Source: an optimization exercise on an open RTL-to-GDS flow (aim: a short achievable clock period and few clock cycles). Production flows keep margins and buffers that such runs may drop.
At most, simulation tests tie the RTL to the original design; equivalence was not proved.
Some runs may be left out. An edit can pass the tests and still lose a function that they never use.
The RTL of run 2 was laid out without a check of its function.
Power figures rest on the tool's default switching activity, not on a simulated workload.

==> design/flow/design.v <==
module SumModule(input [31:0] num1, num2, output signed [31:0] result);
    assign result = num1 + num2;
endmodule
module Mux2to1(input sel, input [31:0] a, b, output[31:0] out);
	assign out = (sel == 0) ? a : b;
endmodule
module Mux3to1(input [1:0] sel, input[31:0] a, b, c, output [31:0] out);
	assign out= (sel == 2'b00) ? a:
		    (sel == 2'b01) ? b:
		    (sel == 2'b10) ? c:
			{32{1'b0}};
endmodule
module Mux4to1(input [1:0] sel, input[31:0] a, b, c, d, output [31:0] out);
	assign out= (sel == 2'b00) ? a:
		    (sel == 2'b01) ? b:
		    (sel == 2'b10) ? c:
		    (sel == 2'b11) ? d:
			{32{1'b0}};
endmodule
module DFlipFlop(input clk, en, sclr, d, output reg q);
    always @(posedge clk) begin
        if (sclr)
            q <= 1'b0;
        else if (en)
            q <= d;
    end
endmodule
module Register #(parameter N = 32) (
    input clk, en, sclr,
    input [N-1:0] d,
    output reg [N-1:0] q
);
    always @(posedge clk) begin
        if (sclr)
            q <= {N{1'b0}};
        else if (en)
            q <= d;
    end
endmodule
module RegisterFile(input clk, we, input [4:0] A1, A2, A3, input[31:0] WD3, output[31:0] RD1, RD2);
	reg[31:0] regFile [1:31];
	assign RD1 = (A1 == 5'd0) ? 32'b0 : (we && A3 == A1) ? WD3 : regFile[A1];
	assign RD2 = (A2 == 5'd0) ? 32'b0 : (we && A3 == A2) ? WD3 : regFile[A2];
	always@(posedge clk)begin 
		if(we == 1 && A3 != 5'b0)
			regFile[A3] <= WD3;
	end
endmodule
module ArithmeticLogicUnit (input signed [31:0] operandA, operandB, input [2:0] controlSignal, output reg [31:0] result, output zeroFlag);
    always @(operandA, operandB, controlSignal) begin
        case (controlSignal)
            3'b000:  result = operandA + operandB;
            3'b001:  result = operandA - operandB;
            3'b010:  result = operandA & operandB;
            3'b011:  result = operandA | operandB;
            3'b100:  result = operandA ^ operandB;
            3'b101:  result = operandA < operandB ? 1'b1 : 1'b0;
            3'b110:  result = $unsigned(operandA) < $unsigned(operandB) ? 1'b1 : 1'b0;
            default: result = {32{1'b0}};
        endcase
    end
    assign zeroFlag = ~|result;
endmodule
module ImmediateExtend(input [2:0] immSelect, input [31:7] instructionPart, output reg [31:0] extendedImmediate);
    always @(immSelect, instructionPart) begin 
        case(immSelect)
            3'b000: extendedImmediate = {{20{instructionPart[31]}}, instructionPart[31:20]};
            3'b001: extendedImmediate = {{20{instructionPart[31]}}, instructionPart[31:25], instructionPart[11:7]};
            3'b010: extendedImmediate = {{12{instructionPart[31]}}, instructionPart[31], instructionPart[19:12], instructionPart[20], instructionPart[30:21], 1'b0};
            3'b011: extendedImmediate = {{19{instructionPart[31]}}, instructionPart[31], instructionPart[7], instructionPart[30:25], instructionPart[11:8], 1'b0};
            3'b100: extendedImmediate = {instructionPart[31:12], {12{1'b0}}};
            default: extendedImmediate = {32{1'b0}};
        endcase
    end
endmodule
module ControlUnit(input [2:0] function3, input [6:0] function7, opcode, output reg memWrite, aluSrc, regWrite, jump, branch, jalr, output reg [1:0] resultSrc, output reg [2:0] aluControl, immSrc);
    wire [9:0] functionn;
    assign functionn = {function7, function3};
    always @(function3, function7, opcode) begin
        {memWrite, aluSrc, regWrite, jump, branch, jalr, resultSrc, aluControl, immSrc} = 14'b00000000000000;
        case (opcode)
            7'b0110011: begin
                regWrite = 1'b1;
                case (functionn)
                    10'b0000000000: aluControl = 3'b000;
                    10'b0100000000: aluControl = 3'b001;
                    10'b0000000111: aluControl = 3'b010;
                    10'b0000000110: aluControl = 3'b011;
                    10'b0000000010: aluControl = 3'b101;
                    10'b0000000011: aluControl = 3'b110;
                endcase
            end
            7'b0000011: {regWrite, resultSrc, aluSrc} = 4'b1011;
            7'b0010011: begin
                {aluSrc, regWrite} = 2'b11;
                case (function3)
                    3'b100: aluControl = 3'b100;
                    3'b110: aluControl = 3'b011;
                    3'b010: aluControl = 3'b101;
                    3'b011: aluControl = 3'b110;
                endcase
            end
            7'b1100111: {jalr, aluSrc, resultSrc, regWrite} = 5'b11101;
            7'b0100011: {immSrc, aluSrc, memWrite} = 5'b00111;
            7'b1101111: {resultSrc, immSrc, regWrite, jump} = 7'b1001011;
            7'b1100011: begin
                {branch, immSrc} = 4'b1011;
                case (function3)
                    3'b000: aluControl = 3'b001;
                    3'b001: aluControl = 3'b001;
                    3'b100: aluControl = 3'b101;
                    3'b101: aluControl = 3'b101;
                endcase
            end
            7'b0110111: {resultSrc, immSrc, regWrite} = 6'b111001;
        endcase
    end
endmodule
module ControlDecoder(input jalrFlag, jumpFlag, branchFlag, zeroFlag, aluResultFlag, input [2:0] funcCode, output [1:0] pcSource);
    assign pcSource = (jalrFlag) ? 2'b10 :
        ((jumpFlag) ||
        (branchFlag && funcCode == 3'b000 && zeroFlag) ||  
        (branchFlag && funcCode == 3'b001 && ~zeroFlag) ||  
        (branchFlag && funcCode == 3'b100 && aluResultFlag) ||  
        (branchFlag && funcCode == 3'b101 && ~aluResultFlag)) ? 2'b01 :  
        2'b00;
endmodule
module HazardUnit(
    input RegWriteM, RegWriteW,
    input [1:0] ResultSrcE, PCSrcE, ResultSrcM, ResultSrcW,
    input [4:0] Rs1D, Rs2D, Rs1E, Rs2E, RdE, RdM, RdW,
    output StallF, StallD, FlushD, FlushE,
    output [1:0] ForwardAE, ForwardBE
);
    wire loadStall;
    assign ForwardAE = ((Rs1E == RdM && RegWriteM) && Rs1E != 0) ? 2'b10 :
                      (((Rs1E == RdW && RegWriteW) && Rs1E != 0) || (Rs1E == RdW && ResultSrcW == 2'b11 && Rs1E != 0)) ? 2'b01 :
                      (Rs1E == RdM && ResultSrcM == 2'b11 && Rs1E != 0) ? 2'b11 :
                      2'b00;
    assign ForwardBE = ((Rs2E == RdM && RegWriteM) && Rs2E != 0) ? 2'b10 :
                      (((Rs2E == RdW && RegWriteW) && Rs2E != 0) || (Rs2E == RdW && ResultSrcW == 2'b11 && Rs2E != 0)) ? 2'b01 :
                      (Rs2E == RdM && ResultSrcM == 2'b11 && Rs2E != 0) ? 2'b11 :
                      2'b00;
    assign loadStall = ((Rs1D == RdE) || (Rs2D == RdE)) && ResultSrcE == 2'b01;
    assign StallF = loadStall;
    assign StallD = loadStall;
    assign FlushE = loadStall || (PCSrcE == 2'b01) || (PCSrcE == 2'b10);
    assign FlushD = (PCSrcE == 2'b01) || (PCSrcE == 2'b10);
endmodule
module IF_ID_Regs(
    input clk, sclr, en, 
    input [31:0] InstrF, PCF, PCPlus4F, 
    output [31:0] InstrD, PCD, PCPlus4D
);
    Register R1(clk, en, sclr, InstrF, InstrD);
    Register R2(clk, en, sclr, PCF, PCD);
    Register R3(clk, en, sclr, PCPlus4F, PCPlus4D);
endmodule
module ID_EX_Regs(
    input clk, sclr, RegWriteD, MemWriteD, ALUSrcD, JumpD, BranchD, JalrD, 
    input [1:0] ResultSrcD, 
    input [2:0] ALUControlD, func3D, 
    input [4:0] Rs1D, Rs2D, RdD, 
    input [31:0] PCD, ExtImmD, PCPlus4D, RD1D, RD2D, 
    output RegWriteE, MemWriteE, ALUSrcE, JumpE, BranchE, JalrE, 
    output [1:0] ResultSrcE, 
    output [2:0] ALUControlE, func3E, 
    output [4:0] Rs1E, Rs2E, RdE, 
    output [31:0] PCE, ExtImmE, PCPlus4E, RD1E, RD2E
);
    DFlipFlop D1(clk, 1'b1, sclr, RegWriteD, RegWriteE);
    DFlipFlop D2(clk, 1'b1, sclr, MemWriteD, MemWriteE);
    DFlipFlop D3(clk, 1'b1, sclr, JumpD, JumpE);
    DFlipFlop D4(clk, 1'b1, sclr, ALUSrcD, ALUSrcE);
    DFlipFlop D5(clk, 1'b1, sclr, BranchD, BranchE);
    DFlipFlop D6(clk, 1'b1, sclr, JalrD, JalrE);
    Register #(2) R4 (clk, 1'b1, sclr, ResultSrcD, ResultSrcE);
    Register #(3) R5 (clk, 1'b1, sclr, ALUControlD, ALUControlE);
    Register #(3) R6 (clk, 1'b1, sclr, func3D, func3E);
    Register #(5) R7 (clk, 1'b1, sclr, Rs1D, Rs1E);
    Register #(5) R8 (clk, 1'b1, sclr, Rs2D, Rs2E);
    Register #(5) R9 (clk, 1'b1, sclr, RdD, RdE);
    Register R10 (clk, 1'b1, sclr, PCD, PCE);
    Register R11(clk, 1'b1, sclr, ExtImmD, ExtImmE);
    Register R12(clk, 1'b1, sclr, PCPlus4D, PCPlus4E);
    Register R13(clk, 1'b1, sclr, RD1D, RD1E);
    Register R14(clk, 1'b1, sclr, RD2D, RD2E);
endmodule
module EX_Mem_Regs(
    input clk, rst, RegWriteE, MemWriteE, 
    input [1:0] ResultSrcE, 
    input [4:0] RdE, 
    input [31:0] ALUResultE, WriteDataE, ExtImmE, PCPlus4E, 
    output RegWriteM, MemWriteM, 
    output [1:0] ResultSrcM, 
    output [4:0] RdM, 
    output [31:0] ALUResultM, WriteDataM, ExtImmM, PCPlus4M
);
    DFlipFlop D7(clk, 1'b1, rst, RegWriteE, RegWriteM);
    DFlipFlop D8(clk, 1'b1, rst, MemWriteE, MemWriteM);
    Register #(2) R15 (clk, 1'b1, rst, ResultSrcE, ResultSrcM);
    Register #(5) R16 (clk, 1'b1, rst, RdE, RdM);
    Register R17 (clk, 1'b1, 1'b0, ALUResultE, ALUResultM);
    Register R18 (clk, 1'b1, 1'b0, WriteDataE, WriteDataM);
    Register R19 (clk, 1'b1, 1'b0, ExtImmE, ExtImmM);
    Register R20 (clk, 1'b1, 1'b0, PCPlus4E, PCPlus4M);
endmodule
module Mem_WB_Regs(
    input clk, rst, RegWriteM, 
    input [1:0] ResultSrcM, 
    input [4:0] RdM, 
    input [31:0] ALUResultM, ReadDataM, ExtImmM, PCPlus4M, 
    output RegWriteW, 
    output [1:0] ResultSrcW, 
    output [4:0] RdW, 
    output [31:0] ALUResultW, ReadDataW, ExtImmW, PCPlus4W
);
    DFlipFlop D9(clk, 1'b1, rst, RegWriteM, RegWriteW);
    Register #(2) R21 (clk, 1'b1, rst, ResultSrcM, ResultSrcW);
    Register #(5) R22 (clk, 1'b1, rst, RdM, RdW);
    Register R23 (clk, 1'b1, 1'b0, ALUResultM, ALUResultW);
    Register R24 (clk, 1'b1, 1'b0, ReadDataM, ReadDataW);
    Register R25 (clk, 1'b1, 1'b0, ExtImmM, ExtImmW);
    Register R26 (clk, 1'b1, 1'b0, PCPlus4M, PCPlus4W);
endmodule
module DataPath (
    input clk, rst, MemWriteD, ALUSrcD, RegWriteD, JumpD, BranchD, JalrD, StallF, StallD, FlushD, FlushE, 
    input [1:0] ResultSrcD, ForwardAE, ForwardBE, PCSrcE, 
    input [2:0] ALUControlD, ImmSrcD, 
    output BranchE, JumpE, JalrE, ZeroE, ALUResult0, RegWriteM, RegWriteW, 
    output [1:0] ResultSrcE,  
    output [2:0] func3D, func3E, 
    output [6:0] func7, op, 
    output [4:0] Rs1D, Rs2D, Rs1E, Rs2E, RdE, RdM, RdW, 
    output [1:0] ResultSrcM, ResultSrcW,
    output [31:0] imem_addr, input [31:0] imem_rdata,
    output [31:0] dmem_addr, output [31:0] dmem_wdata, output dmem_we, input [31:0] dmem_rdata
);
    wire [31:0] PCPlus4F, PCTargetE, ALUResultE, PCF_, PCF, InstrF, InstrD, ResultW, RD1D, RD2D, ExtImmD, SrcAE, ALUResultM, RD1E, RD2E,
        WriteDataE, ExtImmE, SrcBE, PCE, WriteDataM, ReadDataM, ALUResultW, ReadDataW, PCPlus4W, ExtImmW, PCD, PCPlus4D, PCPlus4E, ExtImmM, PCPlus4M;
    wire [4:0] RdD;
    wire [2:0] ALUControlE;
    wire [31:0] ResultM;
    wire MemWriteM, RegWriteE, MemWriteE, ALUSrcE;
    assign ALUResult0 = ALUResultE[0];
    assign Rs1D = InstrD[19:15];
    assign Rs2D = InstrD[24:20];
    assign RdD = InstrD[11:7];
    assign func3D = InstrD[14:12];
    assign func7 = InstrD[31:25];
    assign op = InstrD[6:0];
    Mux3to1 PCMux(PCSrcE, PCPlus4F, PCTargetE, ALUResultE, PCF_);
    Register PCReg(clk, ~StallF, rst, PCF_, PCF);
    assign imem_addr = PCF;
    assign InstrF = imem_rdata;
    SumModule PCAdd4(PCF, 4, PCPlus4F);
    IF_ID_Regs IF_ID_Reg(clk, FlushD | rst, ~StallD, InstrF, PCF, PCPlus4F, InstrD, PCD, PCPlus4D);
    RegisterFile RegFile(clk, RegWriteW, InstrD[19:15], InstrD[24:20], RdW, ResultW, RD1D, RD2D);
    ImmediateExtend Extend(ImmSrcD, InstrD[31:7], ExtImmD);
    ID_EX_Regs ID_EX_Reg(clk, FlushE | rst, RegWriteD, MemWriteD, ALUSrcD, JumpD, BranchD, JalrD, ResultSrcD, ALUControlD, 
        func3D, Rs1D, Rs2D, RdD, PCD, ExtImmD, PCPlus4D, RD1D, RD2D, RegWriteE, MemWriteE, ALUSrcE, JumpE, BranchE, JalrE, 
        ResultSrcE, ALUControlE, func3E, Rs1E, Rs2E, RdE, PCE, ExtImmE, PCPlus4E, RD1E, RD2E);
    Mux4to1 ForwardAMux(ForwardAE, RD1E, ResultW, ResultM, ExtImmE, SrcAE);
    Mux4to1 ForwardBMux(ForwardBE, RD2E, ResultW, ResultM, ExtImmE, WriteDataE);
    Mux2to1 ALUSrcBMux(ALUSrcE, WriteDataE, ExtImmE, SrcBE);
    SumModule PCImmAdd(PCE, ExtImmE, PCTargetE);
    ArithmeticLogicUnit ALU(SrcAE, SrcBE, ALUControlE, ALUResultE, ZeroE);
    EX_Mem_Regs EX_Mem_Reg(clk, rst, RegWriteE, MemWriteE, ResultSrcE, RdE, ALUResultE, WriteDataE, ExtImmE, 
        PCPlus4E, RegWriteM, MemWriteM, ResultSrcM, RdM, ALUResultM, WriteDataM, ExtImmM, PCPlus4M);
    assign dmem_addr = ALUResultM;
    assign dmem_wdata = WriteDataM;
    assign dmem_we = MemWriteM;
    assign ReadDataM = dmem_rdata;
    assign ResultM = ResultSrcM[1] ? (ResultSrcM[0] ? ExtImmM : PCPlus4M) : ALUResultM;
    Mem_WB_Regs Mem_WB_Reg(clk, rst, RegWriteM, ResultSrcM, RdM, ALUResultM, ReadDataM, ExtImmM, PCPlus4M, 
        RegWriteW, ResultSrcW, RdW, ALUResultW, ReadDataW, ExtImmW, PCPlus4W);
    Mux4to1 ResultSrcMux(ResultSrcW, ALUResultW, ReadDataW, PCPlus4W, ExtImmW, ResultW);
endmodule
module TopLevelPipe(input clk, rst,
	output [31:0] imem_addr, input [31:0] imem_rdata,
	output [31:0] dmem_addr, output [31:0] dmem_wdata, output dmem_we, input [31:0] dmem_rdata);
	wire MemWriteD, ALUSrcD, RegWriteD, JumpD, BranchD, JalrD, RegWriteM, RegWriteW, JalrE, JumpE, BranchE, ZeroE, ALUResult0, StallF, StallD, FlushD, FlushE;
	wire[1:0] ResultSrcD, ResultSrcE, PCSrcE, ForwardAE, ForwardBE, ResultSrcM, ResultSrcW;
	wire[2:0] func3D, func3E, ALUControlD, ImmSrcD;
	wire[4:0] Rs1D, Rs2D, Rs1E, Rs2E, RdE, RdM, RdW;
	wire[6:0] func7, op;
	ControlUnit	CTRL(func3D, func7, op, MemWriteD, ALUSrcD, RegWriteD, JumpD, BranchD, JalrD, ResultSrcD, ALUControlD, ImmSrcD);
	HazardUnit	HU(RegWriteM, RegWriteW, ResultSrcE, PCSrcE, ResultSrcM, ResultSrcW, Rs1D, Rs2D, Rs1E, Rs2E, RdE, RdM, RdW, StallF, StallD, FlushD, FlushE, ForwardAE, ForwardBE);
	ControlDecoder		DC(JalrE, JumpE, BranchE, ZeroE, ALUResult0, func3E, PCSrcE);
	DataPath	DP(clk, rst, MemWriteD, ALUSrcD, RegWriteD, JumpD, BranchD, JalrD, StallF, StallD, FlushD, FlushE, 
		ResultSrcD, ForwardAE, ForwardBE, PCSrcE, ALUControlD, ImmSrcD, BranchE, JumpE, JalrE, ZeroE, ALUResult0, RegWriteM, RegWriteW, 
		ResultSrcE, func3D, func3E, func7, op, Rs1D, Rs2D, Rs1E, Rs2E, RdE, RdM, RdW, ResultSrcM, ResultSrcW,
		imem_addr, imem_rdata, dmem_addr, dmem_wdata, dmem_we, dmem_rdata);
endmodule
==> design/flow/run.sh <==
#!/bin/bash
# synth_recipe.tcl (not shown) runs the flow's synth.tcl, then flattens the netlist and writes it again
# the make line also repeats each setting of config.mk as NAME=value (left out here)
make -C /OpenROAD-flow-scripts/flow DESIGN_CONFIG=/design/flow/config.mk WORK_HOME=/design/flow/orfs CLKGATE_MAP_FILE= SYNTH_SCRIPT=/design/flow/synth_recipe.tcl finish
==> design/flow/config.mk <==
export PLATFORM = sky130hd
export DESIGN_NAME = TopLevelPipe
export DESIGN_NICKNAME = TopLevelPipe
export VERILOG_FILES = /design/flow/design.v
export SDC_FILE = /design/flow/constraint.sdc
export NUM_CORES = 4
export LEC_CHECK = 0
export CAP_MARGIN = 20
export CORE_MARGIN = 2
export CORE_UTILIZATION = 40
export SLEW_MARGIN = 20
==> design/flow/constraint.sdc <==
create_clock -name core_clock -period 10.0 [get_ports {clk}]
set_input_delay 2.0000 -clock core_clock [delete_from_list [all_inputs] [get_ports {clk}]]
set_output_delay 2.0000 -clock core_clock [all_outputs]
set_load 0.01 [all_outputs]
==> metrics.yaml, run 1 <==
area_delta_synth_final_pct: 13.4
grt_max_degree: 96
synthCells: 5216
r2r-start: "DP.Mem_WB_Reg.R22.q[4]"
start_util_pct: 40.3
fmax_ghz: 0.114
dieArea_sq_um: 188000
synth-edff-count: 992
worstReg2RegEnd: "DP.ID_EX_Reg.R14.q[16]"
worstSetupPathType: "reg -> reg"
leakagePower_nw: 28.1
hold_class: "reg -> reg"
path_cells: "nand2_1 -> a2111oi_0 -> nand2_1 -> nand2b_1 -> o21ai_0 -> mux2_2 -> ha_1 -> nand2_1 -> nor4_1 -> nor2b_1 -> or4_1 -> o21ba_2 -> o31a_1 -> a211oi_1 -> buf_4 -> nand4b_1 -> nor4_1 -> nand4b_1 -> or4b_4 -> and2_1 -> nand4_1 -> a21o_2 -> a211oi_1"
synthFlopType: "edfxtp_1"
via_per_inst: 6.07
antenna_found_initial: 8
yosysWarnings: 9
hold_path_end: "DP.EX_Mem_Reg.R20.q[30]"
synth_mux_area_share_pct: 21.7
required_ns: 10.66
p_per_area_nw_per_um2: 187
min_from: "DP.ID_EX_Reg.R12.q[30]"
crit_start: "DP.Mem_WB_Reg.R22.q[4]"
place_area_sq_um: 78100
tightest_slew_ns: 1.17
grt_overflow_total: 0
clock-sinks: 1578
clk_pin_slew_worst_paths_ns: 0.07
r2r_slack_ns: 1.22
drtPass1Iterations: 8
cp_slowest_cell: "a2111oi_0"
grt_pass1_wl_um: 344000
crit_top_cell: "nand2_1"
syn_avg_cell_area_sq_um: 14.1
htree_levels: 4
root_buffer: "clkbuf_16"
cts_setup_buffers: 0
num_vias: 48000
drive_gt1_share_pct: 20.7
final_nets: 5512
arrival_ns: 9.45
cpPeakStageDelay_ns: 0.67
clock_latency_ns: 0.84
clock_skew_ns: 0.0393
grt_setup_unrepaired: "no"
crit_buf_inv: 1
worst_path_dominant_cell_family: "simple AND/OR/NAND/NOR gates"
clock_path_buffers: 3
cts-buffers-inserted: 163
cts_hold_buf: 0
stdcell_area_sq_um: 83500
synth-xor-area-share_pct: 1.24
start_kind: "flip-flop"
dp_hpwl_um: 156000
place.gp.congestion: 0.969
maxSlewHeadroom_pct: 21.9
final_hold_viol_count: 0
synthSimpleGateAreaFrac_pct: 7.06
port_buffers: 162
min_period_over_period_pct: 87.8
min_period_ns: 8.78
cts_tree: "built"
synth_fa_ha_area_share_pct: 2.55
finalSetupViolations: 0
cts_resized: 0
synthArstFlopShare_pct: 0
ys_types: 89
tns_ns: 0
pin_count: 163
ant_nets: 0
layout_commonest_cell: "edfxtp_1"
seq_area_frac_synth_pct: 56.4
crit_fanout: 32
reg2reg_depth: 23
status: "complete, no violations"
yosys_register_bits: 1578
drt_iter0_markers: 5089
synth_top_family_by_area: "multiplexers"
mostFrequentLayoutCells: "edfxtp_1, mux4_2, dfxtp_1"
dp.cells: 7597
end_kind: "flip-flop"
synth_compound_area_share_pct: 8.36
syn-num-nets: 5430
cap_violations: 0
grt_pass1_vias: 47349
drc_errors: 0
holdPathStages: 0
slew_violations: 0
syn-cell-area_sq_um: 73600
final_cells: 7902
Testbench counts for the RTL of run 1, summed over its fixed seeds: cycles 36,752.
-- run 1: flip-flops by register name, indices dropped and copies added (netlist names), 30 cells and up --
register and flops:
DP.ID_EX_Reg.R14.q 32, DP.ID_EX_Reg.R13.q 32, DP.Mem_WB_Reg.R23.q 32, DP.ID_EX_Reg.R11.q 32, DP.Mem_WB_Reg.R24.q 32, DP.PCReg.q 32
DP.RegFile.regFile 992, DP.EX_Mem_Reg.R19.q 32, DP.IF_ID_Reg.R2.q 30, DP.IF_ID_Reg.R1.q 32, DP.IF_ID_Reg.R3.q 32, DP.Mem_WB_Reg.R25.q 32
DP.EX_Mem_Reg.R20.q 32, DP.EX_Mem_Reg.R17.q 32, DP.ID_EX_Reg.R10.q 32, DP.ID_EX_Reg.R12.q 30, DP.EX_Mem_Reg.R18.q 32, DP.Mem_WB_Reg.R26.q 32
-- run 1: power by group --
part / internal [mW] / leakage, nW / switching (mW)
sequential: 7.33 / 13.8 / 0.177
combinational: 0.689 / 11.7 / 1.32
clock: 3.43 / 2.60 / 2.68
total: 11.4 / 28.1 / 4.17
-- run 1: synth_stat cells (all sizes together) (10+ instances only) --
| library cell | count | area share, % |
|---|---|---|
| edfxtp | 992 | 40 |
| mux4 | 608 | 19 |
| dfxtp | 586 | 16 |
| nor2 | 426 | 2.2 |
| a21oi | 332 | 2.3 |
| clkbuf | 276 | 1.4 |
| nand2 | 266 | 1.4 |
| mux2i | 204 | 2.8 |
| ha | 145 | 2.5 |
| o21ai | 140 | 0.96 |
| a211oi | 133 | 1.4 |
| inv | 130 | 0.66 |
| and2 | 99 | 0.84 |
| buf | 95 | 0.64 |
| nor3 | 89 | 0.61 |
| xnor2 | 62 | 0.74 |
| nand3 | 52 | 0.36 |
| a22oi | 43 | 0.44 |
| xor2 | 42 | 0.50 |
| nor2b | 38 | 0.32 |
| o221a | 32 | 0.49 |
| a21o | 31 | 0.32 |
| o31ai | 23 | 0.23 |
| and3 | 21 | 0.18 |
| mux2 | 21 | 0.32 |
| nand2b | 20 | 0.17 |
| o211ai | 20 | 0.20 |
| o32ai | 18 | 0.21 |
| nand4 | 17 | 0.14 |
| a31oi | 16 | 0.14 |
| a211o | 15 | 0.18 |
| nor4 | 14 | 0.12 |
| o21a | 14 | 0.14 |
| o21bai | 12 | 0.13 |
| o22ai | 11 | 0.093 |
| or3 | 11 | 0.093 |
| nand3b | 10 | 0.10 |
| or4 | 10 | 0.11 |
-- run 1: final cells by class --
cell class                      count  area, sq um
Timing Repair Buffer              288         2610
Clock inverter                    100          982
Fill cell                       16011        99400
Clock buffer                      203         4340
Antenna cell                        2         5.00
Inverter                          130          488
Multi-Input combinational cell   3137        30400
Sequential cell                  1578        41600
Tap cell                         2464         3080
-- run 1: worst max-delay path by stage --
| stage | end | slack, ns | cells after the start |
|---|---|---|---|
| finish | DP.ID_EX_Reg.R14.q[16] | 1.22 | 23 |
| global route | DP.ID_EX_Reg.R14.q[11] | 0.63 | 24 |
| CTS | DP.ID_EX_Reg.R14.q[6] | 1.41 | 23 |
| detailed placement | DP.ID_EX_Reg.R14.q[6] | 1.42 | 23 |
| global placement | DP.PCReg.q[3] | 1.17 | 24 |
| floorplan | DP.PCReg.q[9] | 3.43 | 24 |
-- run 1: kinds of logic after synthesis --
kind of cell | Yosys count
buffers and inverters | 501
multiplexers | 833
adder cells (fa/ha/maj) | 148
XOR/XNOR | 104
flip-flops | 1578
AO/OA/AOI/OAI | 936
AND/OR/NAND/NOR | 1116
-- run 1: metrics by stage --
step | setup slack, ns | hold WS (ns) | power (mW)
floorplan | 3.43 | 0.310 | 8.71
global placement | 1.17 | 0.314 | 9.61
detailed placement | 1.42 | 0.314 | 9.62
CTS | 1.41 | 0.327 | 15.7
global route | 0.628 | 0.332 | 16.1
finish | 1.22 | 0.327 | 15.6
-- run 1: layer usage --
metal	vias to the layer above	wire (um)	track usage [%]
li1	20527	-	-
met3	485	17300	3.93
met1	24838	99800	34.9
met4	6	12500	12.2
met2	2144	111000	40.0
met5	-	36	0
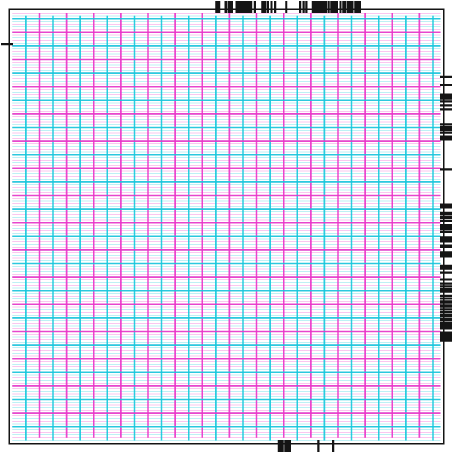
run_1/floorplan.png
(1 px per um) Pins as bars on the die edge.
Key: VDD = magenta; VSS = cyan
31 straps on met5. The core has 157 rows.
Die H: 433 um
core box area: 183000 sq um
Die X: 433 um
Max VDD drop: 0.170 mV

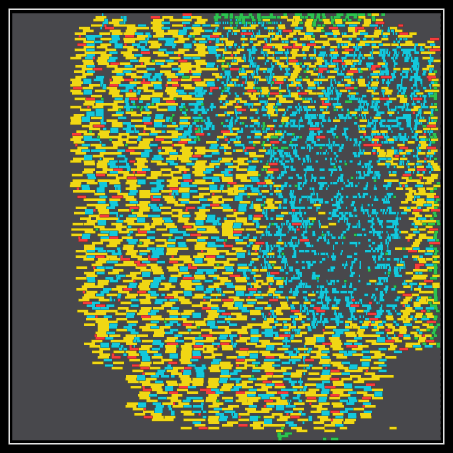
run_1/class_map.png
(1 px per um) Fill, decap, tap and diode cells in gray.
Key: clock drivers and dummy loads = red [cells 303, share of their area 6.6%]; sequential cells = yellow [cells 1578, share of their area 52%]; remaining logic cells = cyan [cells 3267, share of their area 38%]; remaining buffers and delay cells = green [cells 288, share of their area 3.3%]
row count: 157
final core utilization: 45.6%

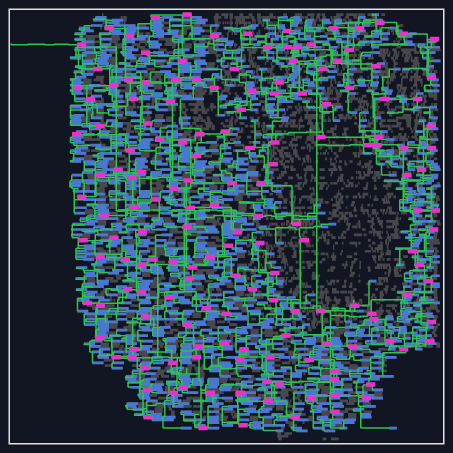
run_1/clock_wires.png
(1 px per um)
Key: clock-net drivers = magenta [count 163]; flip-flops = blue [count 1578]; clock wires = green [length 19300 um]
There are 164 routed clock nets. Position of the flops: all over the die.

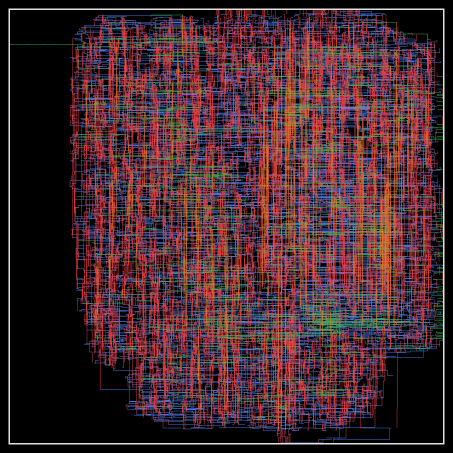
run_1/layers.png
(1 px per um)
Key: M3 = green [wire length 17300 um]; M4 = orange [wire length 12500 um]; M2 = red [wire length 111 mm]; M5 = purple [wire length 36.8 um]; M1 = blue [wire length 99.8 mm]
GRT Total Usage: 25.5%
total routed wirelength: 241000 um
average wire per standard cell: 30.5 um

## Run 2: files that changed since run 1, shown whole
==> design/flow/design.v <==
module TopLevelPipe(input clk, rst,
	output [31:0] imem_addr, input [31:0] imem_rdata,
	output [31:0] dmem_addr, output [31:0] dmem_wdata, output dmem_we, input [31:0] dmem_rdata);
	reg  [31:0] pcF;
	assign imem_addr = pcF;
	wire [31:0] ins = imem_rdata;
	wire [6:0] op  = ins[6:0];
	wire [2:0] f3  = ins[14:12];
	wire [4:0] rs1 = ins[19:15];
	wire [4:0] rs2 = ins[24:20];
	wire [4:0] rd  = ins[11:7];
	wire isR    = op == 7'b0110011;
	wire isI    = op == 7'b0010011;
	wire isLW   = op == 7'b0000011;
	wire isSW   = op == 7'b0100011;
	wire isB    = op == 7'b1100011;
	wire isJAL  = op == 7'b1101111;
	wire isJALR = op == 7'b1100111;
	wire isLUI  = op == 7'b0110111;
	wire [31:0] immI = {{20{ins[31]}}, ins[31:20]};
	wire [31:0] immS = {{20{ins[31]}}, ins[31:25], ins[11:7]};
	wire [31:0] immB = {{19{ins[31]}}, ins[31], ins[7], ins[30:25], ins[11:8], 1'b0};
	wire [31:0] immJ = {{11{ins[31]}}, ins[31], ins[19:12], ins[20], ins[30:21], 1'b0};
	wire [31:0] immU = {ins[31:12], 12'b0};
	wire usesRs1 = isR | isI | isLW | isSW | isB | isJALR;
	wire usesRs2 = isR | isSW | isB;
	wire regWr   = (isR | isI | isLW | isJAL | isJALR | isLUI) & (rd != 5'd0);
	localparam BHB = 6, JTB = 4;
	reg  [1:0]  bht [0:(1<<BHB)-1];      
	reg  [(1<<JTB)-1:0] jtv;
	reg  [29:0] jtt [0:(1<<JTB)-1];
	wire [BHB-1:0] bhiF = pcF[BHB+1:2];
	wire [JTB-1:0] jtiF = pcF[JTB+1:2];
	wire bdis  = bht[bhiF][1];
	wire predT = isJAL | (isB & (ins[31] ^ bdis));
	wire [31:0] pc4F = pcF + 32'd4;
	wire [31:0] tgtF = pcF + (isJAL ? immJ : immB);
	wire jhit = jtv[jtiF];
	wire [31:0] jpred = jhit ? {jtt[jtiF], 2'b00} : pc4F;
	reg         vE, rwE, ldE, swE, brE, jalrE, predTE, passSelE;
	reg         fwdA, fwdB, fwdS;
	reg  [2:0]  f3E;
	reg  [4:0]  rdE;
	reg  [7:0]  aluE;        
	reg  [31:0] aE, bE, sE, passE, altE, jpredE;
	reg  [BHB-1:0] bhiE;
	reg  [JTB-1:0] jtiE;
	reg         statE;
	reg         bupM, boutM, jupM;
	reg  [BHB-1:0] bhiM;
	reg  [JTB-1:0] jtiM;
	reg  [29:0] jtgtM;
	reg         rwM, mwM, ldM;
	reg  [4:0]  rdM;
	reg  [31:0] resM, sdM;
	reg  [31:0] rf [1:31];
	wire [31:0] wbM = ldM ? dmem_rdata : resM;
	wire [31:0] rf1 = (rs1 == 5'd0) ? 32'd0 : (rwM && rdM == rs1) ? wbM : rf[rs1];
	wire [31:0] rf2 = (rs2 == 5'd0) ? 32'd0 : (rwM && rdM == rs2) ? wbM : rf[rs2];
	wire stall = ldE & ((usesRs1 & rs1 == rdE) | (usesRs2 & rs2 == rdE));
	wire [31:0] a  = fwdA ? resM : aE;
	wire [31:0] b  = fwdB ? resM : bE;
	wire [31:0] sd = fwdS ? resM : sE;
	wire [31:0] sum  = a + b;
	wire [31:0] diff = a - b;
	wire        lt   = {~a[31], a[30:0]} < {~b[31], b[30:0]};
	wire        ltu  = a < b;
	wire        eq   = a == b;
	wire [31:0] res = ({32{aluE[0]}} & sum) | ({32{aluE[1]}} & diff) | ({32{aluE[2]}} & (a & b)) |
	                  ({32{aluE[3]}} & (a | b)) | ({32{aluE[4]}} & (a ^ b)) |
	                  {31'd0, (aluE[5] & lt) | (aluE[6] & ltu)} | ({32{aluE[7]}} & passE);
	wire cond  = (f3E == 3'b000) ? eq : (f3E == 3'b001) ? ~eq : (f3E == 3'b100) ? lt : (f3E == 3'b101) ? ~lt : 1'b0;
	wire [31:0] jx = a ^ bE ^ jpredE;
	wire [31:0] jg = (a & bE) | ((a ^ bE) & ~jpredE);
	wire jok = (jx == {jg[30:0], 1'b0});
	wire redirE = vE & ((brE & (cond ^ predTE)) | (jalrE & ~jok));
	wire [31:0] fixPC = jalrE ? sum : altE;
	wire [7:0] aluD;
	assign aluD[0] = ((isR | isI) & f3 == 3'b000 & ~(isR & ins[30])) | isLW | isSW;
	assign aluD[1] = isR & f3 == 3'b000 & ins[30];
	assign aluD[2] = (isR | isI) & f3 == 3'b111;
	assign aluD[3] = (isR | isI) & f3 == 3'b110;
	assign aluD[4] = (isR | isI) & f3 == 3'b100;
	assign aluD[5] = (isR | isI) & f3 == 3'b010;
	assign aluD[6] = (isR | isI) & f3 == 3'b011;
	assign aluD[7] = isJAL | isJALR | isLUI;
	wire go = ~rst & ~redirE & ~stall;    
	always @(posedge clk) begin
		if (rst)         pcF <= 32'd0;
		else if (redirE) pcF <= fixPC;
		else if (!stall) pcF <= predT ? tgtF : isJALR ? jpred : pc4F;
		vE    <= go;
		rwE   <= go & regWr;
		ldE   <= go & isLW & (rd != 5'd0);
		swE   <= go & isSW;
		brE   <= go & isB;
		jalrE <= go & isJALR;
		predTE <= predT;
		f3E   <= f3;
		rdE   <= rd;
		aluE  <= aluD;
		aE    <= rf1;
		bE    <= (isI | isLW | isJALR) ? immI : isSW ? immS : rf2;
		sE    <= rf2;
		passE <= isLUI ? immU : pc4F;
		altE  <= predT ? pc4F : tgtF;
		jpredE <= jpred;
		bhiE  <= bhiF;
		jtiE  <= jtiF;
		statE <= ins[31];
		fwdA  <= rwE & vE & ~ldE & (rdE == rs1);
		fwdB  <= rwE & vE & ~ldE & (rdE == rs2) & ~(isI | isLW | isJALR | isSW);
		fwdS  <= rwE & vE & ~ldE & (rdE == rs2);
		rwM  <= ~rst & vE & rwE;
		mwM  <= ~rst & vE & swE;
		ldM  <= ldE;
		rdM  <= rdE;
		resM <= res;
		sdM  <= sd;
		bupM  <= ~rst & vE & brE;
		boutM <= cond ^ statE;           
		bhiM  <= bhiE;
		jupM  <= ~rst & vE & jalrE;
		jtiM  <= jtiE;
		jtgtM <= sum[31:2];
		if (rst) begin : rs
			integer i;
			for (i = 0; i < (1<<BHB); i = i + 1) bht[i] <= 2'd0;
			jtv <= 0;
		end else begin
			if (bupM) bht[bhiM] <= boutM ? (bht[bhiM] == 2'd3 ? 2'd3 : bht[bhiM] + 2'd1)
			                             : (bht[bhiM] == 2'd0 ? 2'd0 : bht[bhiM] - 2'd1);
			if (jupM) begin jtv[jtiM] <= 1'b1; jtt[jtiM] <= jtgtM; end
		end
		if (rwM) rf[rdM] <= wbM;
	end
	assign dmem_addr  = resM;
	assign dmem_wdata = sdM;
	assign dmem_we    = mwM;
endmodule
==> design/flow/config.mk <==
export PLATFORM = sky130hd
export DESIGN_NAME = TopLevelPipe
export DESIGN_NICKNAME = TopLevelPipe
export VERILOG_FILES = /design/flow/design.v
export SDC_FILE = /design/flow/constraint.sdc
export NUM_CORES = 4
export LEC_CHECK = 0
export ABC_CLOCK_PERIOD_IN_PS = 2500
export CAP_MARGIN = 20
export CORE_MARGIN = 2
export CORE_UTILIZATION = 40
export SETUP_SLACK_MARGIN = 5
export SLEW_MARGIN = 20
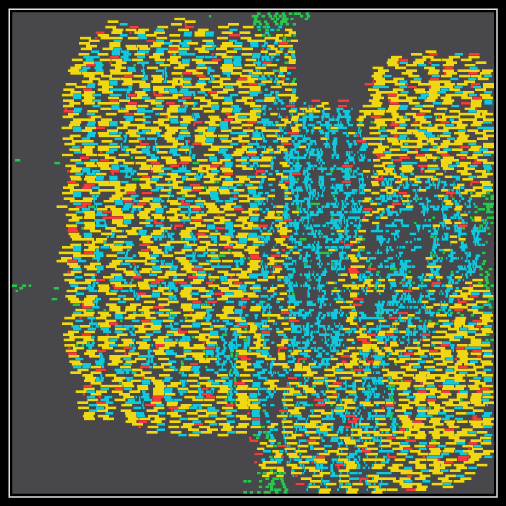
run_2/class_map.png
(1 px per um) Fill, decap, tap and diode cells in gray.
Key: remaining buffers and delay cells = green [cells 314, share of their area 2.9%]; remaining logic cells = cyan [cells 3612, share of their area 36%]; sequential cells = yellow [cells 1990, share of their area 55%]; clock drivers and dummy loads = red [cells 384, share of their area 6.7%]
row count: 177
post-route cell area: 106000 sq um

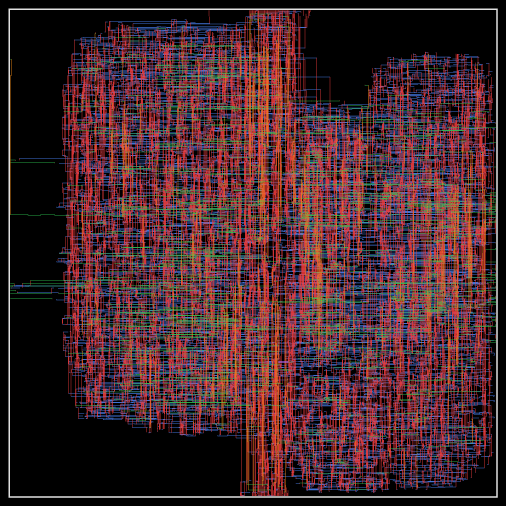
run_2/layers.png
(1 px per um)
Key: M5 = purple [wire length 8.30 um]; M1 = blue [wire length 118 mm]; M3 = green [wire length 23.4 mm]; M2 = red [wire length 147 mm]; M4 = orange [wire length 14200 um]

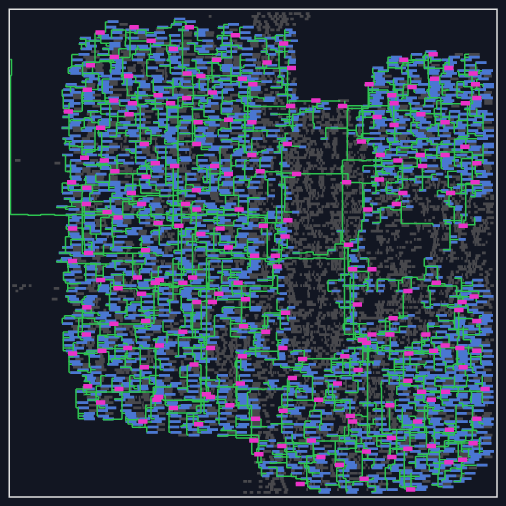
run_2/clock_wires.png
(1 px per um)
Key: clock wires = green [length 24.3 mm]; clock-net drivers = magenta [count 205]; flip-flops = blue [count 1990]
Position of the flops: all over the die. There are 206 routed clock nets.
Setup Skew: 0.0479 ns
Clk Latency, worst-skew pair: 0.89 ns
part of the power in the clock network: 38.8%
clk pwr: 7.85 mW

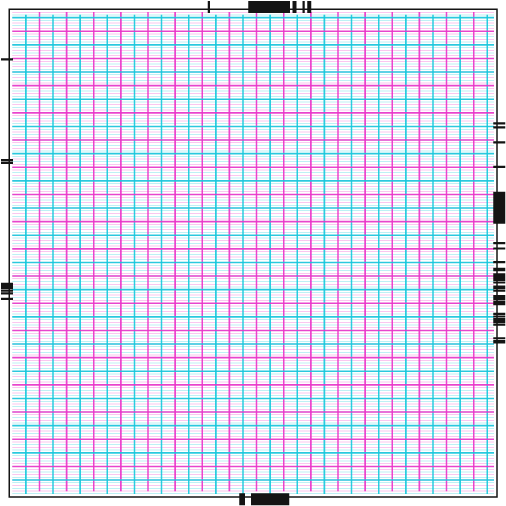
run_2/floorplan.png
(1 px per um) Pins as bars on the die edge.
Key: VDD = magenta; VSS = cyan
178 met1 rails follow the rows. The core has 177 rows. 163 signal pins sit on the boundary.

==> run 2 against run 1 <==
Compared with the run above:
- still clean
- clock-buffer cell count up 63
- area after synthesis rose by 26%
- first-iteration DRC count is 31% higher
- combinational power rose by 25%
- flip-flop and latch count increased by 412
- synthesized cell count up 16%
- critical endpoint is now pcF[25]
- highest routed layer unchanged
==> metrics.yaml, run 2 <==
grt_overflow_total: 0  # unchanged
required_ns: 10.72  # +0.06 ns
min_period_ns: 4.99  # -3.79 ns
drt_iter0_markers: 6677  # +31%
seq_area_frac_synth_pct: 60.0  # +3.6 points
synth_area_leader_cell: "edfxtp_1"
clock_path_buffers: 3  # unchanged
arrival_ns: 5.72  # -3.73 ns
cts-buffers-inserted: 205  # +26%
fp.dieH_um: 486  # +12%
ir_worst_vdd_mv: 0.209  # +23%
layout_commonest_cell: "edfxtp_1"
wl_um: 303000  # +26%
end_kind: "flip-flop"
status: "complete, no violations"
via_per_inst: 6.18  # +1.7%
grt_pass1_wl_um: 429000  # +25%
core-area_sq_um: 232000  # +27%
grt_max_degree: 133  # +39%
grt_usage_pct: 25.2  # -0.29 points
start_util_pct: 40.1  # -0.12 points
area_delta_synth_final_pct: 14.0
finalSetupViolations: 0  # unchanged
tns_ns: 0  # unchanged
yosysWarnings: 1  # -8
p_per_area_nw_per_um2: 191  # +1.9%
top_regs: "rf (992), jtt (480), bht (128)"
clk_pin_slew_worst_paths_ns: 0.06  # about the same
syn-num-nets: 6279  # +16%
final_hold_viol_count: 0  # unchanged
crit_fanout: 9  # -72%
ys_types: 87  # -2.2%
port_buffers: 162  # unchanged
regMostFlops: "rf"
synthFlopType: "edfxtp_1"
synthTopCellsByArea: "edfxtp_1, mux4_2, dfxtp_1"
synthTopCellsByCount: "edfxtp_1, mux4_2, dfxtp_1"
maxSlewHeadroom_pct: 21.3  # -0.59 points
slew_violations: 0  # unchanged
drc_errors: 0  # unchanged
route.detailed.wl_per_inst_um: 32.4  # +6.3%
grt_setup_unrepaired: "yes"
synth-edff-count: 1600  # +61%
multiInputGateArea_sq_um: 35900  # +18%
cap_violations: 0  # unchanged
hold_class: "reg -> reg"
synthCells: 6046  # +16%
start_kind: "flip-flop"
leakagePower_nw: 35.7  # +27%
synth.top_cell.area_share_pct: 51.6  # +11 points
yosys_register_bits: 1990  # +26%
dieArea_sq_um: 237000  # +26%
mostFrequentLayoutCells: "edfxtp_1, mux4_2, dfxtp_1"
clock-sinks: 1990  # +26%
synthArstFlopShare_pct: 0  # unchanged
tightest_slew_ns: 1.17  # +0.00176 ns
dp_hpwl_um: 189000  # +21%
largest_reg_flops: 992  # unchanged
worstSetupPathType: "reg -> reg"
die_w_um: 486  # +12%
syn-cell-area_sq_um: 93100  # +26%
fillCellCount: 19923  # +24%
grt_pass1_vias: 58265  # +23%
holdWs_ns: 0.327  # -0.000177 ns
synth.most_common_cell: "edfxtp_1"
pin_count: 163  # unchanged
min_period_over_period_pct: 49.9  # -38 points
ant_nets: 0  # unchanged
syn_avg_cell_area_sq_um: 15.4  # +9.1%
final_nets: 6356  # +15%
root_buffer: "clkbuf_16"
num_vias: 57775  # +20%
htree_levels: 4  # unchanged
antenna_found_initial: 14  # +6
drive_gt1_share_pct: 23.8  # +3.0 points
place.gp.congestion: 0.948  # -2.2%
cts_tree: "built"
drtPass1Iterations: 8  # unchanged
seq_area_sq_um: 55900  # +34%
fmax_ghz: 0.200  # +76%
[run 2: per-stage QoR]
step / setup slack [ns] / util [%] / instance area [sq um] / std cells / power (mW)
6_report: 5.01 / 45.7 / 106000 / 9350 / 20.2
5_1_grt: 4.93 / 45.7 / 106000 / 9343 / 20.8
4_1_cts: 5.01 / 45.6 / 106000 / 9332 / 20.3
3_5_place_dp: 3.16 / 42.4 / 98300 / 8932 / 12.5
3_3_place_gp: 3.11 / 42.4 / 98300 / 8932 / 12.4
2_1_floorplan: 4.83 / - / 93300 / 6046 / 11.4
[run 2: report_power, final]
group	switching, mW	leakage, nW	total, mW	internal, mW
clock	3.34	3.37	7.85	4.51
combinational	1.59	13.9	2.51	0.926
sequential	0.385	18.4	9.85	9.46
total	5.31	35.7	20.2	14.9
[run 2: cell families (layout without fill, tap and decap cells)]
group / after synthesis / count (layout) / synth area share, %
simple gates: 1041 / 1042 / 5.21
flops: 1990 / 1990 / 60.0
buf+inv: 603 / 856 / 2.50
other cells: 0 / 7 / 0
xor+xnor: 144 / 144 / 1.36
mux: 1143 / 1143 / 21.7
fa+ha+maj: 169 / 169 / 2.54
compound gates: 956 / 956 / 6.68
[run 2: final timing paths]
kind	depth (start not counted)	slack [ns]	start	end
setup / recovery	14	5.01	fwdA	pcF[25]
hold / removal	0	0.33	bhiE[3]	bhiM[3]
setup reg to reg	14	5.01	fwdA	pcF[25]
hold reg to reg	0	0.33	bhiE[3]	bhiM[3]
[run 2: critical path: stages, from the launching register on]
cell      delay (ns)
dfxtp_4         0.39
buf_6           0.21
buf_4           0.26
mux2i_1         0.43
ha_1            0.47
inv_1           0.25
o31ai_1         0.40
a221oi_1        0.17
a211oi_1        0.52
o21ai_0         0.32
a21boi_1        0.50
mux2i_1         0.48
a21oi_1         0.19
a21oi_1         0.15
a211oi_1        0.08
[run 2: area by class of cell]
| type | count | area share [%] |
|---|---|---|
| well taps | 3043 | 3.59 |
| diodes | 7 | 0.0165 |
| flip-flops and latches | 1990 | 52.7 |
| inverters | 158 | 0.565 |
| multi-input cells | 3454 | 33.9 |
| clock buffers | 266 | 5.24 |
| clock inverters | 118 | 1.27 |
| repair buffers | 314 | 2.75 |
[run 2: what timing repair did]
action,in CTS,in global routing
buffers inserted,15,10
hold buffers,0,0
gates cloned,1,1
resized for setup,69,65
endpoints found under the setup margin,108,61
pin swaps,15,12
[run 2: per-layer routing]
metal | vias to the layer above | GRT usage (%) | wire length, um
li1 | 24193 | - | -
met1 | 30210 | 33.0 | 118000
met2 | 2785 | 41.8 | 147000
met3 | 585 | 3.79 | 23400
met4 | 2 | 11.0 | 14200
met5 | - | 0 | 8
## Run 3: what changed since run 2
--- a/design/flow/design.v
+++ b/design/flow/design.v
@@ -25,31 +25,15 @@
 	wire usesRs1 = isR | isI | isLW | isSW | isB | isJALR;
 	wire usesRs2 = isR | isSW | isB;
 	wire regWr   = (isR | isI | isLW | isJAL | isJALR | isLUI) & (rd != 5'd0);
-	localparam BHB = 6, JTB = 4;
-	reg  [1:0]  bht [0:(1<<BHB)-1];      
-	reg  [(1<<JTB)-1:0] jtv;
-	reg  [29:0] jtt [0:(1<<JTB)-1];
-	wire [BHB-1:0] bhiF = pcF[BHB+1:2];
-	wire [JTB-1:0] jtiF = pcF[JTB+1:2];
-	wire bdis  = bht[bhiF][1];
-	wire predT = isJAL | (isB & (ins[31] ^ bdis));
+	wire predT = isJAL | (isB & ins[31]);
 	wire [31:0] pc4F = pcF + 32'd4;
 	wire [31:0] tgtF = pcF + (isJAL ? immJ : immB);
-	wire jhit = jtv[jtiF];
-	wire [31:0] jpred = jhit ? {jtt[jtiF], 2'b00} : pc4F;
 	reg         vE, rwE, ldE, swE, brE, jalrE, predTE, passSelE;
 	reg         fwdA, fwdB, fwdS;
 	reg  [2:0]  f3E;
 	reg  [4:0]  rdE;
 	reg  [7:0]  aluE;        
-	reg  [31:0] aE, bE, sE, passE, altE, jpredE;
-	reg  [BHB-1:0] bhiE;
-	reg  [JTB-1:0] jtiE;
-	reg         statE;
-	reg         bupM, boutM, jupM;
-	reg  [BHB-1:0] bhiM;
-	reg  [JTB-1:0] jtiM;
-	reg  [29:0] jtgtM;
+	reg  [31:0] aE, bE, sE, passE, altE;
 	reg         rwM, mwM, ldM;
 	reg  [4:0]  rdM;
 	reg  [31:0] resM, sdM;
@@ -70,10 +54,7 @@
 	                  ({32{aluE[3]}} & (a | b)) | ({32{aluE[4]}} & (a ^ b)) |
 	                  {31'd0, (aluE[5] & lt) | (aluE[6] & ltu)} | ({32{aluE[7]}} & passE);
 	wire cond  = (f3E == 3'b000) ? eq : (f3E == 3'b001) ? ~eq : (f3E == 3'b100) ? lt : (f3E == 3'b101) ? ~lt : 1'b0;
-	wire [31:0] jx = a ^ bE ^ jpredE;
-	wire [31:0] jg = (a & bE) | ((a ^ bE) & ~jpredE);
-	wire jok = (jx == {jg[30:0], 1'b0});
-	wire redirE = vE & ((brE & (cond ^ predTE)) | (jalrE & ~jok));
+	wire redirE = vE & ((brE & (cond ^ predTE)) | jalrE);
 	wire [31:0] fixPC = jalrE ? sum : altE;
 	wire [7:0] aluD;
 	assign aluD[0] = ((isR | isI) & f3 == 3'b000 & ~(isR & ins[30])) | isLW | isSW;
@@ -88,7 +69,7 @@
 	always @(posedge clk) begin
 		if (rst)         pcF <= 32'd0;
 		else if (redirE) pcF <= fixPC;
-		else if (!stall) pcF <= predT ? tgtF : isJALR ? jpred : pc4F;
+		else if (!stall) pcF <= predT ? tgtF : pc4F;
 		vE    <= go;
 		rwE   <= go & regWr;
 		ldE   <= go & isLW & (rd != 5'd0);
@@ -104,10 +85,6 @@
 		sE    <= rf2;
 		passE <= isLUI ? immU : pc4F;
 		altE  <= predT ? pc4F : tgtF;
-		jpredE <= jpred;
-		bhiE  <= bhiF;
-		jtiE  <= jtiF;
-		statE <= ins[31];
 		fwdA  <= rwE & vE & ~ldE & (rdE == rs1);
 		fwdB  <= rwE & vE & ~ldE & (rdE == rs2) & ~(isI | isLW | isJALR | isSW);
 		fwdS  <= rwE & vE & ~ldE & (rdE == rs2);
@@ -117,21 +94,6 @@
 		rdM  <= rdE;
 		resM <= res;
 		sdM  <= sd;
-		bupM  <= ~rst & vE & brE;
-		boutM <= cond ^ statE;           
-		bhiM  <= bhiE;
-		jupM  <= ~rst & vE & jalrE;
-		jtiM  <= jtiE;
-		jtgtM <= sum[31:2];
-		if (rst) begin : rs
-			integer i;
-			for (i = 0; i < (1<<BHB); i = i + 1) bht[i] <= 2'd0;
-			jtv <= 0;
-		end else begin
-			if (bupM) bht[bhiM] <= boutM ? (bht[bhiM] == 2'd3 ? 2'd3 : bht[bhiM] + 2'd1)
-			                             : (bht[bhiM] == 2'd0 ? 2'd0 : bht[bhiM] - 2'd1);
-			if (jupM) begin jtv[jtiM] <= 1'b1; jtt[jtiM] <= jtgtM; end
-		end
 		if (rwM) rf[rdM] <= wbM;
 	end
 	assign dmem_addr  = resM;
==> design/flow/config.mk (replaced) <==
export PLATFORM = sky130hd
export DESIGN_NAME = TopLevelPipe
export DESIGN_NICKNAME = TopLevelPipe
export VERILOG_FILES = /design/flow/design.v
export SDC_FILE = /design/flow/constraint.sdc
export NUM_CORES = 4
export LEC_CHECK = 0
export CAP_MARGIN = 20
export CORE_MARGIN = 2
export CORE_UTILIZATION = 40
export SLEW_MARGIN = 20
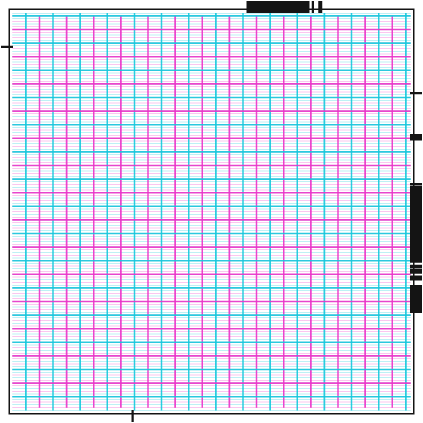
run_3/floorplan.png
(1 px per um) Pins as bars on the die edge.
Key: VDD = magenta; VSS = cyan
163 signal pins sit on the boundary. The core has 146 rows. 29 straps on met4. 29 straps on met5. 147 met1 rails follow the rows.

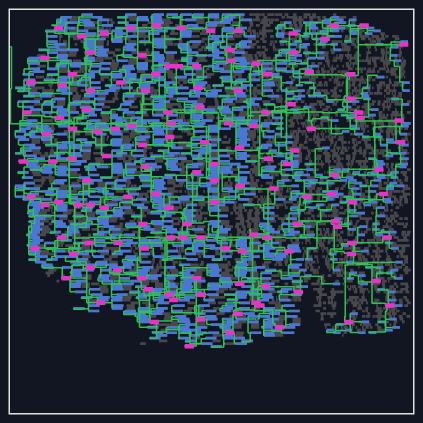
run_3/clock_wires.png
(1 px per um)
Key: clock-net drivers = magenta [count 136]; flip-flops = blue [count 1282]; clock wires = green [length 16000 um]
Position of the flops: all over the die.
clk pwr: 5.29 mW
Setup Skew: 0.0347 ns
Clk Latency, worst-skew pair: 0.80 ns

==> run 3 against run 2 <==
Compared with the run above:
- largest cell class unchanged
- worst hold slack improved by 0.053 ns
- flip-flop and latch count decreased by 708
- non-clock buffer count shrank 56
- critical path depth rose by 3
- total power decreased by 34%
- still clean on timing, DRC and antenna
- synthesized cell count down 27%
==> metrics.yaml, run 3 <==
status: "complete, no violations"
fp.dieH_um: 403  # -17%
cap_violations: 0  # unchanged
dieArea_sq_um: 162000  # -31%
regMostFlops: "rf"
synthTopCellsByArea: "edfxtp_1, mux4_2, dfxtp_1"
worstSetupPathType: "in -> reg"
clock_path_buffers: 3  # unchanged
grt_max_degree: 121  # -9.0%
place.gp.congestion: 0.920  # -2.9%
ir_worst_vdd_mv: 0.188  # -10%
r2r-start: "fwdB"
antenna_found_initial: 5  # -9
final_nets: 4689  # -26%
die_w_um: 403  # -17%
final_hold_viol_count: 0  # unchanged
drt_iter0_markers: 5403  # -19%
arrival_ns: 6.97  # +1.25 ns
crit_fanout: 15  # +6
seq_area_frac_synth_pct: 55.9  # -4.1 points
synthArstFlopShare_pct: 0  # unchanged
root_buffer: "clkbuf_16"
cts_tree: "built"
ys_types: 75  # -14%
synthFlopType: "edfxtp_1"
syn_avg_cell_area_sq_um: 14.4  # -6.5%
area_delta_synth_final_pct: 13.8
syn-num-nets: 4622  # -26%
rows: 146  # -18%
cts_resized: 0  # -100%
synth_area_leader_cell: "edfxtp_1"
largest_reg_flops: 992  # unchanged
grt_setup_unrepaired: "no"
slew_violations: 0  # unchanged
via_per_inst: 6.34  # +2.6%
multiInputGateArea_sq_um: 26700  # -26%
finalSetupViolations: 0  # unchanged
crit_start: "imem_rdata[2]"
maxSlewHeadroom_pct: 24.4  # +3.1 points
drtPass1Iterations: 6  # -2
drive_gt1_share_pct: 20.9  # -2.9 points
tightest_slew_ns: 1.13  # -0.0390 ns
clk_pin_slew_worst_paths_ns: 0.06  # about the same
port_buffers: 162  # unchanged
final_cells: 6678  # -29%
ant_nets: 0  # unchanged
synthTopCellsByCount: "edfxtp_1, mux4_2, nor2_1"
clock-sinks: 1282  # -36%
mostFrequentLayoutCells: "edfxtp_1, mux4_2, nor2_1"
core-area_sq_um: 158000  # -32%
grt_pass1_wl_um: 306000  # -29%
dp.cells: 6425  # -28%
yosys_register_bits: 1282  # -36%
fillCellCount: 13779  # -31%
pin_count: 163  # unchanged
min_period_over_period_pct: 63.6  # +14 points
yosysWarnings: 1  # unchanged
synth-edff-count: 992  # -38%
htree_levels: 4  # unchanged
cts-buffers-inserted: 136  # -34%
synthCells: 4425  # -27%
layout_commonest_cell: "edfxtp_1"
cts_setup_buffers: 0  # -15
synth.most_common_cell: "edfxtp_1"
seq_area_sq_um: 35600  # -36%
dp_hpwl_um: 133000  # -30%
grt_pass1_vias: 41489  # -29%
syn-cell-area_sq_um: 63700  # -32%
tns_ns: 0  # unchanged
leakagePower_nw: 25.1  # -30%
end_kind: "flip-flop"
synth.top_cell.area_share_pct: 46.8  # -4.8 points
min_from: "ldE"
fmax_ghz: 0.157  # -21%
cts_hold_buf: 0  # unchanged
grt_overflow_total: 0  # unchanged
p_per_area_nw_per_um2: 184  # -3.7%
start_util_pct: 40.3  # +0.12 points
drc_errors: 0  # unchanged
start_kind: "input port"
hold_class: "reg -> reg"
min_period_ns: 6.36  # +1.36 ns
required_ns: 10.61  # -0.11 ns
Testbench counts for the RTL of run 3, summed over its fixed seeds: cycles 31,335.
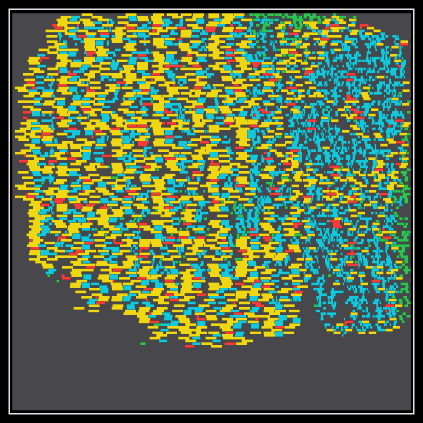
run_3/class_map.png
(1 px per um) Fill, decap, tap and diode cells in gray.
Key: sequential cells = yellow [cells 1282, share of their area 51%]; clock drivers and dummy loads = red [cells 248, share of their area 6.7%]; remaining buffers and delay cells = green [cells 258, share of their area 3.5%]; remaining logic cells = cyan [cells 2814, share of their area 39%]
post-route cell area: 72500 sq um
final core utilization: 45.8%

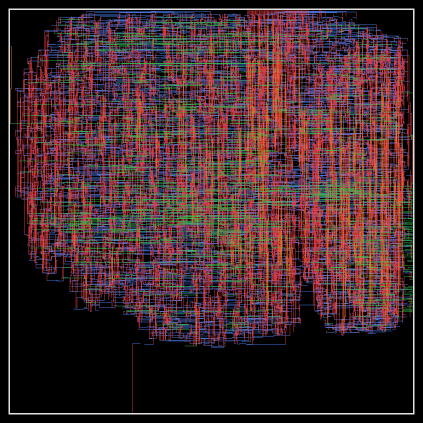
run_3/layers.png
(1 px per um)
Key: M4 = orange [wire length 11000 um]; M1 = blue [wire length 84.5 mm]; M2 = red [wire length 98.8 mm]; M3 = green [wire length 21.8 mm]
detailed-route via count: 42335
total routed wirelength: 216000 um
GRT Total Usage: 26.3%
average wire per standard cell: 32.3 um

run 3: cell count changes after synthesis, sizes merged, moves of 44 or more:
| cell | before | now |
|---|---|---|
| edfxtp | 1600 | 992 |
| nor3 | 188 | 73 |
| mux2 | 132 | 74 |
| clkbuf | 320 | 230 |
| dfxtp | 390 | 290 |
| o21ai | 189 | 116 |
| nand2 | 223 | 150 |
| mux2i | 325 | 281 |
| mux4 | 686 | 494 |
run 3: logic make-up after synthesis:
| kind of cell | Yosys count | share of synthesized area, % |
|---|---|---|
| AO/OA/AOI/OAI | 850 | 8.78 |
| XOR/XNOR | 107 | 1.47 |
| adder cells (fa/ha/maj) | 131 | 2.61 |
| buffers and inverters | 442 | 2.64 |
| flip-flops | 1282 | 55.9 |
| multiplexers | 849 | 23.2 |
| AND/OR/NAND/NOR | 764 | 5.40 |
run 3: final cells by class:
class	count	share of cell area (%)
clock buffers	186	5.32
multi-input cells	2701	36.9
flip-flops and latches	1282	49.1
well taps	2072	3.58
clock inverters	62	1.12
inverters	113	0.585
repair buffers	258	3.35
diodes	4	0.0138
run 3: routing by layer:
metal	global-route usage (%)	part of all wire, %	vias to the layer above
li1	-	-	17739
met1	35.5	39	21857
met2	40.6	46	2315
met3	5.63	10	424
met4	12.6	5.1	0
met5	0	0	-
run 3: power breakdown:
group	total, mW	switching, mW	leakage [nW]	internal, mW
logic	1.90	1.22	11.0	0.685
clock network	5.29	2.22	2.27	3.07
registers	6.10	0.114	11.8	5.99
run 3: path summary, 6_finish.rpt:
| path | endpoint | slack [ns] | cells after the start |
|---|---|---|---|
| min | ldM | 0.38 | 0 |
| min reg2reg | ldM | 0.38 | 0 |
| max reg2reg | pcF[13] | 4.05 | 14 |
| max | pcF[30] | 3.64 | 17 |
run 3: through the flow:
| stage | util, % | setup slack [ns] | hold WS (ns) | total power [mW] | instance area (sq um) |
|---|---|---|---|---|---|
| 2_1_floorplan | - | 3.87 | 0.359 | 7.30 | 63700 |
| 3_3_place_gp | 42.8 | 2.95 | 0.381 | 8.06 | 67800 |
| 3_5_place_dp | 42.8 | 2.95 | 0.375 | 8.07 | 67800 |
| 4_1_cts | 45.8 | 3.75 | 0.377 | 13.3 | 72400 |
| 5_1_grt | 45.8 | 3.27 | 0.394 | 13.7 | 72400 |
| 6_report | 45.8 | 3.64 | 0.379 | 13.3 | 72500 |
run 3: worst max-delay path: stages:
cell and delay [ns]:
clkdlybuf4s50_1 0.66, nand4b_1 0.23, nor2_1 0.22, and2_1 0.61
nor2_1 0.31, a21o_1 0.24, ha_1 0.37, o21ai_0 0.22
o21ai_0 0.13, a221oi_1 0.23, o21ai_0 0.29, a31oi_1 0.34
o21a_1 0.27, o21ai_0 0.13, xor2_1 0.17, a2111oi_0 0.44
a211oi_1 0.09
## Run 4: files that changed since run 3, shown whole
removed: design/flow/run.sh
==> design/flow/design.v <==
module TopLevelPipe(input clk, rst,
	output [31:0] imem_addr, input [31:0] imem_rdata,
	output [31:0] dmem_addr, output [31:0] dmem_wdata, output dmem_we, input [31:0] dmem_rdata);
	reg  [31:0] pcF;         
	reg  [31:0] pcO;         
	assign imem_addr = pcO;
	wire [31:0] ins = imem_rdata;
	wire [6:0] op  = ins[6:0];
	wire [2:0] f3  = ins[14:12];
	wire [4:0] rs1 = ins[19:15];
	wire [4:0] rs2 = ins[24:20];
	wire [4:0] rd  = ins[11:7];
	wire isR    = op == 7'b0110011;
	wire isI    = op == 7'b0010011;
	wire isLW   = op == 7'b0000011;
	wire isSW   = op == 7'b0100011;
	wire isB    = op == 7'b1100011;
	wire isJAL  = op == 7'b1101111;
	wire isJALR = op == 7'b1100111;
	wire isLUI  = op == 7'b0110111;
	wire [31:0] immI = {{20{ins[31]}}, ins[31:20]};
	wire [31:0] immS = {{20{ins[31]}}, ins[31:25], ins[11:7]};
	wire [31:0] immB = {{19{ins[31]}}, ins[31], ins[7], ins[30:25], ins[11:8], 1'b0};
	wire [31:0] immJ = {{11{ins[31]}}, ins[31], ins[19:12], ins[20], ins[30:21], 1'b0};
	wire [31:0] immU = {ins[31:12], 12'b0};
	wire usesRs1 = isR | isI | isLW | isSW | isB | isJALR;
	wire usesRs2 = isR | isSW | isB;
	wire regWr   = (isR | isI | isLW | isJAL | isJALR | isLUI) & (rd != 5'd0);
	localparam BHB = 6, JTB = 4;
	reg  [1:0]  bht [0:(1<<BHB)-1];      
	reg  [(1<<JTB)-1:0] jtv;
	reg  [29:0] jtt [0:(1<<JTB)-1];
	wire [BHB-1:0] bhiF = pcF[BHB+1:2];
	wire [JTB-1:0] jtiF = pcF[JTB+1:2];
	wire bdis  = bht[bhiF][1];
	wire stat  = ins[31] | (f3 == 3'b001);
	wire predT = isJAL | (isB & (stat ^ bdis));
	wire [31:0] pc4F = pcF + 32'd4;
	wire [13:0] loB = {1'b0, pcF[12:0]} + {1'b0, immB[12:0]};
	wire [21:0] loJ = {1'b0, pcF[20:0]} + {1'b0, immJ[20:0]};
	wire [18:0] hiB = pcF[31:13], hiBp = hiB + 19'd1, hiBm = hiB - 19'd1;
	wire [10:0] hiJ = pcF[31:21], hiJp = hiJ + 11'd1, hiJm = hiJ - 11'd1;
	wire [31:0] tgtB = {ins[31] ? (loB[13] ? hiB : hiBm) : (loB[13] ? hiBp : hiB), loB[12:0]};
	wire [31:0] tgtJ = {ins[31] ? (loJ[21] ? hiJ : hiJm) : (loJ[21] ? hiJp : hiJ), loJ[20:0]};
	wire [31:0] tgtF = isJAL ? tgtJ : tgtB;
	wire jhit = jtv[jtiF];
	wire [31:0] jpred = jhit ? {jtt[jtiF], 2'b00} : pc4F;
	reg         vE, rwE, ldE, swE, brE, jalrE, predTE;
	reg         fwdA, fwdB, fwdS;
	reg  [2:0]  f3E;
	reg  [4:0]  rdE;
	reg  [7:0]  aluE;        
	reg  [31:0] aE, bE, sE, passE, altE, jpredE;
	reg  [BHB-1:0] bhiE;
	reg  [JTB-1:0] jtiE;
	reg         statE;
	reg         redirR;      
	reg  [31:0] fixR;
	reg         rwM, mwM, ldM;
	reg  [4:0]  rdM;
	reg  [31:0] resM, sdM, daM;
	reg         bupM, boutM, jupM;
	reg  [BHB-1:0] bhiM;
	reg  [JTB-1:0] jtiM;
	reg  [29:0] jtgtM;
	reg  [31:0] rf [1:31];
	wire [31:0] wbM = ldM ? dmem_rdata : resM;
	wire [31:0] rf1 = (rs1 == 5'd0) ? 32'd0 : (rwM && rdM == rs1) ? wbM : rf[rs1];
	wire [31:0] rf2 = (rs2 == 5'd0) ? 32'd0 : (rwM && rdM == rs2) ? wbM : rf[rs2];
	wire stall = ldE & ((usesRs1 & rs1 == rdE) | (usesRs2 & rs2 == rdE));
	wire vEk = vE & ~redirR;             
	wire [31:0] a  = fwdA ? resM : aE;
	wire [31:0] b  = fwdB ? resM : bE;
	wire [31:0] sd = fwdS ? resM : sE;
	wire [31:0] sum  = a + b;
	wire [31:0] diff = a - b;
	wire        lt   = {~a[31], a[30:0]} < {~b[31], b[30:0]};
	wire        ltu  = a < b;
	wire        eq   = a == b;
	wire [31:0] res = ({32{aluE[0]}} & sum) | ({32{aluE[1]}} & diff) | ({32{aluE[2]}} & (a & b)) |
	                  ({32{aluE[3]}} & (a | b)) | ({32{aluE[4]}} & (a ^ b)) |
	                  {31'd0, (aluE[5] & lt) | (aluE[6] & ltu)} | ({32{aluE[7]}} & passE);
	wire cond  = (f3E == 3'b000) ? eq : (f3E == 3'b001) ? ~eq : (f3E == 3'b100) ? lt : (f3E == 3'b101) ? ~lt : 1'b0;
	wire [31:0] jx = a ^ bE ^ jpredE;
	wire [31:0] jg = (a & bE) | ((a ^ bE) & ~jpredE);
	wire jok = (jx == {jg[30:0], 1'b0});
	wire redirE = vEk & ((brE & (cond ^ predTE)) | (jalrE & ~jok));
	wire [31:0] fixPC = jalrE ? sum : altE;
	wire [7:0] aluD;
	assign aluD[0] = ((isR | isI) & f3 == 3'b000 & ~(isR & ins[30])) | isLW | isSW;
	assign aluD[1] = isR & f3 == 3'b000 & ins[30];
	assign aluD[2] = (isR | isI) & f3 == 3'b111;
	assign aluD[3] = (isR | isI) & f3 == 3'b110;
	assign aluD[4] = (isR | isI) & f3 == 3'b100;
	assign aluD[5] = (isR | isI) & f3 == 3'b010;
	assign aluD[6] = (isR | isI) & f3 == 3'b011;
	assign aluD[7] = isJAL | isJALR | isLUI;
	wire go = ~rst & ~redirR & ~stall;    
	wire [31:0] nextF = predT ? tgtF : isJALR ? jpred : pc4F;
	wire [31:0] nextO = predT ? tgtF : isJALR ? jpred : pcO + 32'd4;
	always @(posedge clk) begin
		if (rst)         pcF <= 32'd0;
		else if (redirR) pcF <= fixR;
		else if (!stall) pcF <= nextF;
		if (rst)         pcO <= 32'd0;
		else if (redirR) pcO <= fixR;
		else if (!stall) pcO <= nextO;
		vE    <= go;
		rwE   <= go & regWr;
		ldE   <= go & isLW & (rd != 5'd0);
		swE   <= go & isSW;
		brE   <= go & isB;
		jalrE <= go & isJALR;
		predTE <= predT;
		f3E   <= f3;
		rdE   <= rd;
		aluE  <= aluD;
		aE    <= rf1;
		bE    <= (isI | isLW | isJALR) ? immI : isSW ? immS : rf2;
		sE    <= rf2;
		passE <= isLUI ? immU : pc4F;
		altE  <= predT ? pc4F : tgtF;
		jpredE <= jpred;
		bhiE  <= bhiF;
		jtiE  <= jtiF;
		statE <= stat;
		fwdA  <= rwE & vE & ~ldE & (rdE == rs1);
		fwdB  <= rwE & vE & ~ldE & (rdE == rs2) & ~(isI | isLW | isJALR | isSW);
		fwdS  <= rwE & vE & ~ldE & (rdE == rs2);
		redirR <= ~rst & redirE;
		fixR   <= fixPC;
		rwM  <= ~rst & vEk & rwE;
		mwM  <= ~rst & vEk & swE;
		ldM  <= ldE;
		rdM  <= rdE;
		resM <= res;
		daM  <= sum;                     
		sdM  <= sd;
		bupM  <= ~rst & vEk & brE;
		boutM <= cond ^ statE;           
		bhiM  <= bhiE;
		jupM  <= ~rst & vEk & jalrE;
		jtiM  <= jtiE;
		jtgtM <= sum[31:2];
		if (rst) begin : rs
			integer i;
			for (i = 0; i < (1<<BHB); i = i + 1) bht[i] <= 2'd0;
			jtv <= 0;
		end else begin
			if (bupM) bht[bhiM] <= boutM ? (bht[bhiM] == 2'd3 ? 2'd3 : bht[bhiM] + 2'd1)
			                             : (bht[bhiM] == 2'd0 ? 2'd0 : bht[bhiM] - 2'd1);
			if (jupM) begin jtv[jtiM] <= 1'b1; jtt[jtiM] <= jtgtM; end
		end
		if (rwM) rf[rdM] <= wbM;
	end
	assign dmem_addr  = daM;
	assign dmem_wdata = sdM;
	assign dmem_we    = mwM;
endmodule
==> design/flow/flow/run.sh <==
#!/bin/bash
set -euo pipefail
bash standard.sh SETUP_SLACK_MARGIN=7 finish > standard_make.log 2>&1
==> design/flow/standard.sh <==
#!/bin/bash
# synth_recipe.tcl (not shown) runs the flow's synth.tcl, then flattens the netlist and writes it again
# the make line also repeats each setting of config.mk as NAME=value (left out here)
make -C /OpenROAD-flow-scripts/flow DESIGN_CONFIG=/design/flow/config.mk WORK_HOME=/design/flow/orfs CLKGATE_MAP_FILE= SYNTH_SCRIPT=/design/flow/synth_recipe.tcl "${@:-finish}"
==> design/flow/config.mk <==
export PLATFORM = sky130hd
export DESIGN_NAME = TopLevelPipe
export DESIGN_NICKNAME = TopLevelPipe
export VERILOG_FILES = /design/flow/design.v
export SDC_FILE = /design/flow/constraint.sdc
export NUM_CORES = 4
export LEC_CHECK = 0
export ABC_CLOCK_PERIOD_IN_PS = 2500
export CAP_MARGIN = 20
export CORE_MARGIN = 2
export CORE_UTILIZATION = 40
export SLEW_MARGIN = 20
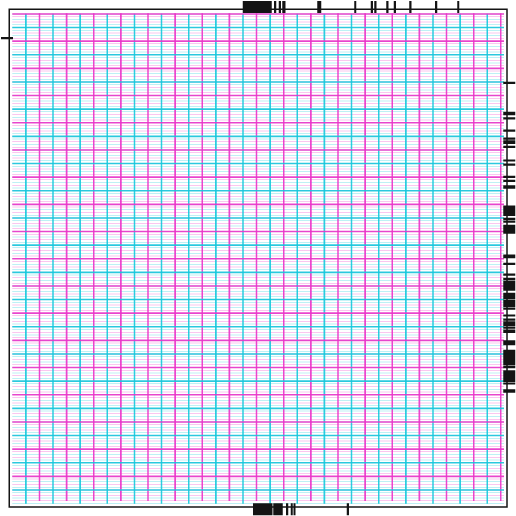
run_4/floorplan.png
(1 px per um) Pins as bars on the die edge.
Key: VSS = cyan; VDD = magenta
36 straps on met4. The core has 180 rows.
Die H: 496 um
Max VDD drop: 0.175 mV
Die X: 496 um
core box area: 241000 sq um

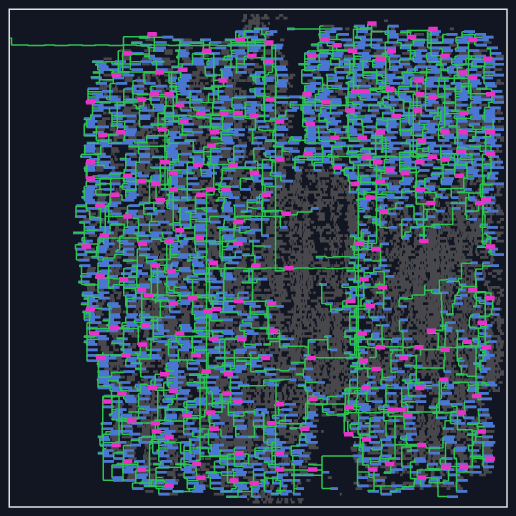
run_4/clock_wires.png
(1 px per um)
Clk Latency, worst-skew pair: 0.90 ns
part of the power in the clock network: 35.9%
clk pwr: 8.40 mW
Setup Skew: 0.0523 ns

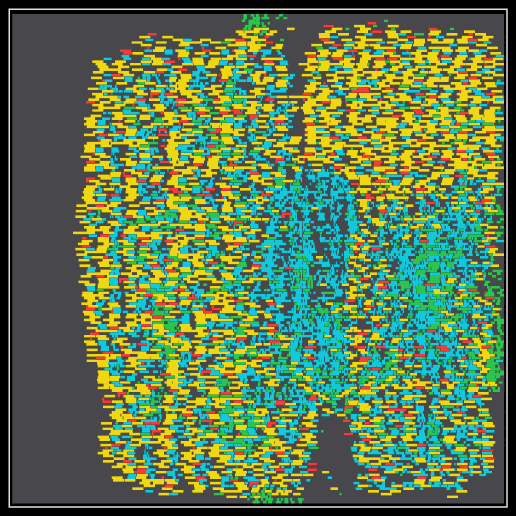
run_4/class_map.png
(1 px per um) Fill, decap, tap and diode cells in gray.
Key: clock drivers and dummy loads = red [cells 402, share of their area 5.9%]; sequential cells = yellow [cells 2056, share of their area 46%]; remaining logic cells = cyan [cells 4150, share of their area 36%]; remaining buffers and delay cells = green [cells 1051, share of their area 12%]
row count: 180
Seq/total area: 44.5%
final core utilization: 53.7%

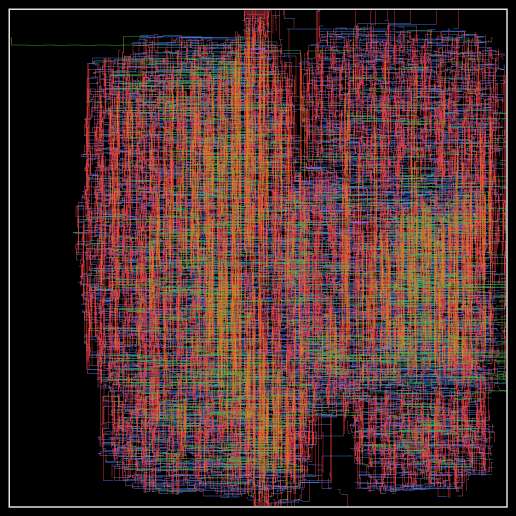
run_4/layers.png
(1 px per um)
Key: M2 = red [wire length 177 mm]; M1 = blue [wire length 142 mm]; M3 = green [wire length 43.4 mm]; M4 = orange [wire length 29.3 mm]; M5 = purple [wire length 48.8 um]

==> run 4 against run 3 <==
Compared with the run above:
- non-clock buffer count rose by 793
- clock skew rose by 0.018 ns
- total power rose by 76%
- maximum frequency rose by 57%
- worst hold slack got worse by 0.054 ns
- via count rose by 66%
- die area rose by 52%
- worst setup slack improved by 2.3 ns
- combinational power rose to 2.6 times the previous value
- global-route usage rose by 4.5 points
==> metrics.yaml, run 4 <==
fmax_ghz: 0.247  # +57%
p_seq_share_pct: 43.2  # -2.7 points
area_delta_synth_final_pct: 33.3
dp_hpwl_um: 198000  # +49%
slew_violations: 0  # unchanged
hold_class: "reg -> reg"
setup_slack_ns: 5.95  # +2.30 ns
start_kind: "input port"
status: "complete, no violations"
htree_levels: 4  # unchanged
p_int_mw: 16.9  # +73%
tns_ns: 0  # unchanged
cts_hold_buf: 0  # unchanged
synthArstFlopShare_pct: 0  # unchanged
yosys_register_bits: 2056  # +60%
switching_power_mw: 6.53  # +84%
syn_avg_cell_area_sq_um: 14.5  # +0.75%
syn-cell-area_sq_um: 96900  # +52%
r2r_slack_ns: 6.09  # +2.04 ns
place_area_sq_um: 104000  # +54%
clock_path_buffers: 3  # unchanged
final_nets: 7707  # +64%
final_hold_viol_count: 0  # unchanged
end_kind: "flip-flop"
drtPass1Iterations: 7  # +1
clk_pin_slew_worst_paths_ns: 0.07  # about the same
leakagePower_nw: 46.0  # +84%
grt_max_degree: 77  # -36%
synthCells: 6685  # +51%
clock-sinks: 2056  # +60%
switching_share_pct: 27.9  # +1.1 points
largest_reg_flops: 992  # unchanged
arrival_ns: 4.83  # -2.14 ns
fillCellCount: 18838  # +37%
reg2reg_depth: 18  # +4
dieArea_sq_um: 246000  # +52%
worstReg2RegEnd: "fixR[31]"
synthFlopType: "edfxtp_1"
root_buffer: "clkbuf_16"
via_per_inst: 6.46  # +1.9%
synth_area_leader_cell: "edfxtp_1"
syn-num-nets: 6920  # +50%
antenna_found_initial: 14  # +9
synthTopCellsByCount: "edfxtp_1, mux4_2, dfxtp_1"
grt_usage_pct: 30.8  # +4.5 points
cts_tree: "built"
required_ns: 10.78  # +0.17 ns
finalSetupViolations: 0  # unchanged
grt_pass1_vias: 67228  # +62%
ys_types: 87  # +16%
cts-buffers-inserted: 213  # +57%
wl_um: 393000  # +82%
grt_setup_unrepaired: "yes"
synthTopCellsByArea: "edfxtp_1, mux4_2, dfxtp_1"
maxSlewHeadroom_pct: 20.0  # -4.5 points
pin_count: 163  # unchanged
tightest_slew_ns: 1.19  # +0.0584 ns
r2r-start: "fwdA"
drc_errors: 0  # unchanged
place.gp.congestion: 0.914  # -0.65%
seq_area_frac_synth_pct: 59.0  # +3.1 points
synth.most_common_cell: "edfxtp_1"
yosysWarnings: 1  # unchanged
drive_gt1_share_pct: 42.3  # +21 points
worstSetupPathType: "in -> reg"
ant_nets: 0  # unchanged
synth-edff-count: 1600  # +61%
grt_overflow_total: 0  # unchanged
port_buffers: 162  # unchanged
drt_iter0_markers: 9696  # +79%
cap_violations: 0  # unchanged
crit_start: "imem_rdata[8]"
mostFrequentLayoutCells: "edfxtp_1, mux4_2, buf_4"
grt_pass1_wl_um: 532000  # +74%
synth.top_cell.area_share_pct: 49.6  # +2.8 points
min_period_over_period_pct: 40.5  # -23 points
regMostFlops: "rf"
dp_slack_ns: 3.88  # +0.924 ns
crit_fanout: 3  # -12
route.detailed.wl_per_inst_um: 36.2  # +12%
num_vias: 70113  # +66%
top_regs: "rf (992), jtt (480), bht (128)"
min_period_ns: 4.05  # -2.30 ns
p_per_area_nw_per_um2: 181  # -1.2%
worstSetupEndpoint: "pcO[29]"
comb_power_share_pct: 21.0  # +6.7 points
start_util_pct: 40.3  # about the same
stdcell_area_sq_um: 129000  # +78%
layout_commonest_cell: "edfxtp_1"
Testbench counts for the RTL of run 4, summed over its fixed seeds: cycles 30,793.
==> run 4: changes by cell type in the layout (fill, tap and decap cells not counted), sizes merged, moves of 131 or more <==
| cell | change |
|---|---|
| buf | +853 |
| clkbuf | +139 |
| dfxtp | +166 |
| edfxtp | +608 |
| nand2 | +131 |
| nor3 | +146 |
==> run 4: per-stage QoR <==
stage	cells	hold slack (ns)	total power, mW	utilization, %
3_5_place_dp	9670	0.312	13.5	43.4
6_report	10849	0.325	23.4	53.7
5_1_grt	10845	0.334	24.0	53.7
4_1_cts	10681	0.326	22.9	52.1
2_1_floorplan	6685	0.310	12.1	-
3_3_place_gp	9668	0.311	13.4	43.4
==> run 4: layout make-up <==
| class | count | area [sq um] | area share, % |
|---|---|---|---|
| Sequential cell | 2056 | 57500 | 44.5 |
| Multi-Input combinational cell | 3931 | 44500 | 34.4 |
| Timing Repair Buffer | 1051 | 15000 | 11.6 |
| Clock buffer | 313 | 6100 | 4.72 |
| Tap cell | 3185 | 3990 | 3.08 |
| Clock inverter | 89 | 1260 | 0.972 |
| Inverter | 218 | 873 | 0.676 |
| Antenna cell | 5 | 12.5 | 0.00968 |
| Timing Repair inverter | 1 | 8.76 | 0.00678 |
==> run 4: worst min path at each step <==
stage,start,to,slack (ns),cells past startpoint
2_1_floorplan,bhiE[3],bhiM[3],0.31,0
3_3_place_gp,bhiE[3],bhiM[3],0.31,0
3_5_place_dp,bhiE[5],bhiM[5],0.31,0
4_1_cts,bhiE[5],bhiM[5],0.33,0
5_1_grt,bhiE[4],bhiM[4],0.33,0
6_report,jtiE[2],jtiM[2],0.33,0
==> run 4: worst max-delay path: stages <==
cell,delay [ns]
buf_12,0.09
ha_4,0.12
inv_2,0.03
fa_2,0.34
nand2b_4,0.16
o2bb2ai_4,0.14
o21ai_4,0.16
a211oi_4,0.08
buf_6,0.13
buf_12,0.12
buf_16,0.12
or4b_4,0.47
o211ai_1,0.14
o31ai_2,0.14
xor2_1,0.27
nand3_1,0.14
nor3b_2,0.17
==> run 4: kinds of logic (layout without fill, tap and decap cells) <==
kind of cell / after synthesis / count (layout) / synth area share [%]
flops: 2056 / 2056 / 59.0
compound gates: 1190 / 1190 / 8.09
simple gates: 1182 / 1195 / 5.66
mux: 1171 / 1171 / 20.0
buf+inv: 715 / 1672 / 3.00
xor+xnor: 200 / 200 / 1.81
fa+ha+maj: 171 / 175 / 2.47
other cells: 0 / 5 / 0
==> run 4: routing by layer <==
| layer | vias to the layer above | part of all wire, % | GRT usage, % |
|---|---|---|---|
| met5 | - | 0.012 | 0 |
| met4 | 8 | 7.5 | 18.7 |
| met3 | 1276 | 11 | 7.16 |
| met2 | 4930 | 45 | 47.7 |
| met1 | 36002 | 36 | 39.5 |
| li1 | 27897 | - | - |
==> run 4: power groups by stage <==
stage	Sequential [mW]	Clock, mW	Combinational (mW)
2_1_floorplan	10.2	0	1.85
3_3_place_gp	10.4	0	2.98
3_5_place_dp	10.5	0	3.00
4_1_cts	10.1	8.45	4.39
5_1_grt	10.1	8.77	5.07
6_report	10.1	8.40	4.91
==> run 4: timing repair <==
action | in CTS | in global routing
setup buffers | 452 | 146
gates cloned | 157 | 17
pin swaps | 265 | 261
resized for setup | 1830 | 443
endpoints found under the setup margin | 1243 | 790
==> run 5: a larger rewrite; changed files in full <==
==> design/flow/design.v <==
module TopLevelPipe(input clk, rst,
	output [31:0] imem_addr, input [31:0] imem_rdata,
	output [31:0] dmem_addr, output [31:0] dmem_wdata, output dmem_we, input [31:0] dmem_rdata);
	reg  [31:0] pcF;         
	reg  [31:0] pcO;         
	assign imem_addr = pcO;
	wire [31:0] ins = imem_rdata;
	wire [6:0] op  = ins[6:0];
	wire [2:0] f3  = ins[14:12];
	wire [4:0] rs1 = ins[19:15];
	wire [4:0] rs2 = ins[24:20];
	wire [4:0] rd  = ins[11:7];
	wire isR    = op == 7'b0110011;
	wire isI    = op == 7'b0010011;
	wire isLW   = op == 7'b0000011;
	wire isSW   = op == 7'b0100011;
	wire isB    = op == 7'b1100011;
	wire isJAL  = op == 7'b1101111;
	wire isJALR = op == 7'b1100111;
	wire isLUI  = op == 7'b0110111;
	wire [31:0] immI = {{20{ins[31]}}, ins[31:20]};
	wire [31:0] immS = {{20{ins[31]}}, ins[31:25], ins[11:7]};
	wire [31:0] immB = {{19{ins[31]}}, ins[31], ins[7], ins[30:25], ins[11:8], 1'b0};
	wire [31:0] immJ = {{11{ins[31]}}, ins[31], ins[19:12], ins[20], ins[30:21], 1'b0};
	wire [31:0] immU = {ins[31:12], 12'b0};
	wire [31:0] immT = isJAL ? immJ : immB;
	wire usesRs1 = isR | isI | isLW | isSW | isB | isJALR;
	wire usesRs2 = isR | isSW | isB;
	wire useImm  = isI | isLW | isJALR | isSW;
	wire regWr   = (isR | isI | isLW | isJAL | isJALR | isLUI) & (rd != 5'd0);
	localparam BHI = 5, BTI = 5, BHN = 1 << BHI, BTN = 1 << BTI;
	reg  [1:0]  bht [0:BHN-1];      
	reg  [BTN-1:0] btv;
	reg  [29:0] btt [0:BTN-1];
	wire [BTN-1:0] bts = 1 << pcF[BTI+1:2];
	reg         bdis, bhit, bh1, bh0;
	reg  [29:0] btr;
	always @* begin : tables
		integer i;
		bdis = 1'b0; bhit = 1'b0; bh1 = 1'b0; bh0 = 1'b0; btr = 30'd0;
		for (i = 0; i < BTN; i = i + 1) begin
			bdis = bdis | (bts[i] & bht[i][1]);
			bhit = bhit | (bts[i] & btv[i]);
			bh1  = bh1 | (bts[i] & btv[i] & ~bht[i][1]);    
			bh0  = bh0 | (bts[i] & btv[i] & bht[i][1]);     
			btr  = btr | ({30{bts[i]}} & btt[i]);
		end
	end
	wire [31:0] btgt = {btr, 2'b00};
	wire stat  = ins[31] | (f3 == 3'b001);
	wire predT = isJAL | (isB & (stat ^ bdis));
	wire [31:0] pc4F = pcF + 32'd4;
	wire [31:0] jpred = bhit ? btgt : pc4F;
	reg         vE, rwE, ldE, swE, brE, brqE, jalE, jalrE, predTE, bUsedE;
	reg  [2:0]  f3E;
	reg  [4:0]  rdE;
	reg  [7:0]  aluE;        
	reg  [31:0] aE, bE, sE, passE, pcE, immE, jpredE;
	reg  [BHI-1:0] bhiE, bhiM;
	reg  [BTI-1:0] btiE, btiM;
	reg         statE;
	reg         redirR;      
	reg         fixSelR;     
	reg  [31:0] fixAR, fixBR;
	reg         fdRedirR;    
	reg  [31:0] tpcR, timmR;  
	reg         rwM, mwM, ldM;
	reg  [4:0]  rdM;
	reg  [31:0] resM, sdM, daM;
	reg         bupM, boutM, tupM;
	reg  [29:0] ttgtM;
	reg  [31:0] rf [1:31];
	wire [31:0] wbM = ldM ? dmem_rdata : resM;
	wire [31:0] s1 = 1 << rs1, s2 = 1 << rs2;
	reg  [31:0] rd1, rd2;
	always @* begin : rfread
		integer i;
		rd1 = 32'd0; rd2 = 32'd0;
		for (i = 1; i < 32; i = i + 1) begin
			rd1 = rd1 | ({32{s1[i]}} & rf[i]);
			rd2 = rd2 | ({32{s2[i]}} & rf[i]);
		end
	end
	wire [31:0] rf1 = (rwM && rdM == rs1) ? wbM : rd1;    
	wire [31:0] rf2 = (rwM && rdM == rs2) ? wbM : rd2;
	wire stall = ldE & ((usesRs1 & rs1 == rdE) | (usesRs2 & rs2 == rdE));
	wire fwdE = rwE & ~ldE;
	wire fwdA = fwdE & (rdE == rs1);
	wire fwdB = fwdE & (rdE == rs2) & ~useImm;
	wire fwdS = fwdE & (rdE == rs2);
	wire vEk = vE & ~redirR;             
	wire [31:0] a  = aE;
	wire [31:0] b  = bE;
	wire [31:0] sum  = a + b;
	wire [31:0] diff = a - b;
	wire        lt   = {~a[31], a[30:0]} < {~b[31], b[30:0]};
	wire        ltu  = a < b;
	wire        eq   = a == b;
	wire [31:0] res = ({32{aluE[0]}} & sum) | ({32{aluE[1]}} & diff) | ({32{aluE[2]}} & (a & b)) |
	                  ({32{aluE[3]}} & (a | b)) | ({32{aluE[4]}} & (a ^ b)) |
	                  {31'd0, (aluE[5] & lt) | (aluE[6] & ltu)} | ({32{aluE[7]}} & passE);
	wire cond  = (f3E == 3'b000) ? eq : (f3E == 3'b001) ? ~eq : (f3E == 3'b100) ? lt : (f3E == 3'b101) ? ~lt : 1'b0;
	wire [31:0] tgtE = pcE + immE;
	wire [31:0] pc4E = pcE + 32'd4;
	wire [31:0] jx = a ^ b ^ jpredE;
	wire [31:0] jg = (a & b) | ((a ^ b) & ~jpredE);
	wire jok = (jx == {jg[30:0], 1'b0});
	wire [31:0] tx = pcE ^ immE ^ jpredE;
	wire [31:0] tg = (pcE & immE) | ((pcE ^ immE) & ~jpredE);
	wire tok = (tx == {tg[30:0], 1'b0});
	wire condq = f3E[0] ? ~eq : eq;      
	wire redirQ = vEk & ((brqE & (condq ^ predTE)) | (jalrE & ~jok));
	wire [31:0] fixQ = jalrE ? sum : condq ? tgtE : pc4E;
	wire redirE = vEk & ((brE & ~brqE & (cond ^ predTE)) | ((jalE | (brE & cond)) & bUsedE & ~tok));
	wire [31:0] fixA = tgtE;                  
	wire [7:0] aluD;
	assign aluD[0] = ((isR | isI) & f3 == 3'b000 & ~(isR & ins[30])) | isLW | isSW;
	assign aluD[1] = isR & f3 == 3'b000 & ins[30];
	assign aluD[2] = (isR | isI) & f3 == 3'b111;
	assign aluD[3] = (isR | isI) & f3 == 3'b110;
	assign aluD[4] = (isR | isI) & f3 == 3'b100;
	assign aluD[5] = (isR | isI) & f3 == 3'b010;
	assign aluD[6] = (isR | isI) & f3 == 3'b011;
	assign aluD[7] = isJAL | isJALR | isLUI;
	wire go = ~rst & ~redirR & ~redirQ & ~fdRedirR & ~stall;    
	wire useB = ((isJAL | isJALR) & bhit) | (isB & (stat ? bh1 : bh0));    
	wire [31:0] tgtR = tpcR + timmR;
	wire selB = go & useB;
	wire [31:0] fixR = fixSelR ? fixBR : fixAR;
	wire [31:0] nextF = selB ? btgt : rst ? 32'd0 : redirR ? fixR : redirQ ? fixQ : fdRedirR ? tgtR : stall ? pcO : pc4F;
	wire [31:0] nextO = selB ? btgt : rst ? 32'd0 : redirR ? fixR : redirQ ? fixQ : fdRedirR ? tgtR : stall ? pcF : pcO + 32'd4;
	always @(posedge clk) begin
		pcF <= nextF;
		pcO <= nextO;
		fdRedirR <= go & predT & ~bhit;
		tpcR     <= pcF;
		timmR    <= immT;
		vE    <= go;
		rwE   <= go & regWr;
		ldE   <= go & isLW & (rd != 5'd0);
		swE   <= go & isSW;
		brE   <= go & isB;
		brqE  <= go & isB & ~f3[2];
		jalE  <= go & isJAL;
		jalrE <= go & isJALR;
		predTE <= predT;
		bUsedE <= predT & bhit;
		f3E   <= f3;
		rdE   <= rd;
		aluE  <= aluD;
		aE    <= fwdA ? res : rf1;
		bE    <= fwdB ? res : useImm ? (isSW ? immS : immI) : rf2;
		sE    <= fwdS ? res : rf2;
		passE <= isLUI ? immU : pc4F;
		pcE   <= pcF;
		immE  <= immT;
		jpredE <= jpred;
		bhiE  <= pcF[BHI+1:2];
		btiE  <= pcF[BTI+1:2];
		statE <= stat;
		redirR <= ~rst & redirE;
		fixSelR <= brE & ~cond;
		fixAR  <= fixA;
		fixBR  <= pc4E;
		rwM  <= ~rst & vEk & rwE;
		mwM  <= ~rst & vEk & swE;
		ldM  <= ldE;
		rdM  <= rdE;
		resM <= res;
		daM  <= sum;                     
		sdM  <= sE;
		bupM  <= ~rst & vEk & brE;
		boutM <= cond ^ statE;           
		bhiM  <= bhiE;
		tupM  <= ~rst & vEk & (jalE | jalrE | (brE & cond));
		btiM  <= btiE;
		ttgtM <= jalrE ? sum[31:2] : tgtE[31:2];
		if (rst) begin : rs
			integer i;
			for (i = 0; i < BHN; i = i + 1) bht[i] <= 2'd0;
			btv <= 0;
		end else begin
			if (bupM) bht[bhiM] <= boutM ? (bht[bhiM] == 2'd3 ? 2'd3 : bht[bhiM] + 2'd1)
			                             : (bht[bhiM] == 2'd0 ? 2'd0 : bht[bhiM] - 2'd1);
			if (tupM) begin btv[btiM] <= 1'b1; btt[btiM] <= ttgtM; end
		end
		if (rwM) rf[rdM] <= wbM;
	end
	assign dmem_addr  = daM;
	assign dmem_wdata = sdM;
	assign dmem_we    = mwM;
endmodule
==> design/flow/config.mk <==
export PLATFORM = sky130hd
export DESIGN_NAME = TopLevelPipe
export DESIGN_NICKNAME = TopLevelPipe
export VERILOG_FILES = /design/flow/design.v
export SDC_FILE = /design/flow/constraint.sdc
export NUM_CORES = 4
export LEC_CHECK = 0
export ABC_CLOCK_PERIOD_IN_PS = 2500
export CAP_MARGIN = 20
export CORE_MARGIN = 2
export CORE_UTILIZATION = 33
export SLEW_MARGIN = 20
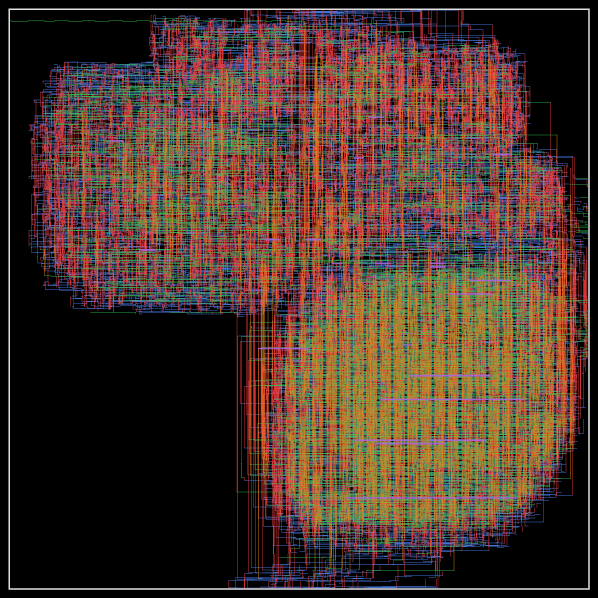
run_5/layers.png
(1 px per um)
Key: M2 = red [wire length 235 mm]; M3 = green [wire length 102 mm]; M5 = purple [wire length 867 um]; M1 = blue [wire length 195 mm]; M4 = orange [wire length 57.5 mm]
total routed wirelength: 591000 um
GRT Total Usage: 33.6%
detailed-route via count: 95675
average wire per standard cell: 42.0 um

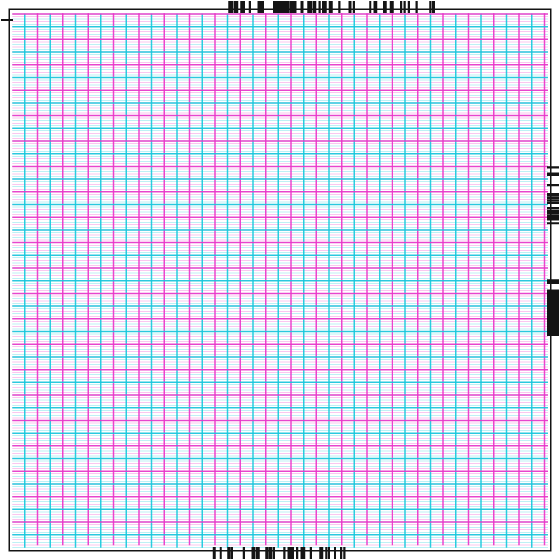
run_5/floorplan.png
Pins as bars on the die edge.
Key: VSS = cyan; VDD = magenta
163 signal pins sit on the boundary. The core has 210 rows. 211 met1 rails follow the rows. 42 straps on met5.

==> run 5 against run 4 <==
Compared with the run above:
- critical path depth fell by 2
- die area up 36%
- largest power group unchanged
- global-route usage rose by 2.8 points
- core utilization shrank 9.0 points
- via count up 36%
- non-clock buffer count up 322
- synthesized cell count grew 24%
- maximum frequency up 2.2%
- critical endpoint is now pcO[31]
- sequential share of layout area rose by 4.6 points
==> metrics.yaml, run 5 <==
finalPower_mw: 27.3  # +17%
synthTopCellsByCount: "edfxtp_1, a22oi_1, nor2_1"
final_hold_viol_count: 0  # unchanged
leakagePower_nw: 52.0  # +13%
clock_skew_ns: 0.0660  # +0.0137 ns
grt_setup_unrepaired: "yes"
ys_types: 90  # +3.4%
dieArea_sq_um: 334000  # +36%
regMostFlops: "rf"
drc_errors: 0  # unchanged
hold_class: "reg -> reg"
setup_slack_ns: 6.03  # +0.0859 ns
synthTopCellsByArea: "edfxtp_1, dfxtp_1, a22oi_1"
ir_worst_vdd_mv: 0.136  # -22%
dp_hpwl_um: 304000  # +54%
syn-cell-area_sq_um: 109000  # +12%
arrival_ns: 4.86  # +0.03 ns
antenna_found_initial: 51  # +37
cts_hold_buf: 0  # unchanged
syn-num-nets: 8592  # +24%
final_cells: 14068  # +30%
root_buffer: "clkbuf_16"
synth_area_leader_cell: "edfxtp_1"
largest_reg_flops: 992  # unchanged
reg2reg_depth: 15  # -3
cp_slowest_cell: "fa_1"
seq_area_frac_synth_pct: 65.6  # +6.7 points
worstSetupPathType: "reg -> reg"
ant_nets: 0  # unchanged
grt_overflow_total: 0  # unchanged
min_from: "sE[28]"
synth.most_common_cell: "edfxtp_1"
slew_violations: 0  # unchanged
dp.cells: 12568  # +30%
r2r-start: "bE[5]"
p_per_area_nw_per_um2: 187  # +3.0%
start_util_pct: 33.2  # -7.1 points
worstReg2RegEnd: "pcO[31]"
grt_pass1_vias: 87845  # +31%
syn_avg_cell_area_sq_um: 13.1  # -9.8%
drtPass1Iterations: 31  # +24
cpPeakStageDelay_ns: 0.52  # +0.05 ns
synthCells: 8322  # +24%
cts-buffers-inserted: 280  # +31%
place_area_sq_um: 118000  # +13%
pin_count: 163  # unchanged
fmax_ghz: 0.252  # +2.2%
start_kind: "flip-flop"
place.gp.congestion: 1.01  # +10%
synthArstFlopShare_pct: 0  # unchanged
min_period_over_period_pct: 39.7  # -0.86 points
clk_pin_slew_worst_paths_ns: 0.06  # about the same
drive_gt1_share_pct: 32.0  # -10 points
synth-edff-count: 2016  # +26%
layout_commonest_cell: "edfxtp_1"
cts_tree: "built"
top_regs: "rf (992), btt (960), bht (64)"
required_ns: 10.89  # +0.11 ns
finalSetupViolations: 0  # unchanged
core-area_sq_um: 328000  # +36%
status: "complete, no violations"
dp_slack_ns: 3.07  # -0.809 ns
yosysWarnings: 1  # unchanged
cap_violations: 0  # unchanged
clock-sinks: 2559  # +24%
maxSlewHeadroom_pct: 14.8  # -5.2 points
yosys_register_bits: 2559  # +24%
holdWs_ns: 0.328  # +0.00225 ns
holdPathStages: 0  # unchanged
grt_max_degree: 72  # -6.5%
final_nets: 9717  # +26%
tightest_slew_ns: 1.28  # +0.0862 ns
die_w_um: 578  # +17%
fp.dieH_um: 578  # +17%
mostFrequentLayoutCells: "edfxtp_1, a22oi_1, buf_4"
rows: 210  # +17%
via_per_inst: 6.80  # +5.2%
crit_fanout: 7  # +4
min_period_ns: 3.97  # -0.0859 ns
synth.top_cell.area_share_pct: 55.6  # +6.1 points
port_buffers: 162  # unchanged
Testbench counts for the RTL of run 5, summed over its fixed seeds: cycles 31,023.
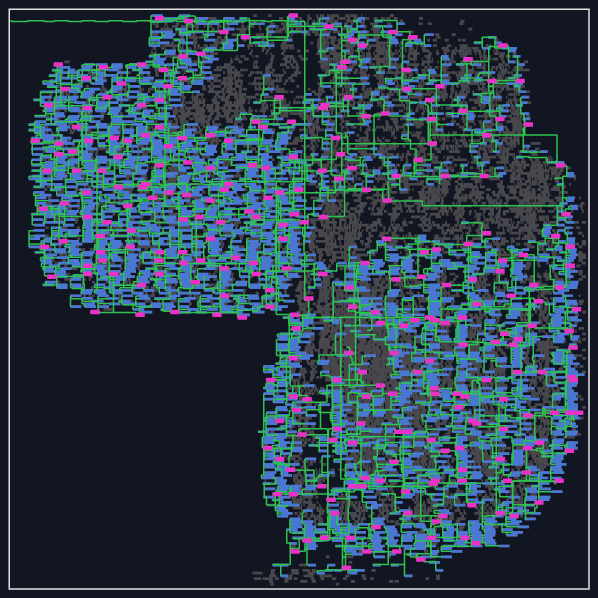
run_5/clock_wires.png
(1 px per um)
Clk Latency, worst-skew pair: 0.98 ns
part of the power in the clock network: 39.7%

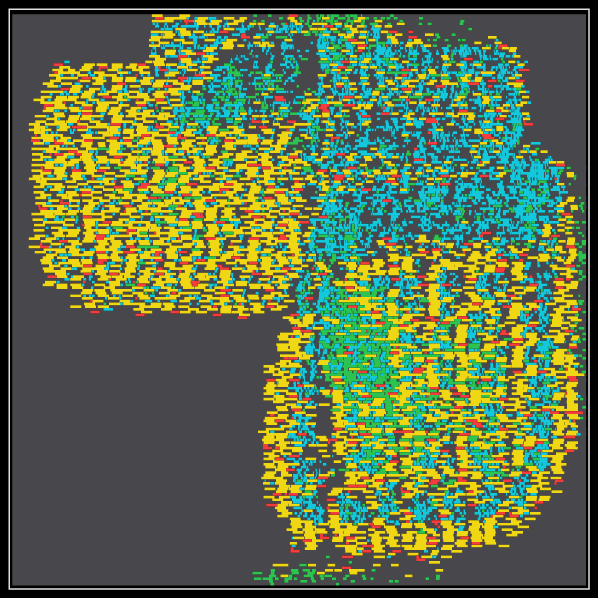
run_5/class_map.png
(1 px per um) Fill, decap, tap and diode cells in gray.
post-route cell area: 146000 sq um
Seq/total area: 49.1%

-- run 5: logic make-up after synthesis --
family	Yosys count	synth area share, %
AOI/OAI and AO/OA	2404	16.3
xor gates and xnor gates	247	1.99
adders and majority gates	206	2.81
buffers and inverters	750	2.62
DFF	2559	65.6
muxes	185	1.98
and+or+nand+nor	1971	8.64
-- run 5: per-layer routing --
| metal | GRT usage, % | share of wire [%] |
|---|---|---|
| met5 | 1.04 | 0.15 |
| met3 | 16.8 | 17 |
| met1 | 39.9 | 33 |
| met2 | 47.0 | 40 |
| met4 | 23.4 | 9.7 |
-- run 5: timing repair --
item	4_1_cts	5_1_grt
endpoints found under the setup margin	1493	949
pin swaps	391	318
resized for setup	2041	579
buffers inserted	634	223
gates cloned	62	24
-- run 5: where the power goes --
group / internal [mW] / total [mW] / switching, mW
combinational: 1.75 / 4.35 / 2.60
sequential: 11.7 / 12.1 / 0.405
clock: 6.21 / 10.8 / 4.63
total: 19.7 / 27.3 / 7.63
-- run 5: final cells by class --
cell class,instances,area (sq um)
Antenna cell,52,130
Clock buffer,365,7690
Clock inverter,140,1700
Fill cell,28540,181000
Inverter,217,840
Multi-Input combinational cell,5015,41800
Sequential cell,2559,71800
Tap cell,4346,5440
Timing Repair Buffer,1373,16900
Timing Repair inverter,1,7.51
-- run 5: critical path, delay by kind of cell (launching register included) --
family                   cells  cell delay [ns]
AO/OA/AOI/OAI                4             0.60
buffers and inverters        4             0.68
XOR/XNOR                     1             0.19
AND/OR/NAND/NOR              5             1.47
flip-flops                   1             0.40
adder cells (fa/ha/maj)      1             0.52
-- run 5: how the worst max path moves through the flow --
stage                   start  endpoint  slack, ns
2_1_floorplan   imem_rdata[3]   pcF[28]       5.79
3_3_place_gp   imem_rdata[19]   pcO[28]       3.05
3_5_place_dp   imem_rdata[19]   pcO[28]       3.07
4_1_cts                pcF[2]   pcO[28]       6.25
5_1_grt                 bE[5]   pcO[31]       6.04
6_report                bE[5]   pcO[31]       6.03
## Run 6: what changed since run 5
--- a/design/flow/config.mk
+++ b/design/flow/config.mk
@@ -8,5 +8,6 @@
 export ABC_CLOCK_PERIOD_IN_PS = 2500
 export CAP_MARGIN = 20
 export CORE_MARGIN = 2
-export CORE_UTILIZATION = 33
+export CORE_UTILIZATION = 40
+export PLACE_DENSITY = 0.45
 export SLEW_MARGIN = 20
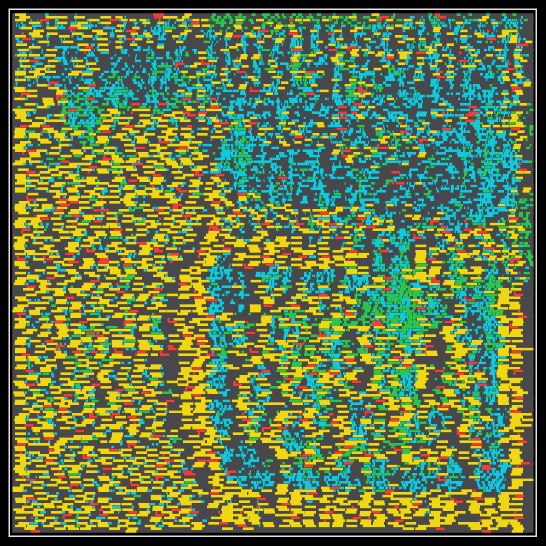
run_6/class_map.png
(1 px per um) Fill, decap, tap and diode cells in gray.
Key: clock drivers and dummy loads = red [cells 518, share of their area 6.5%]; remaining logic cells = cyan [cells 5233, share of their area 31%]; remaining buffers and delay cells = green [cells 1377, share of their area 12%]; sequential cells = yellow [cells 2559, share of their area 51%]

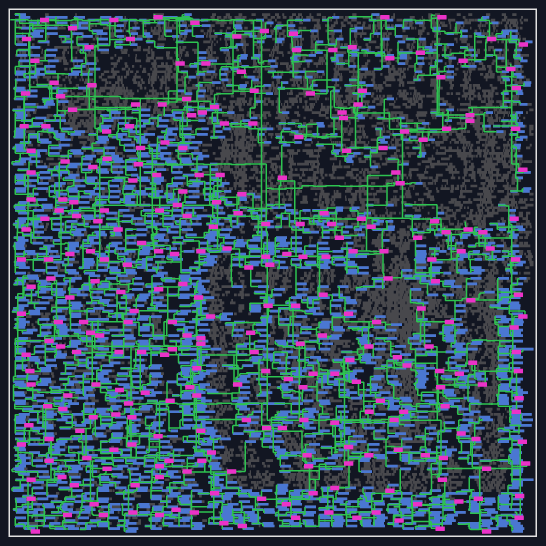
run_6/clock_wires.png
(1 px per um)
part of the power in the clock network: 38.9%
Clk Latency, worst-skew pair: 0.95 ns
clk pwr: 10.5 mW
Setup Skew: 0.0840 ns

==> run 6 against run 5 <==
Compared with the run above:
- wire length grew 1.8%
- largest cell class unchanged
- maximum frequency fell by 5.4%
- core utilization increased by 9.1 points
- clock power is essentially flat
- clock skew increased by 0.018 ns
- highest routed layer unchanged
==> metrics.yaml, run 6 <==
status: "complete, no violations"
pin_count: 163  # unchanged
dp_hpwl_um: 341000  # +12%
cts-buffers-inserted: 288  # +2.9%
use_met2_pct: 63.4  # +16 points
min_from: "sE[0]"
grt_pass1_wl_um: 785000
finalSetupViolations: 0  # unchanged
dp.cells: 11808  # -6.0%
leakagePower_nw: 52.1  # about the same
min_period_over_period_pct: 42.0  # +2.3 points
clk_pin_slew_worst_paths_ns: 0.06  # about the same
layout_commonest_cell: "edfxtp_1"
regMostFlops: "rf"
ant_nets: 0  # unchanged
synthFlopType: "edfxtp_1"
clock-sinks: 2559  # unchanged
dp_slack_ns: 3.45  # +0.384 ns
switching_share_pct: 27.9  # about the same
required_ns: 10.83  # -0.06 ns
min_period_ns: 4.20  # +0.229 ns
clock_path_buffers: 4
holdPathStages: 0  # unchanged
cts_tree: "built"
synth-edff-count: 2016  # unchanged
setup_slack_ns: 5.80  # -0.229 ns
antenna_found_initial: 44  # -14%
start_kind: "input port"
drive_gt1_share_pct: 32.5  # +0.55 points
tightest_slew_ns: 1.17  # -0.111 ns
hold_path_end: "sdM[0]"
final_nets: 9729  # +0.12%
worstSetupPathType: "in -> reg"
synth_area_leader_cell: "edfxtp_1"
via_per_inst: 6.82  # +0.29%
slew_violations: 0  # unchanged
syn-cell-area_sq_um: 109000  # unchanged
port_buffers: 162  # unchanged
seq_area_frac_synth_pct: 65.6  # unchanged
grtUsageMet3_pct: 12.7  # -4.1 points
grt_setup_unrepaired: "yes"
ir_worst_vdd_mv: 0.144  # +6.3%
start_util_pct: 40.2  # +7.0 points
core-area_sq_um: 271000  # -17%
place.gp.congestion: 0.980  # -2.6%
maxSlewHeadroom_pct: 22.2  # +7.4 points
drc_errors: 0  # unchanged
synthArstFlopShare_pct: 0  # unchanged
drtPass1Iterations: 12  # -61%
synth.most_common_cell: "edfxtp_1"
top_regs: "rf (992), btt (960), bht (64)"
holdWs_ns: 0.325  # -0.00241 ns
mostFrequentLayoutCells: "edfxtp_1, a22oi_1, buf_4"
root_buffer: "clkbuf_16"
die_w_um: 526  # -9.1%
final_cells: 13278  # -5.6%
comb_power_share_pct: 16.5  # +0.6 points
switching_power_mw: 7.55  # -1.0%
syn-num-nets: 8592  # unchanged
area_delta_synth_final_pct: 33.8
synthCells: 8322  # unchanged
cap_violations: 0  # unchanged
largest_reg_flops: 992  # unchanged
final_util_pct: 53.8
ys_types: 90  # unchanged
grt_pass1_vias: 85594  # -2.6%
end_kind: "flip-flop"
dieArea_sq_um: 276000  # -17%
worstReg2RegEnd: "ldE"
r2r-start: "aE[5]"
fmax_ghz: 0.238  # -5.4%
hold_class: "reg -> reg"
reg2reg_depth: 14  # -1
grt_overflow_total: 0  # unchanged
p_per_area_nw_per_um2: 186  # -0.50%
route.detailed.wl_per_inst_um: 45.3  # +7.9%
p_seq_share_pct: 44.6  # +0.2 points
synth.top_cell.area_share_pct: 55.6  # unchanged
p_int_mw: 19.5  # -1.0%
yosysWarnings: 1  # unchanged
yosys_register_bits: 2559  # unchanged
busiest_layer: "met2"
grt_max_degree: 80  # +11%
synthTopCellsByArea: "edfxtp_1, dfxtp_1, a22oi_1"
rows: 191  # -9.0%
r2r_slack_ns: 6.01
tns_ns: 0
crit_fanout: 4  # -3
final_hold_viol_count: 0  # unchanged
arrival_ns: 5.02  # +0.16 ns
fp.dieH_um: 526  # -9.1%
grt_usage_pct: 42.0  # +8.4 points
drt_iter0_markers: 15331
syn_avg_cell_area_sq_um: 13.1  # unchanged
synthTopCellsByCount: "edfxtp_1, a22oi_1, nor2_1"
htree_levels: 5
grtUsageMet1_pct: 52.6  # +13 points
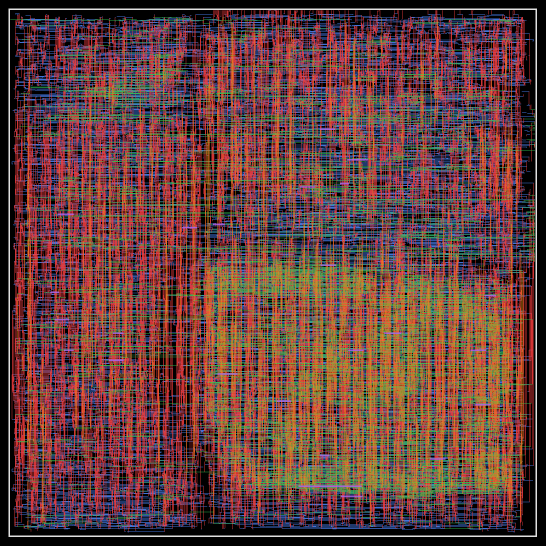
run_6/layers.png
(1 px per um)
detailed-route via count: 90565
total routed wirelength: 601000 um

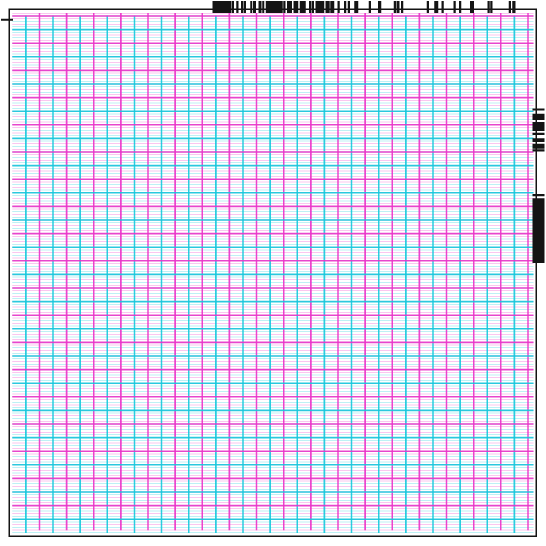
run_6/floorplan.png
(1 px per um) Pins as bars on the die edge.
Key: VDD = magenta; VSS = cyan
163 signal pins sit on the boundary. 38 straps on met4. The core has 191 rows. 38 straps on met5.

[run 6: critical path, cell delays in order]
cell and delay [ns]:
buf_6 0.10, buf_12 0.13, a21oi_4 0.32, o311ai_2 0.17
a211oi_2 0.19, nand4_1 0.43, a32oi_4 0.43, o41ai_4 0.14
buf_12 0.19, or2_4 0.25, or4_4 0.50, o21ai_1 0.15
[run 6: power groups by stage]
stage / Combinational (mW) / Clock [mW] / Sequential (mW)
after floorplan: 1.46 / 0 / 12.1
after global placement: 2.87 / 0 / 12.3
after detailed placement: 2.88 / 0 / 12.3
after CTS: 3.93 / 10.6 / 12.0
after global routing: 4.56 / 11.0 / 12.1
final: 4.47 / 10.5 / 12.1
[run 6: worst max-delay path by stage]
stage / from / to / slack (ns)
finish: imem_rdata[31] / pcF[28] / 5.80
floorplan: imem_rdata[3] / pcF[28] / 5.79
detailed placement: imem_rdata[14] / pcO[6] / 3.45
CTS: imem_rdata[31] / pcF[28] / 6.01
global route: imem_rdata[31] / pcF[28] / 5.87
global placement: imem_rdata[14] / pcF[6] / 3.46
[run 6: cells by family after synthesis]
| kind of cell | share of synthesized area [%] |
|---|---|
| xor+xnor | 1.99 |
| compound gates | 16.3 |
| buf+inv | 2.62 |
| simple gates | 8.64 |
| fa+ha+maj | 2.81 |
| flops | 65.6 |
| mux | 1.98 |
[run 6: repair_timing]
item                       in CTS  in global routing
hold buffers                    0                  0
resized for setup            2216                515
setup endpoints to repair    1635                871
buffers inserted              660                210
cloned                         52                  9
pin swaps                     505                342
[run 6: through the flow]
stage,cell area (sq um),total power [mW]
finish,146000,27.0
global route,146000,27.6
CTS,141000,26.5
detailed placement,117000,15.1
global placement,117000,15.1
floorplan,112000,13.6
[run 6: area by class of cell]
| cell class | count | area (sq um) |
|---|---|---|
| inverter | 217 | 857 |
| sequential | 2559 | 71700 |
| fill | 22490 | 125000 |
| timing repair inverter | 2 | 15.0 |
| antenna | 21 | 52.6 |
| timing repair buffer | 1377 | 17000 |
| tap | 3570 | 4470 |
| clock buffer | 384 | 8010 |
| clock inverter | 134 | 1120 |
| multi-input combinational | 5014 | 42400 |
[run 6: layer usage]
| layer | wire [um] | vias to the layer above |
|---|---|---|
| li1 | - | 35147 |
| met4 | 49900 | 48 |
| met5 | 359 | - |
| met2 | 259000 | 7296 |
| met3 | 71600 | 2255 |
| met1 | 220000 | 45819 |
## Run 7: what changed since run 6
--- a/design/flow/design.v
+++ b/design/flow/design.v
@@ -109,10 +109,11 @@
 	wire [31:0] tg = (pcE & immE) | ((pcE ^ immE) & ~jpredE);
 	wire tok = (tx == {tg[30:0], 1'b0});
 	wire condq = f3E[0] ? ~eq : eq;      
-	wire redirQ = vEk & ((brqE & (condq ^ predTE)) | (jalrE & ~jok));
-	wire [31:0] fixQ = jalrE ? sum : condq ? tgtE : pc4E;
-	wire redirE = vEk & ((brE & ~brqE & (cond ^ predTE)) | ((jalE | (brE & cond)) & bUsedE & ~tok));
-	wire [31:0] fixA = tgtE;                  
+	wire redirQ = vEk & brqE & (condq ^ predTE);
+	wire [31:0] fixQ = condq ? tgtE : pc4E;
+	wire redirE = vEk & ((brE & ~brqE & (cond ^ predTE)) | ((jalE | (brE & cond)) & bUsedE & ~tok) |
+	                     (jalrE & ~jok));
+	wire [31:0] fixA = jalrE ? sum : tgtE;    
 	wire [7:0] aluD;
 	assign aluD[0] = ((isR | isI) & f3 == 3'b000 & ~(isR & ins[30])) | isLW | isSW;
 	assign aluD[1] = isR & f3 == 3'b000 & ins[30];
--- a/design/flow/config.mk
+++ b/design/flow/config.mk
@@ -9,5 +9,5 @@
 export CAP_MARGIN = 20
 export CORE_MARGIN = 2
 export CORE_UTILIZATION = 40
-export PLACE_DENSITY = 0.45
+export PLACE_DENSITY = 0.5
 export SLEW_MARGIN = 20
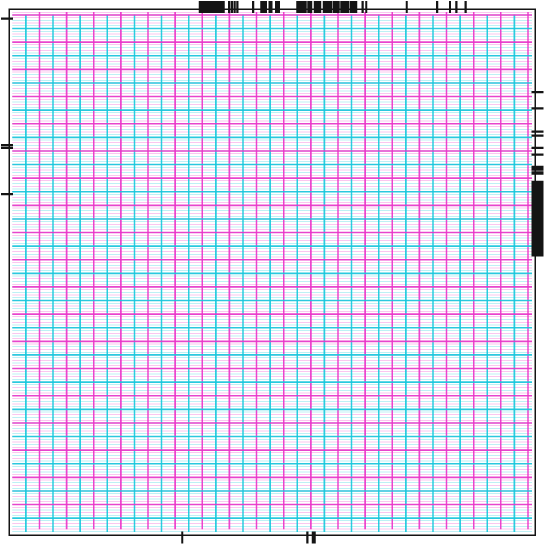
run_7/floorplan.png
(1 px per um) Pins as bars on the die edge.
Key: VDD = magenta; VSS = cyan
163 signal pins sit on the boundary. 38 straps on met4. 192 met1 rails follow the rows.

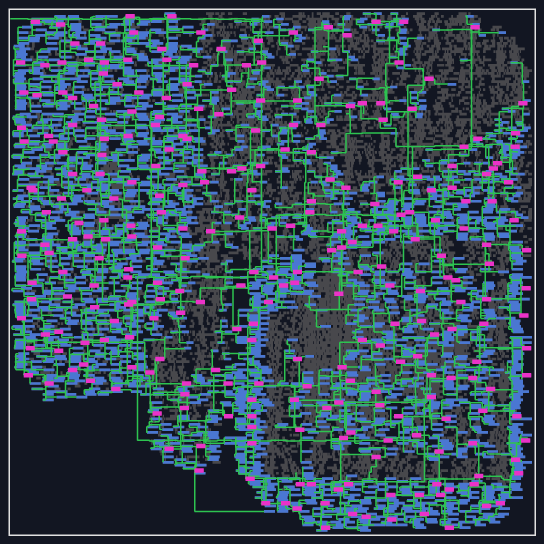
run_7/clock_wires.png
(1 px per um)
clk pwr: 10.7 mW
Setup Skew: 0.0877 ns

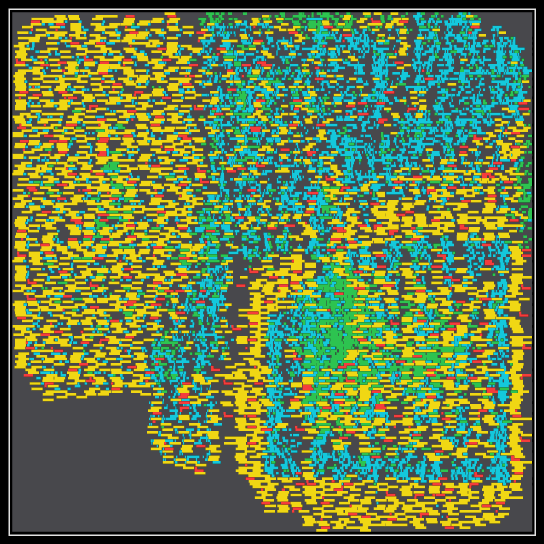
run_7/class_map.png
(1 px per um) Fill, decap, tap and diode cells in gray.
post-route cell area: 147000 sq um
Seq/total area: 48.3%
core box area: 270000 sq um

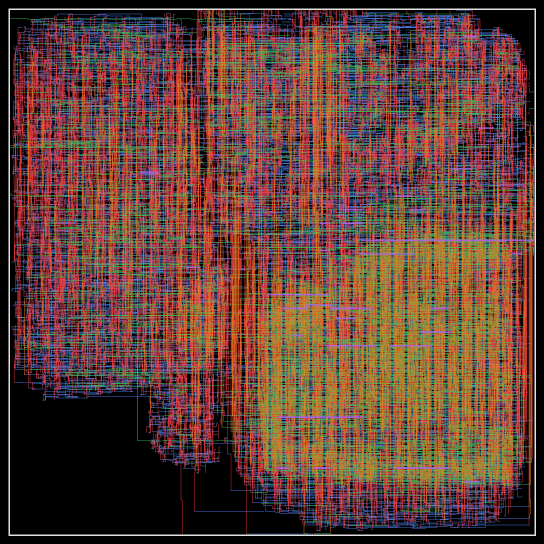
run_7/layers.png
(1 px per um)
GRT Total Usage: 42.3%
total routed wirelength: 610000 um
detailed-route via count: 95383

==> run 7 against run 6 <==
Compared with the run above:
- clock skew grew 0.0036 ns
- critical path depth grew 2
- global-route usage grew 0.29 points
- register-to-register slack gained 0.31 ns
- sequential share of layout area shrank 0.95 points
- maximum frequency grew 9.9%
- critical path type unchanged
- cell count grew 1.3%
- area after synthesis shrank 0.41%
- largest cell class unchanged
- wire length grew 1.3%
- clock-buffer cell count shrank 35
- total power shrank 0.58%
- highest routed layer unchanged
==> metrics.yaml, run 7 <==
rows: 191  # unchanged
hold_class: "reg -> reg"
start_kind: "input port"
crit_cells: 14  # +2
crit_top_cell: "buf_12"
drc_errors: 0  # unchanged
cpPeakStageDelay_ns: 0.32  # -0.18 ns
regMostFlops: "rf"
grt_setup_unrepaired: "yes"
cp_slowest_cell: "or3b_4"
via_per_inst: 7.09  # +4.0%
drt_iter0_markers: 20249  # +32%
final_util_pct: 54.6  # +0.80 points
end_kind: "flip-flop"
drive_gt1_share_pct: 34.3  # +1.8 points
comb_power_share_pct: 16.3  # -0.2 points
path_cells: "buf_12 -> buf_12 -> or3b_4 -> buf_6 -> nor2_4 -> buf_12 -> buf_12 -> a22oi_1 -> nand2_1 -> nor4_2 -> and3_1 -> nand3_4 -> o211ai_1 -> o21ai_1"
synth.most_common_cell: "edfxtp_1"
worstSetupPathType: "in -> reg"
die_w_um: 524  # -0.20%
finalSetupViolations: 0  # unchanged
finalPower_mw: 26.9  # -0.58%
synth.top_cell.area_share_pct: 55.9  # +0.23 points
worstSetupEndpoint: "aE[3]"
clock_path_buffers: 4  # unchanged
syn_avg_cell_area_sq_um: 12.9  # -1.5%
maxSlewHeadroom_pct: 16.5  # -5.7 points
cts_tree: "built"
port_buffers: 162  # unchanged
worst_path_dominant_cell_family: "simple AND/OR/NAND/NOR gates"
dp_slack_ns: 3.52  # +0.0704 ns
ys_types: 94  # +4.4%
tns_ns: 0  # unchanged
syn-num-nets: 8680  # +1.0%
pin_count: 163  # unchanged
switching_share_pct: 27.9  # about the same
synthTopCellsByArea: "edfxtp_1, dfxtp_1, a22oi_1"
slew_violations: 0  # unchanged
fp.dieH_um: 524  # -0.20%
p_per_area_nw_per_um2: 182  # -1.8%
dp_hpwl_um: 319000  # -6.6%
dieArea_sq_um: 275000  # -0.41%
start_util_pct: 40.1  # -0.058 points
crit_buf_inv: 5  # +2
synth-edff-count: 2016  # unchanged
min_period_over_period_pct: 38.2  # -3.8 points
crit_start: "imem_rdata[15]"
grt_overflow_total: 0  # unchanged
yosysWarnings: 1  # unchanged
clk_pin_slew_worst_paths_ns: 0.06  # about the same
place.gp.congestion: 1.02  # +3.9%
mostFrequentLayoutCells: "edfxtp_1, a22oi_1, nand2_1"
synthFlopType: "edfxtp_1"
r2r_slack_ns: 6.32  # +0.31 ns
ant_nets: 0  # unchanged
final_hold_viol_count: 0  # unchanged
root_buffer: "clkbuf_16"
switching_power_mw: 7.50  # -0.66%
arrival_ns: 4.64  # -0.38 ns
synthTopCellsByCount: "edfxtp_1, a22oi_1, nand2_1"
seq_area_frac_synth_pct: 65.4  # -0.27 points
synth_area_leader_cell: "edfxtp_1"
reg2reg_depth: 16  # +2
cap_violations: 0  # unchanged
syn-cell-area_sq_um: 108000  # -0.41%
largest_reg_flops: 992  # unchanged
layout_commonest_cell: "edfxtp_1"
yosys_register_bits: 2530  # -1.1%
clock_power_share_pct: 39.6  # +0.7 points
final_nets: 9880  # +1.6%
htree_levels: 5  # unchanged
required_ns: 10.82  # about the same
tightest_slew_ns: 1.25  # +0.0850 ns
r2r-start: "aE[12]"
worstReg2RegEnd: "pcF[22]"
ir_worst_vdd_mv: 0.162  # +12%
status: "complete, no violations"
synthCells: 8410  # +1.1%
synthArstFlopShare_pct: 0  # unchanged
clock_latency_ns: 0.98  # +0.03 ns
setup_slack_ns: 6.18  # +0.378 ns
p_seq_share_pct: 44.1  # -0.5 points
grt_pass1_vias: 87955  # +2.8%
drtPass1Iterations: 22  # +10
clock-sinks: 2530  # -1.1%
top_regs: "rf (992), btt (960), bht (64)"
min_period_ns: 3.82  # -0.378 ns
fmax_ghz: 0.262  # +9.9%
crit_fanout: 10  # +6
Testbench counts for the RTL of run 7, summed over its fixed seeds: cycles 31,134.
[run 7: cell types whose count changed after synthesis, moves of 22 or more]
cell      change
a22o_1       -96
nand2_1     +191
a22oi_1     +199
dfxtp_1      -29
nand3_1      +26
nor4_1       +28
o22ai_1      -24
o21ai_0      +24
nand4_1      -62
and3_1       +22
mux2i_1      -38
a21oi_1      -57
a221oi_1    -112
clkbuf_1     -22
[run 7: worst min-delay path by stage]
stage,from,to,slack [ns],cells past startpoint
2_1_floorplan,sE[0],sdM[0],0.31,0
3_3_place_gp,sE[19],sdM[19],0.31,0
3_5_place_dp,sE[19],sdM[19],0.31,0
4_1_cts,sE[19],sdM[19],0.32,0
5_1_grt,sE[7],sdM[7],0.33,0
6_report,sE[19],sdM[19],0.32,0
[run 7: area by class of cell]
| class | instances | area, sq um |
|---|---|---|
| flip-flops and latches | 2530 | 71200 |
| well taps | 3570 | 4470 |
| diodes | 49 | 123 |
| multi-input cells | 5155 | 43300 |
| fillers | 21877 | 123000 |
| clock inverters | 158 | 1630 |
| clock buffers | 349 | 7590 |
| repair buffers | 1438 | 18200 |
| inverters | 203 | 813 |
[run 7: cell families after synthesis]
kind of cell    Yosys count  synth area share [%]
mux                     156                  1.73
compound gates         2363                  16.0
flops                  2530                  65.4
xor+xnor                244                  1.99
simple gates           2175                  9.49
buf+inv                 736                  2.60
fa+ha+maj               206                  2.82
[run 7: stage by stage]
stage / hold WS (ns) / cell area [sq um] / cells
2_1_floorplan: 0.310 / 111000 / 8410
3_3_place_gp: 0.313 / 116000 / 11890
3_5_place_dp: 0.312 / 116000 / 11898
4_1_cts: 0.322 / 142000 / 13162
5_1_grt: 0.325 / 147000 / 13411
6_report: 0.325 / 147000 / 13452
[run 7: timing repair]
action,4_1_cts,5_1_grt
gates resized for setup,2385,661
setup buffers,660,227
gates cloned,97,14
pin swaps,558,509
setup endpoints to repair,1468,1055
hold buffers,0,0
[run 7: per-layer routing]
| layer | track usage [%] | vias to the layer above | part of all wire (%) |
|---|---|---|---|
| met2 | 60.9 | 9432 | 41 |
| met1 | 50.9 | 47169 | 34 |
| met4 | 31.5 | 56 | 10 |
| li1 | - | 35493 | - |
| met3 | 16.8 | 3233 | 14 |
| met5 | 0.970 | - | 0.15 |
[run 7: power by group through the flow]
| stage | clock network, mW | registers (mW) | logic, mW |
|---|---|---|---|
| 2_1_floorplan | 0 | 12.0 | 1.43 |
| 5_1_grt | 11.1 | 11.9 | 4.44 |
| 6_report | 10.7 | 11.9 | 4.37 |
| 4_1_cts | 10.6 | 11.8 | 3.80 |
| 3_3_place_gp | 0 | 12.0 | 2.85 |
| 3_5_place_dp | 0 | 12.0 | 2.89 |

separate check: timing with driven ports:
The flow's constraints put no driver on any port. The routed layouts listed below were extracted and timed again, unchanged, in two steps. Step 1 sets driving cells, clkbuf_16 on the clock port and buf_2 on the other inputs (assumed; they add their load-dependent delay and slew). Step 2, shift: input delay + t, output delay - t, t = (earliest + latest rising clock arrival at the registers) / 2. This alone moves slack from input paths to output paths. Slacks: no drivers / after step 1 / after step 2; pairs: no drivers / after step 1.
| run | t (ns) | setup WS [ns] | latest minus earliest clock arrival (ns) |
|---|---|---|---|
| run 1 | 0.905 | 1.216 / 1.216 / 1.216 | 0.040 / 0.040 |
| run 2 | 0.950 | 5.005 / 5.005 / 4.127 | 0.049 / 0.049 |
| run 3 | 0.860 | 3.644 / 3.689 / 2.829 | 0.036 / 0.036 |
| run 4 | 0.981 | 5.947 / 5.780 / 4.799 | 0.055 / 0.055 |
| run 5 | 1.065 | 6.033 / 6.033 / 4.995 | 0.069 / 0.069 |
| run 6 | 1.013 | 5.804 / 5.794 / 4.781 | 0.089 / 0.088 |
| run 7 | 1.056 | 6.182 / 6.137 / 5.081 | 0.105 / 0.104 |
After both steps every run listed still meets setup and hold. The setup slack of run 4, which loses most, moves by -0.167 ns with the drivers and by -1.148 ns with both steps.
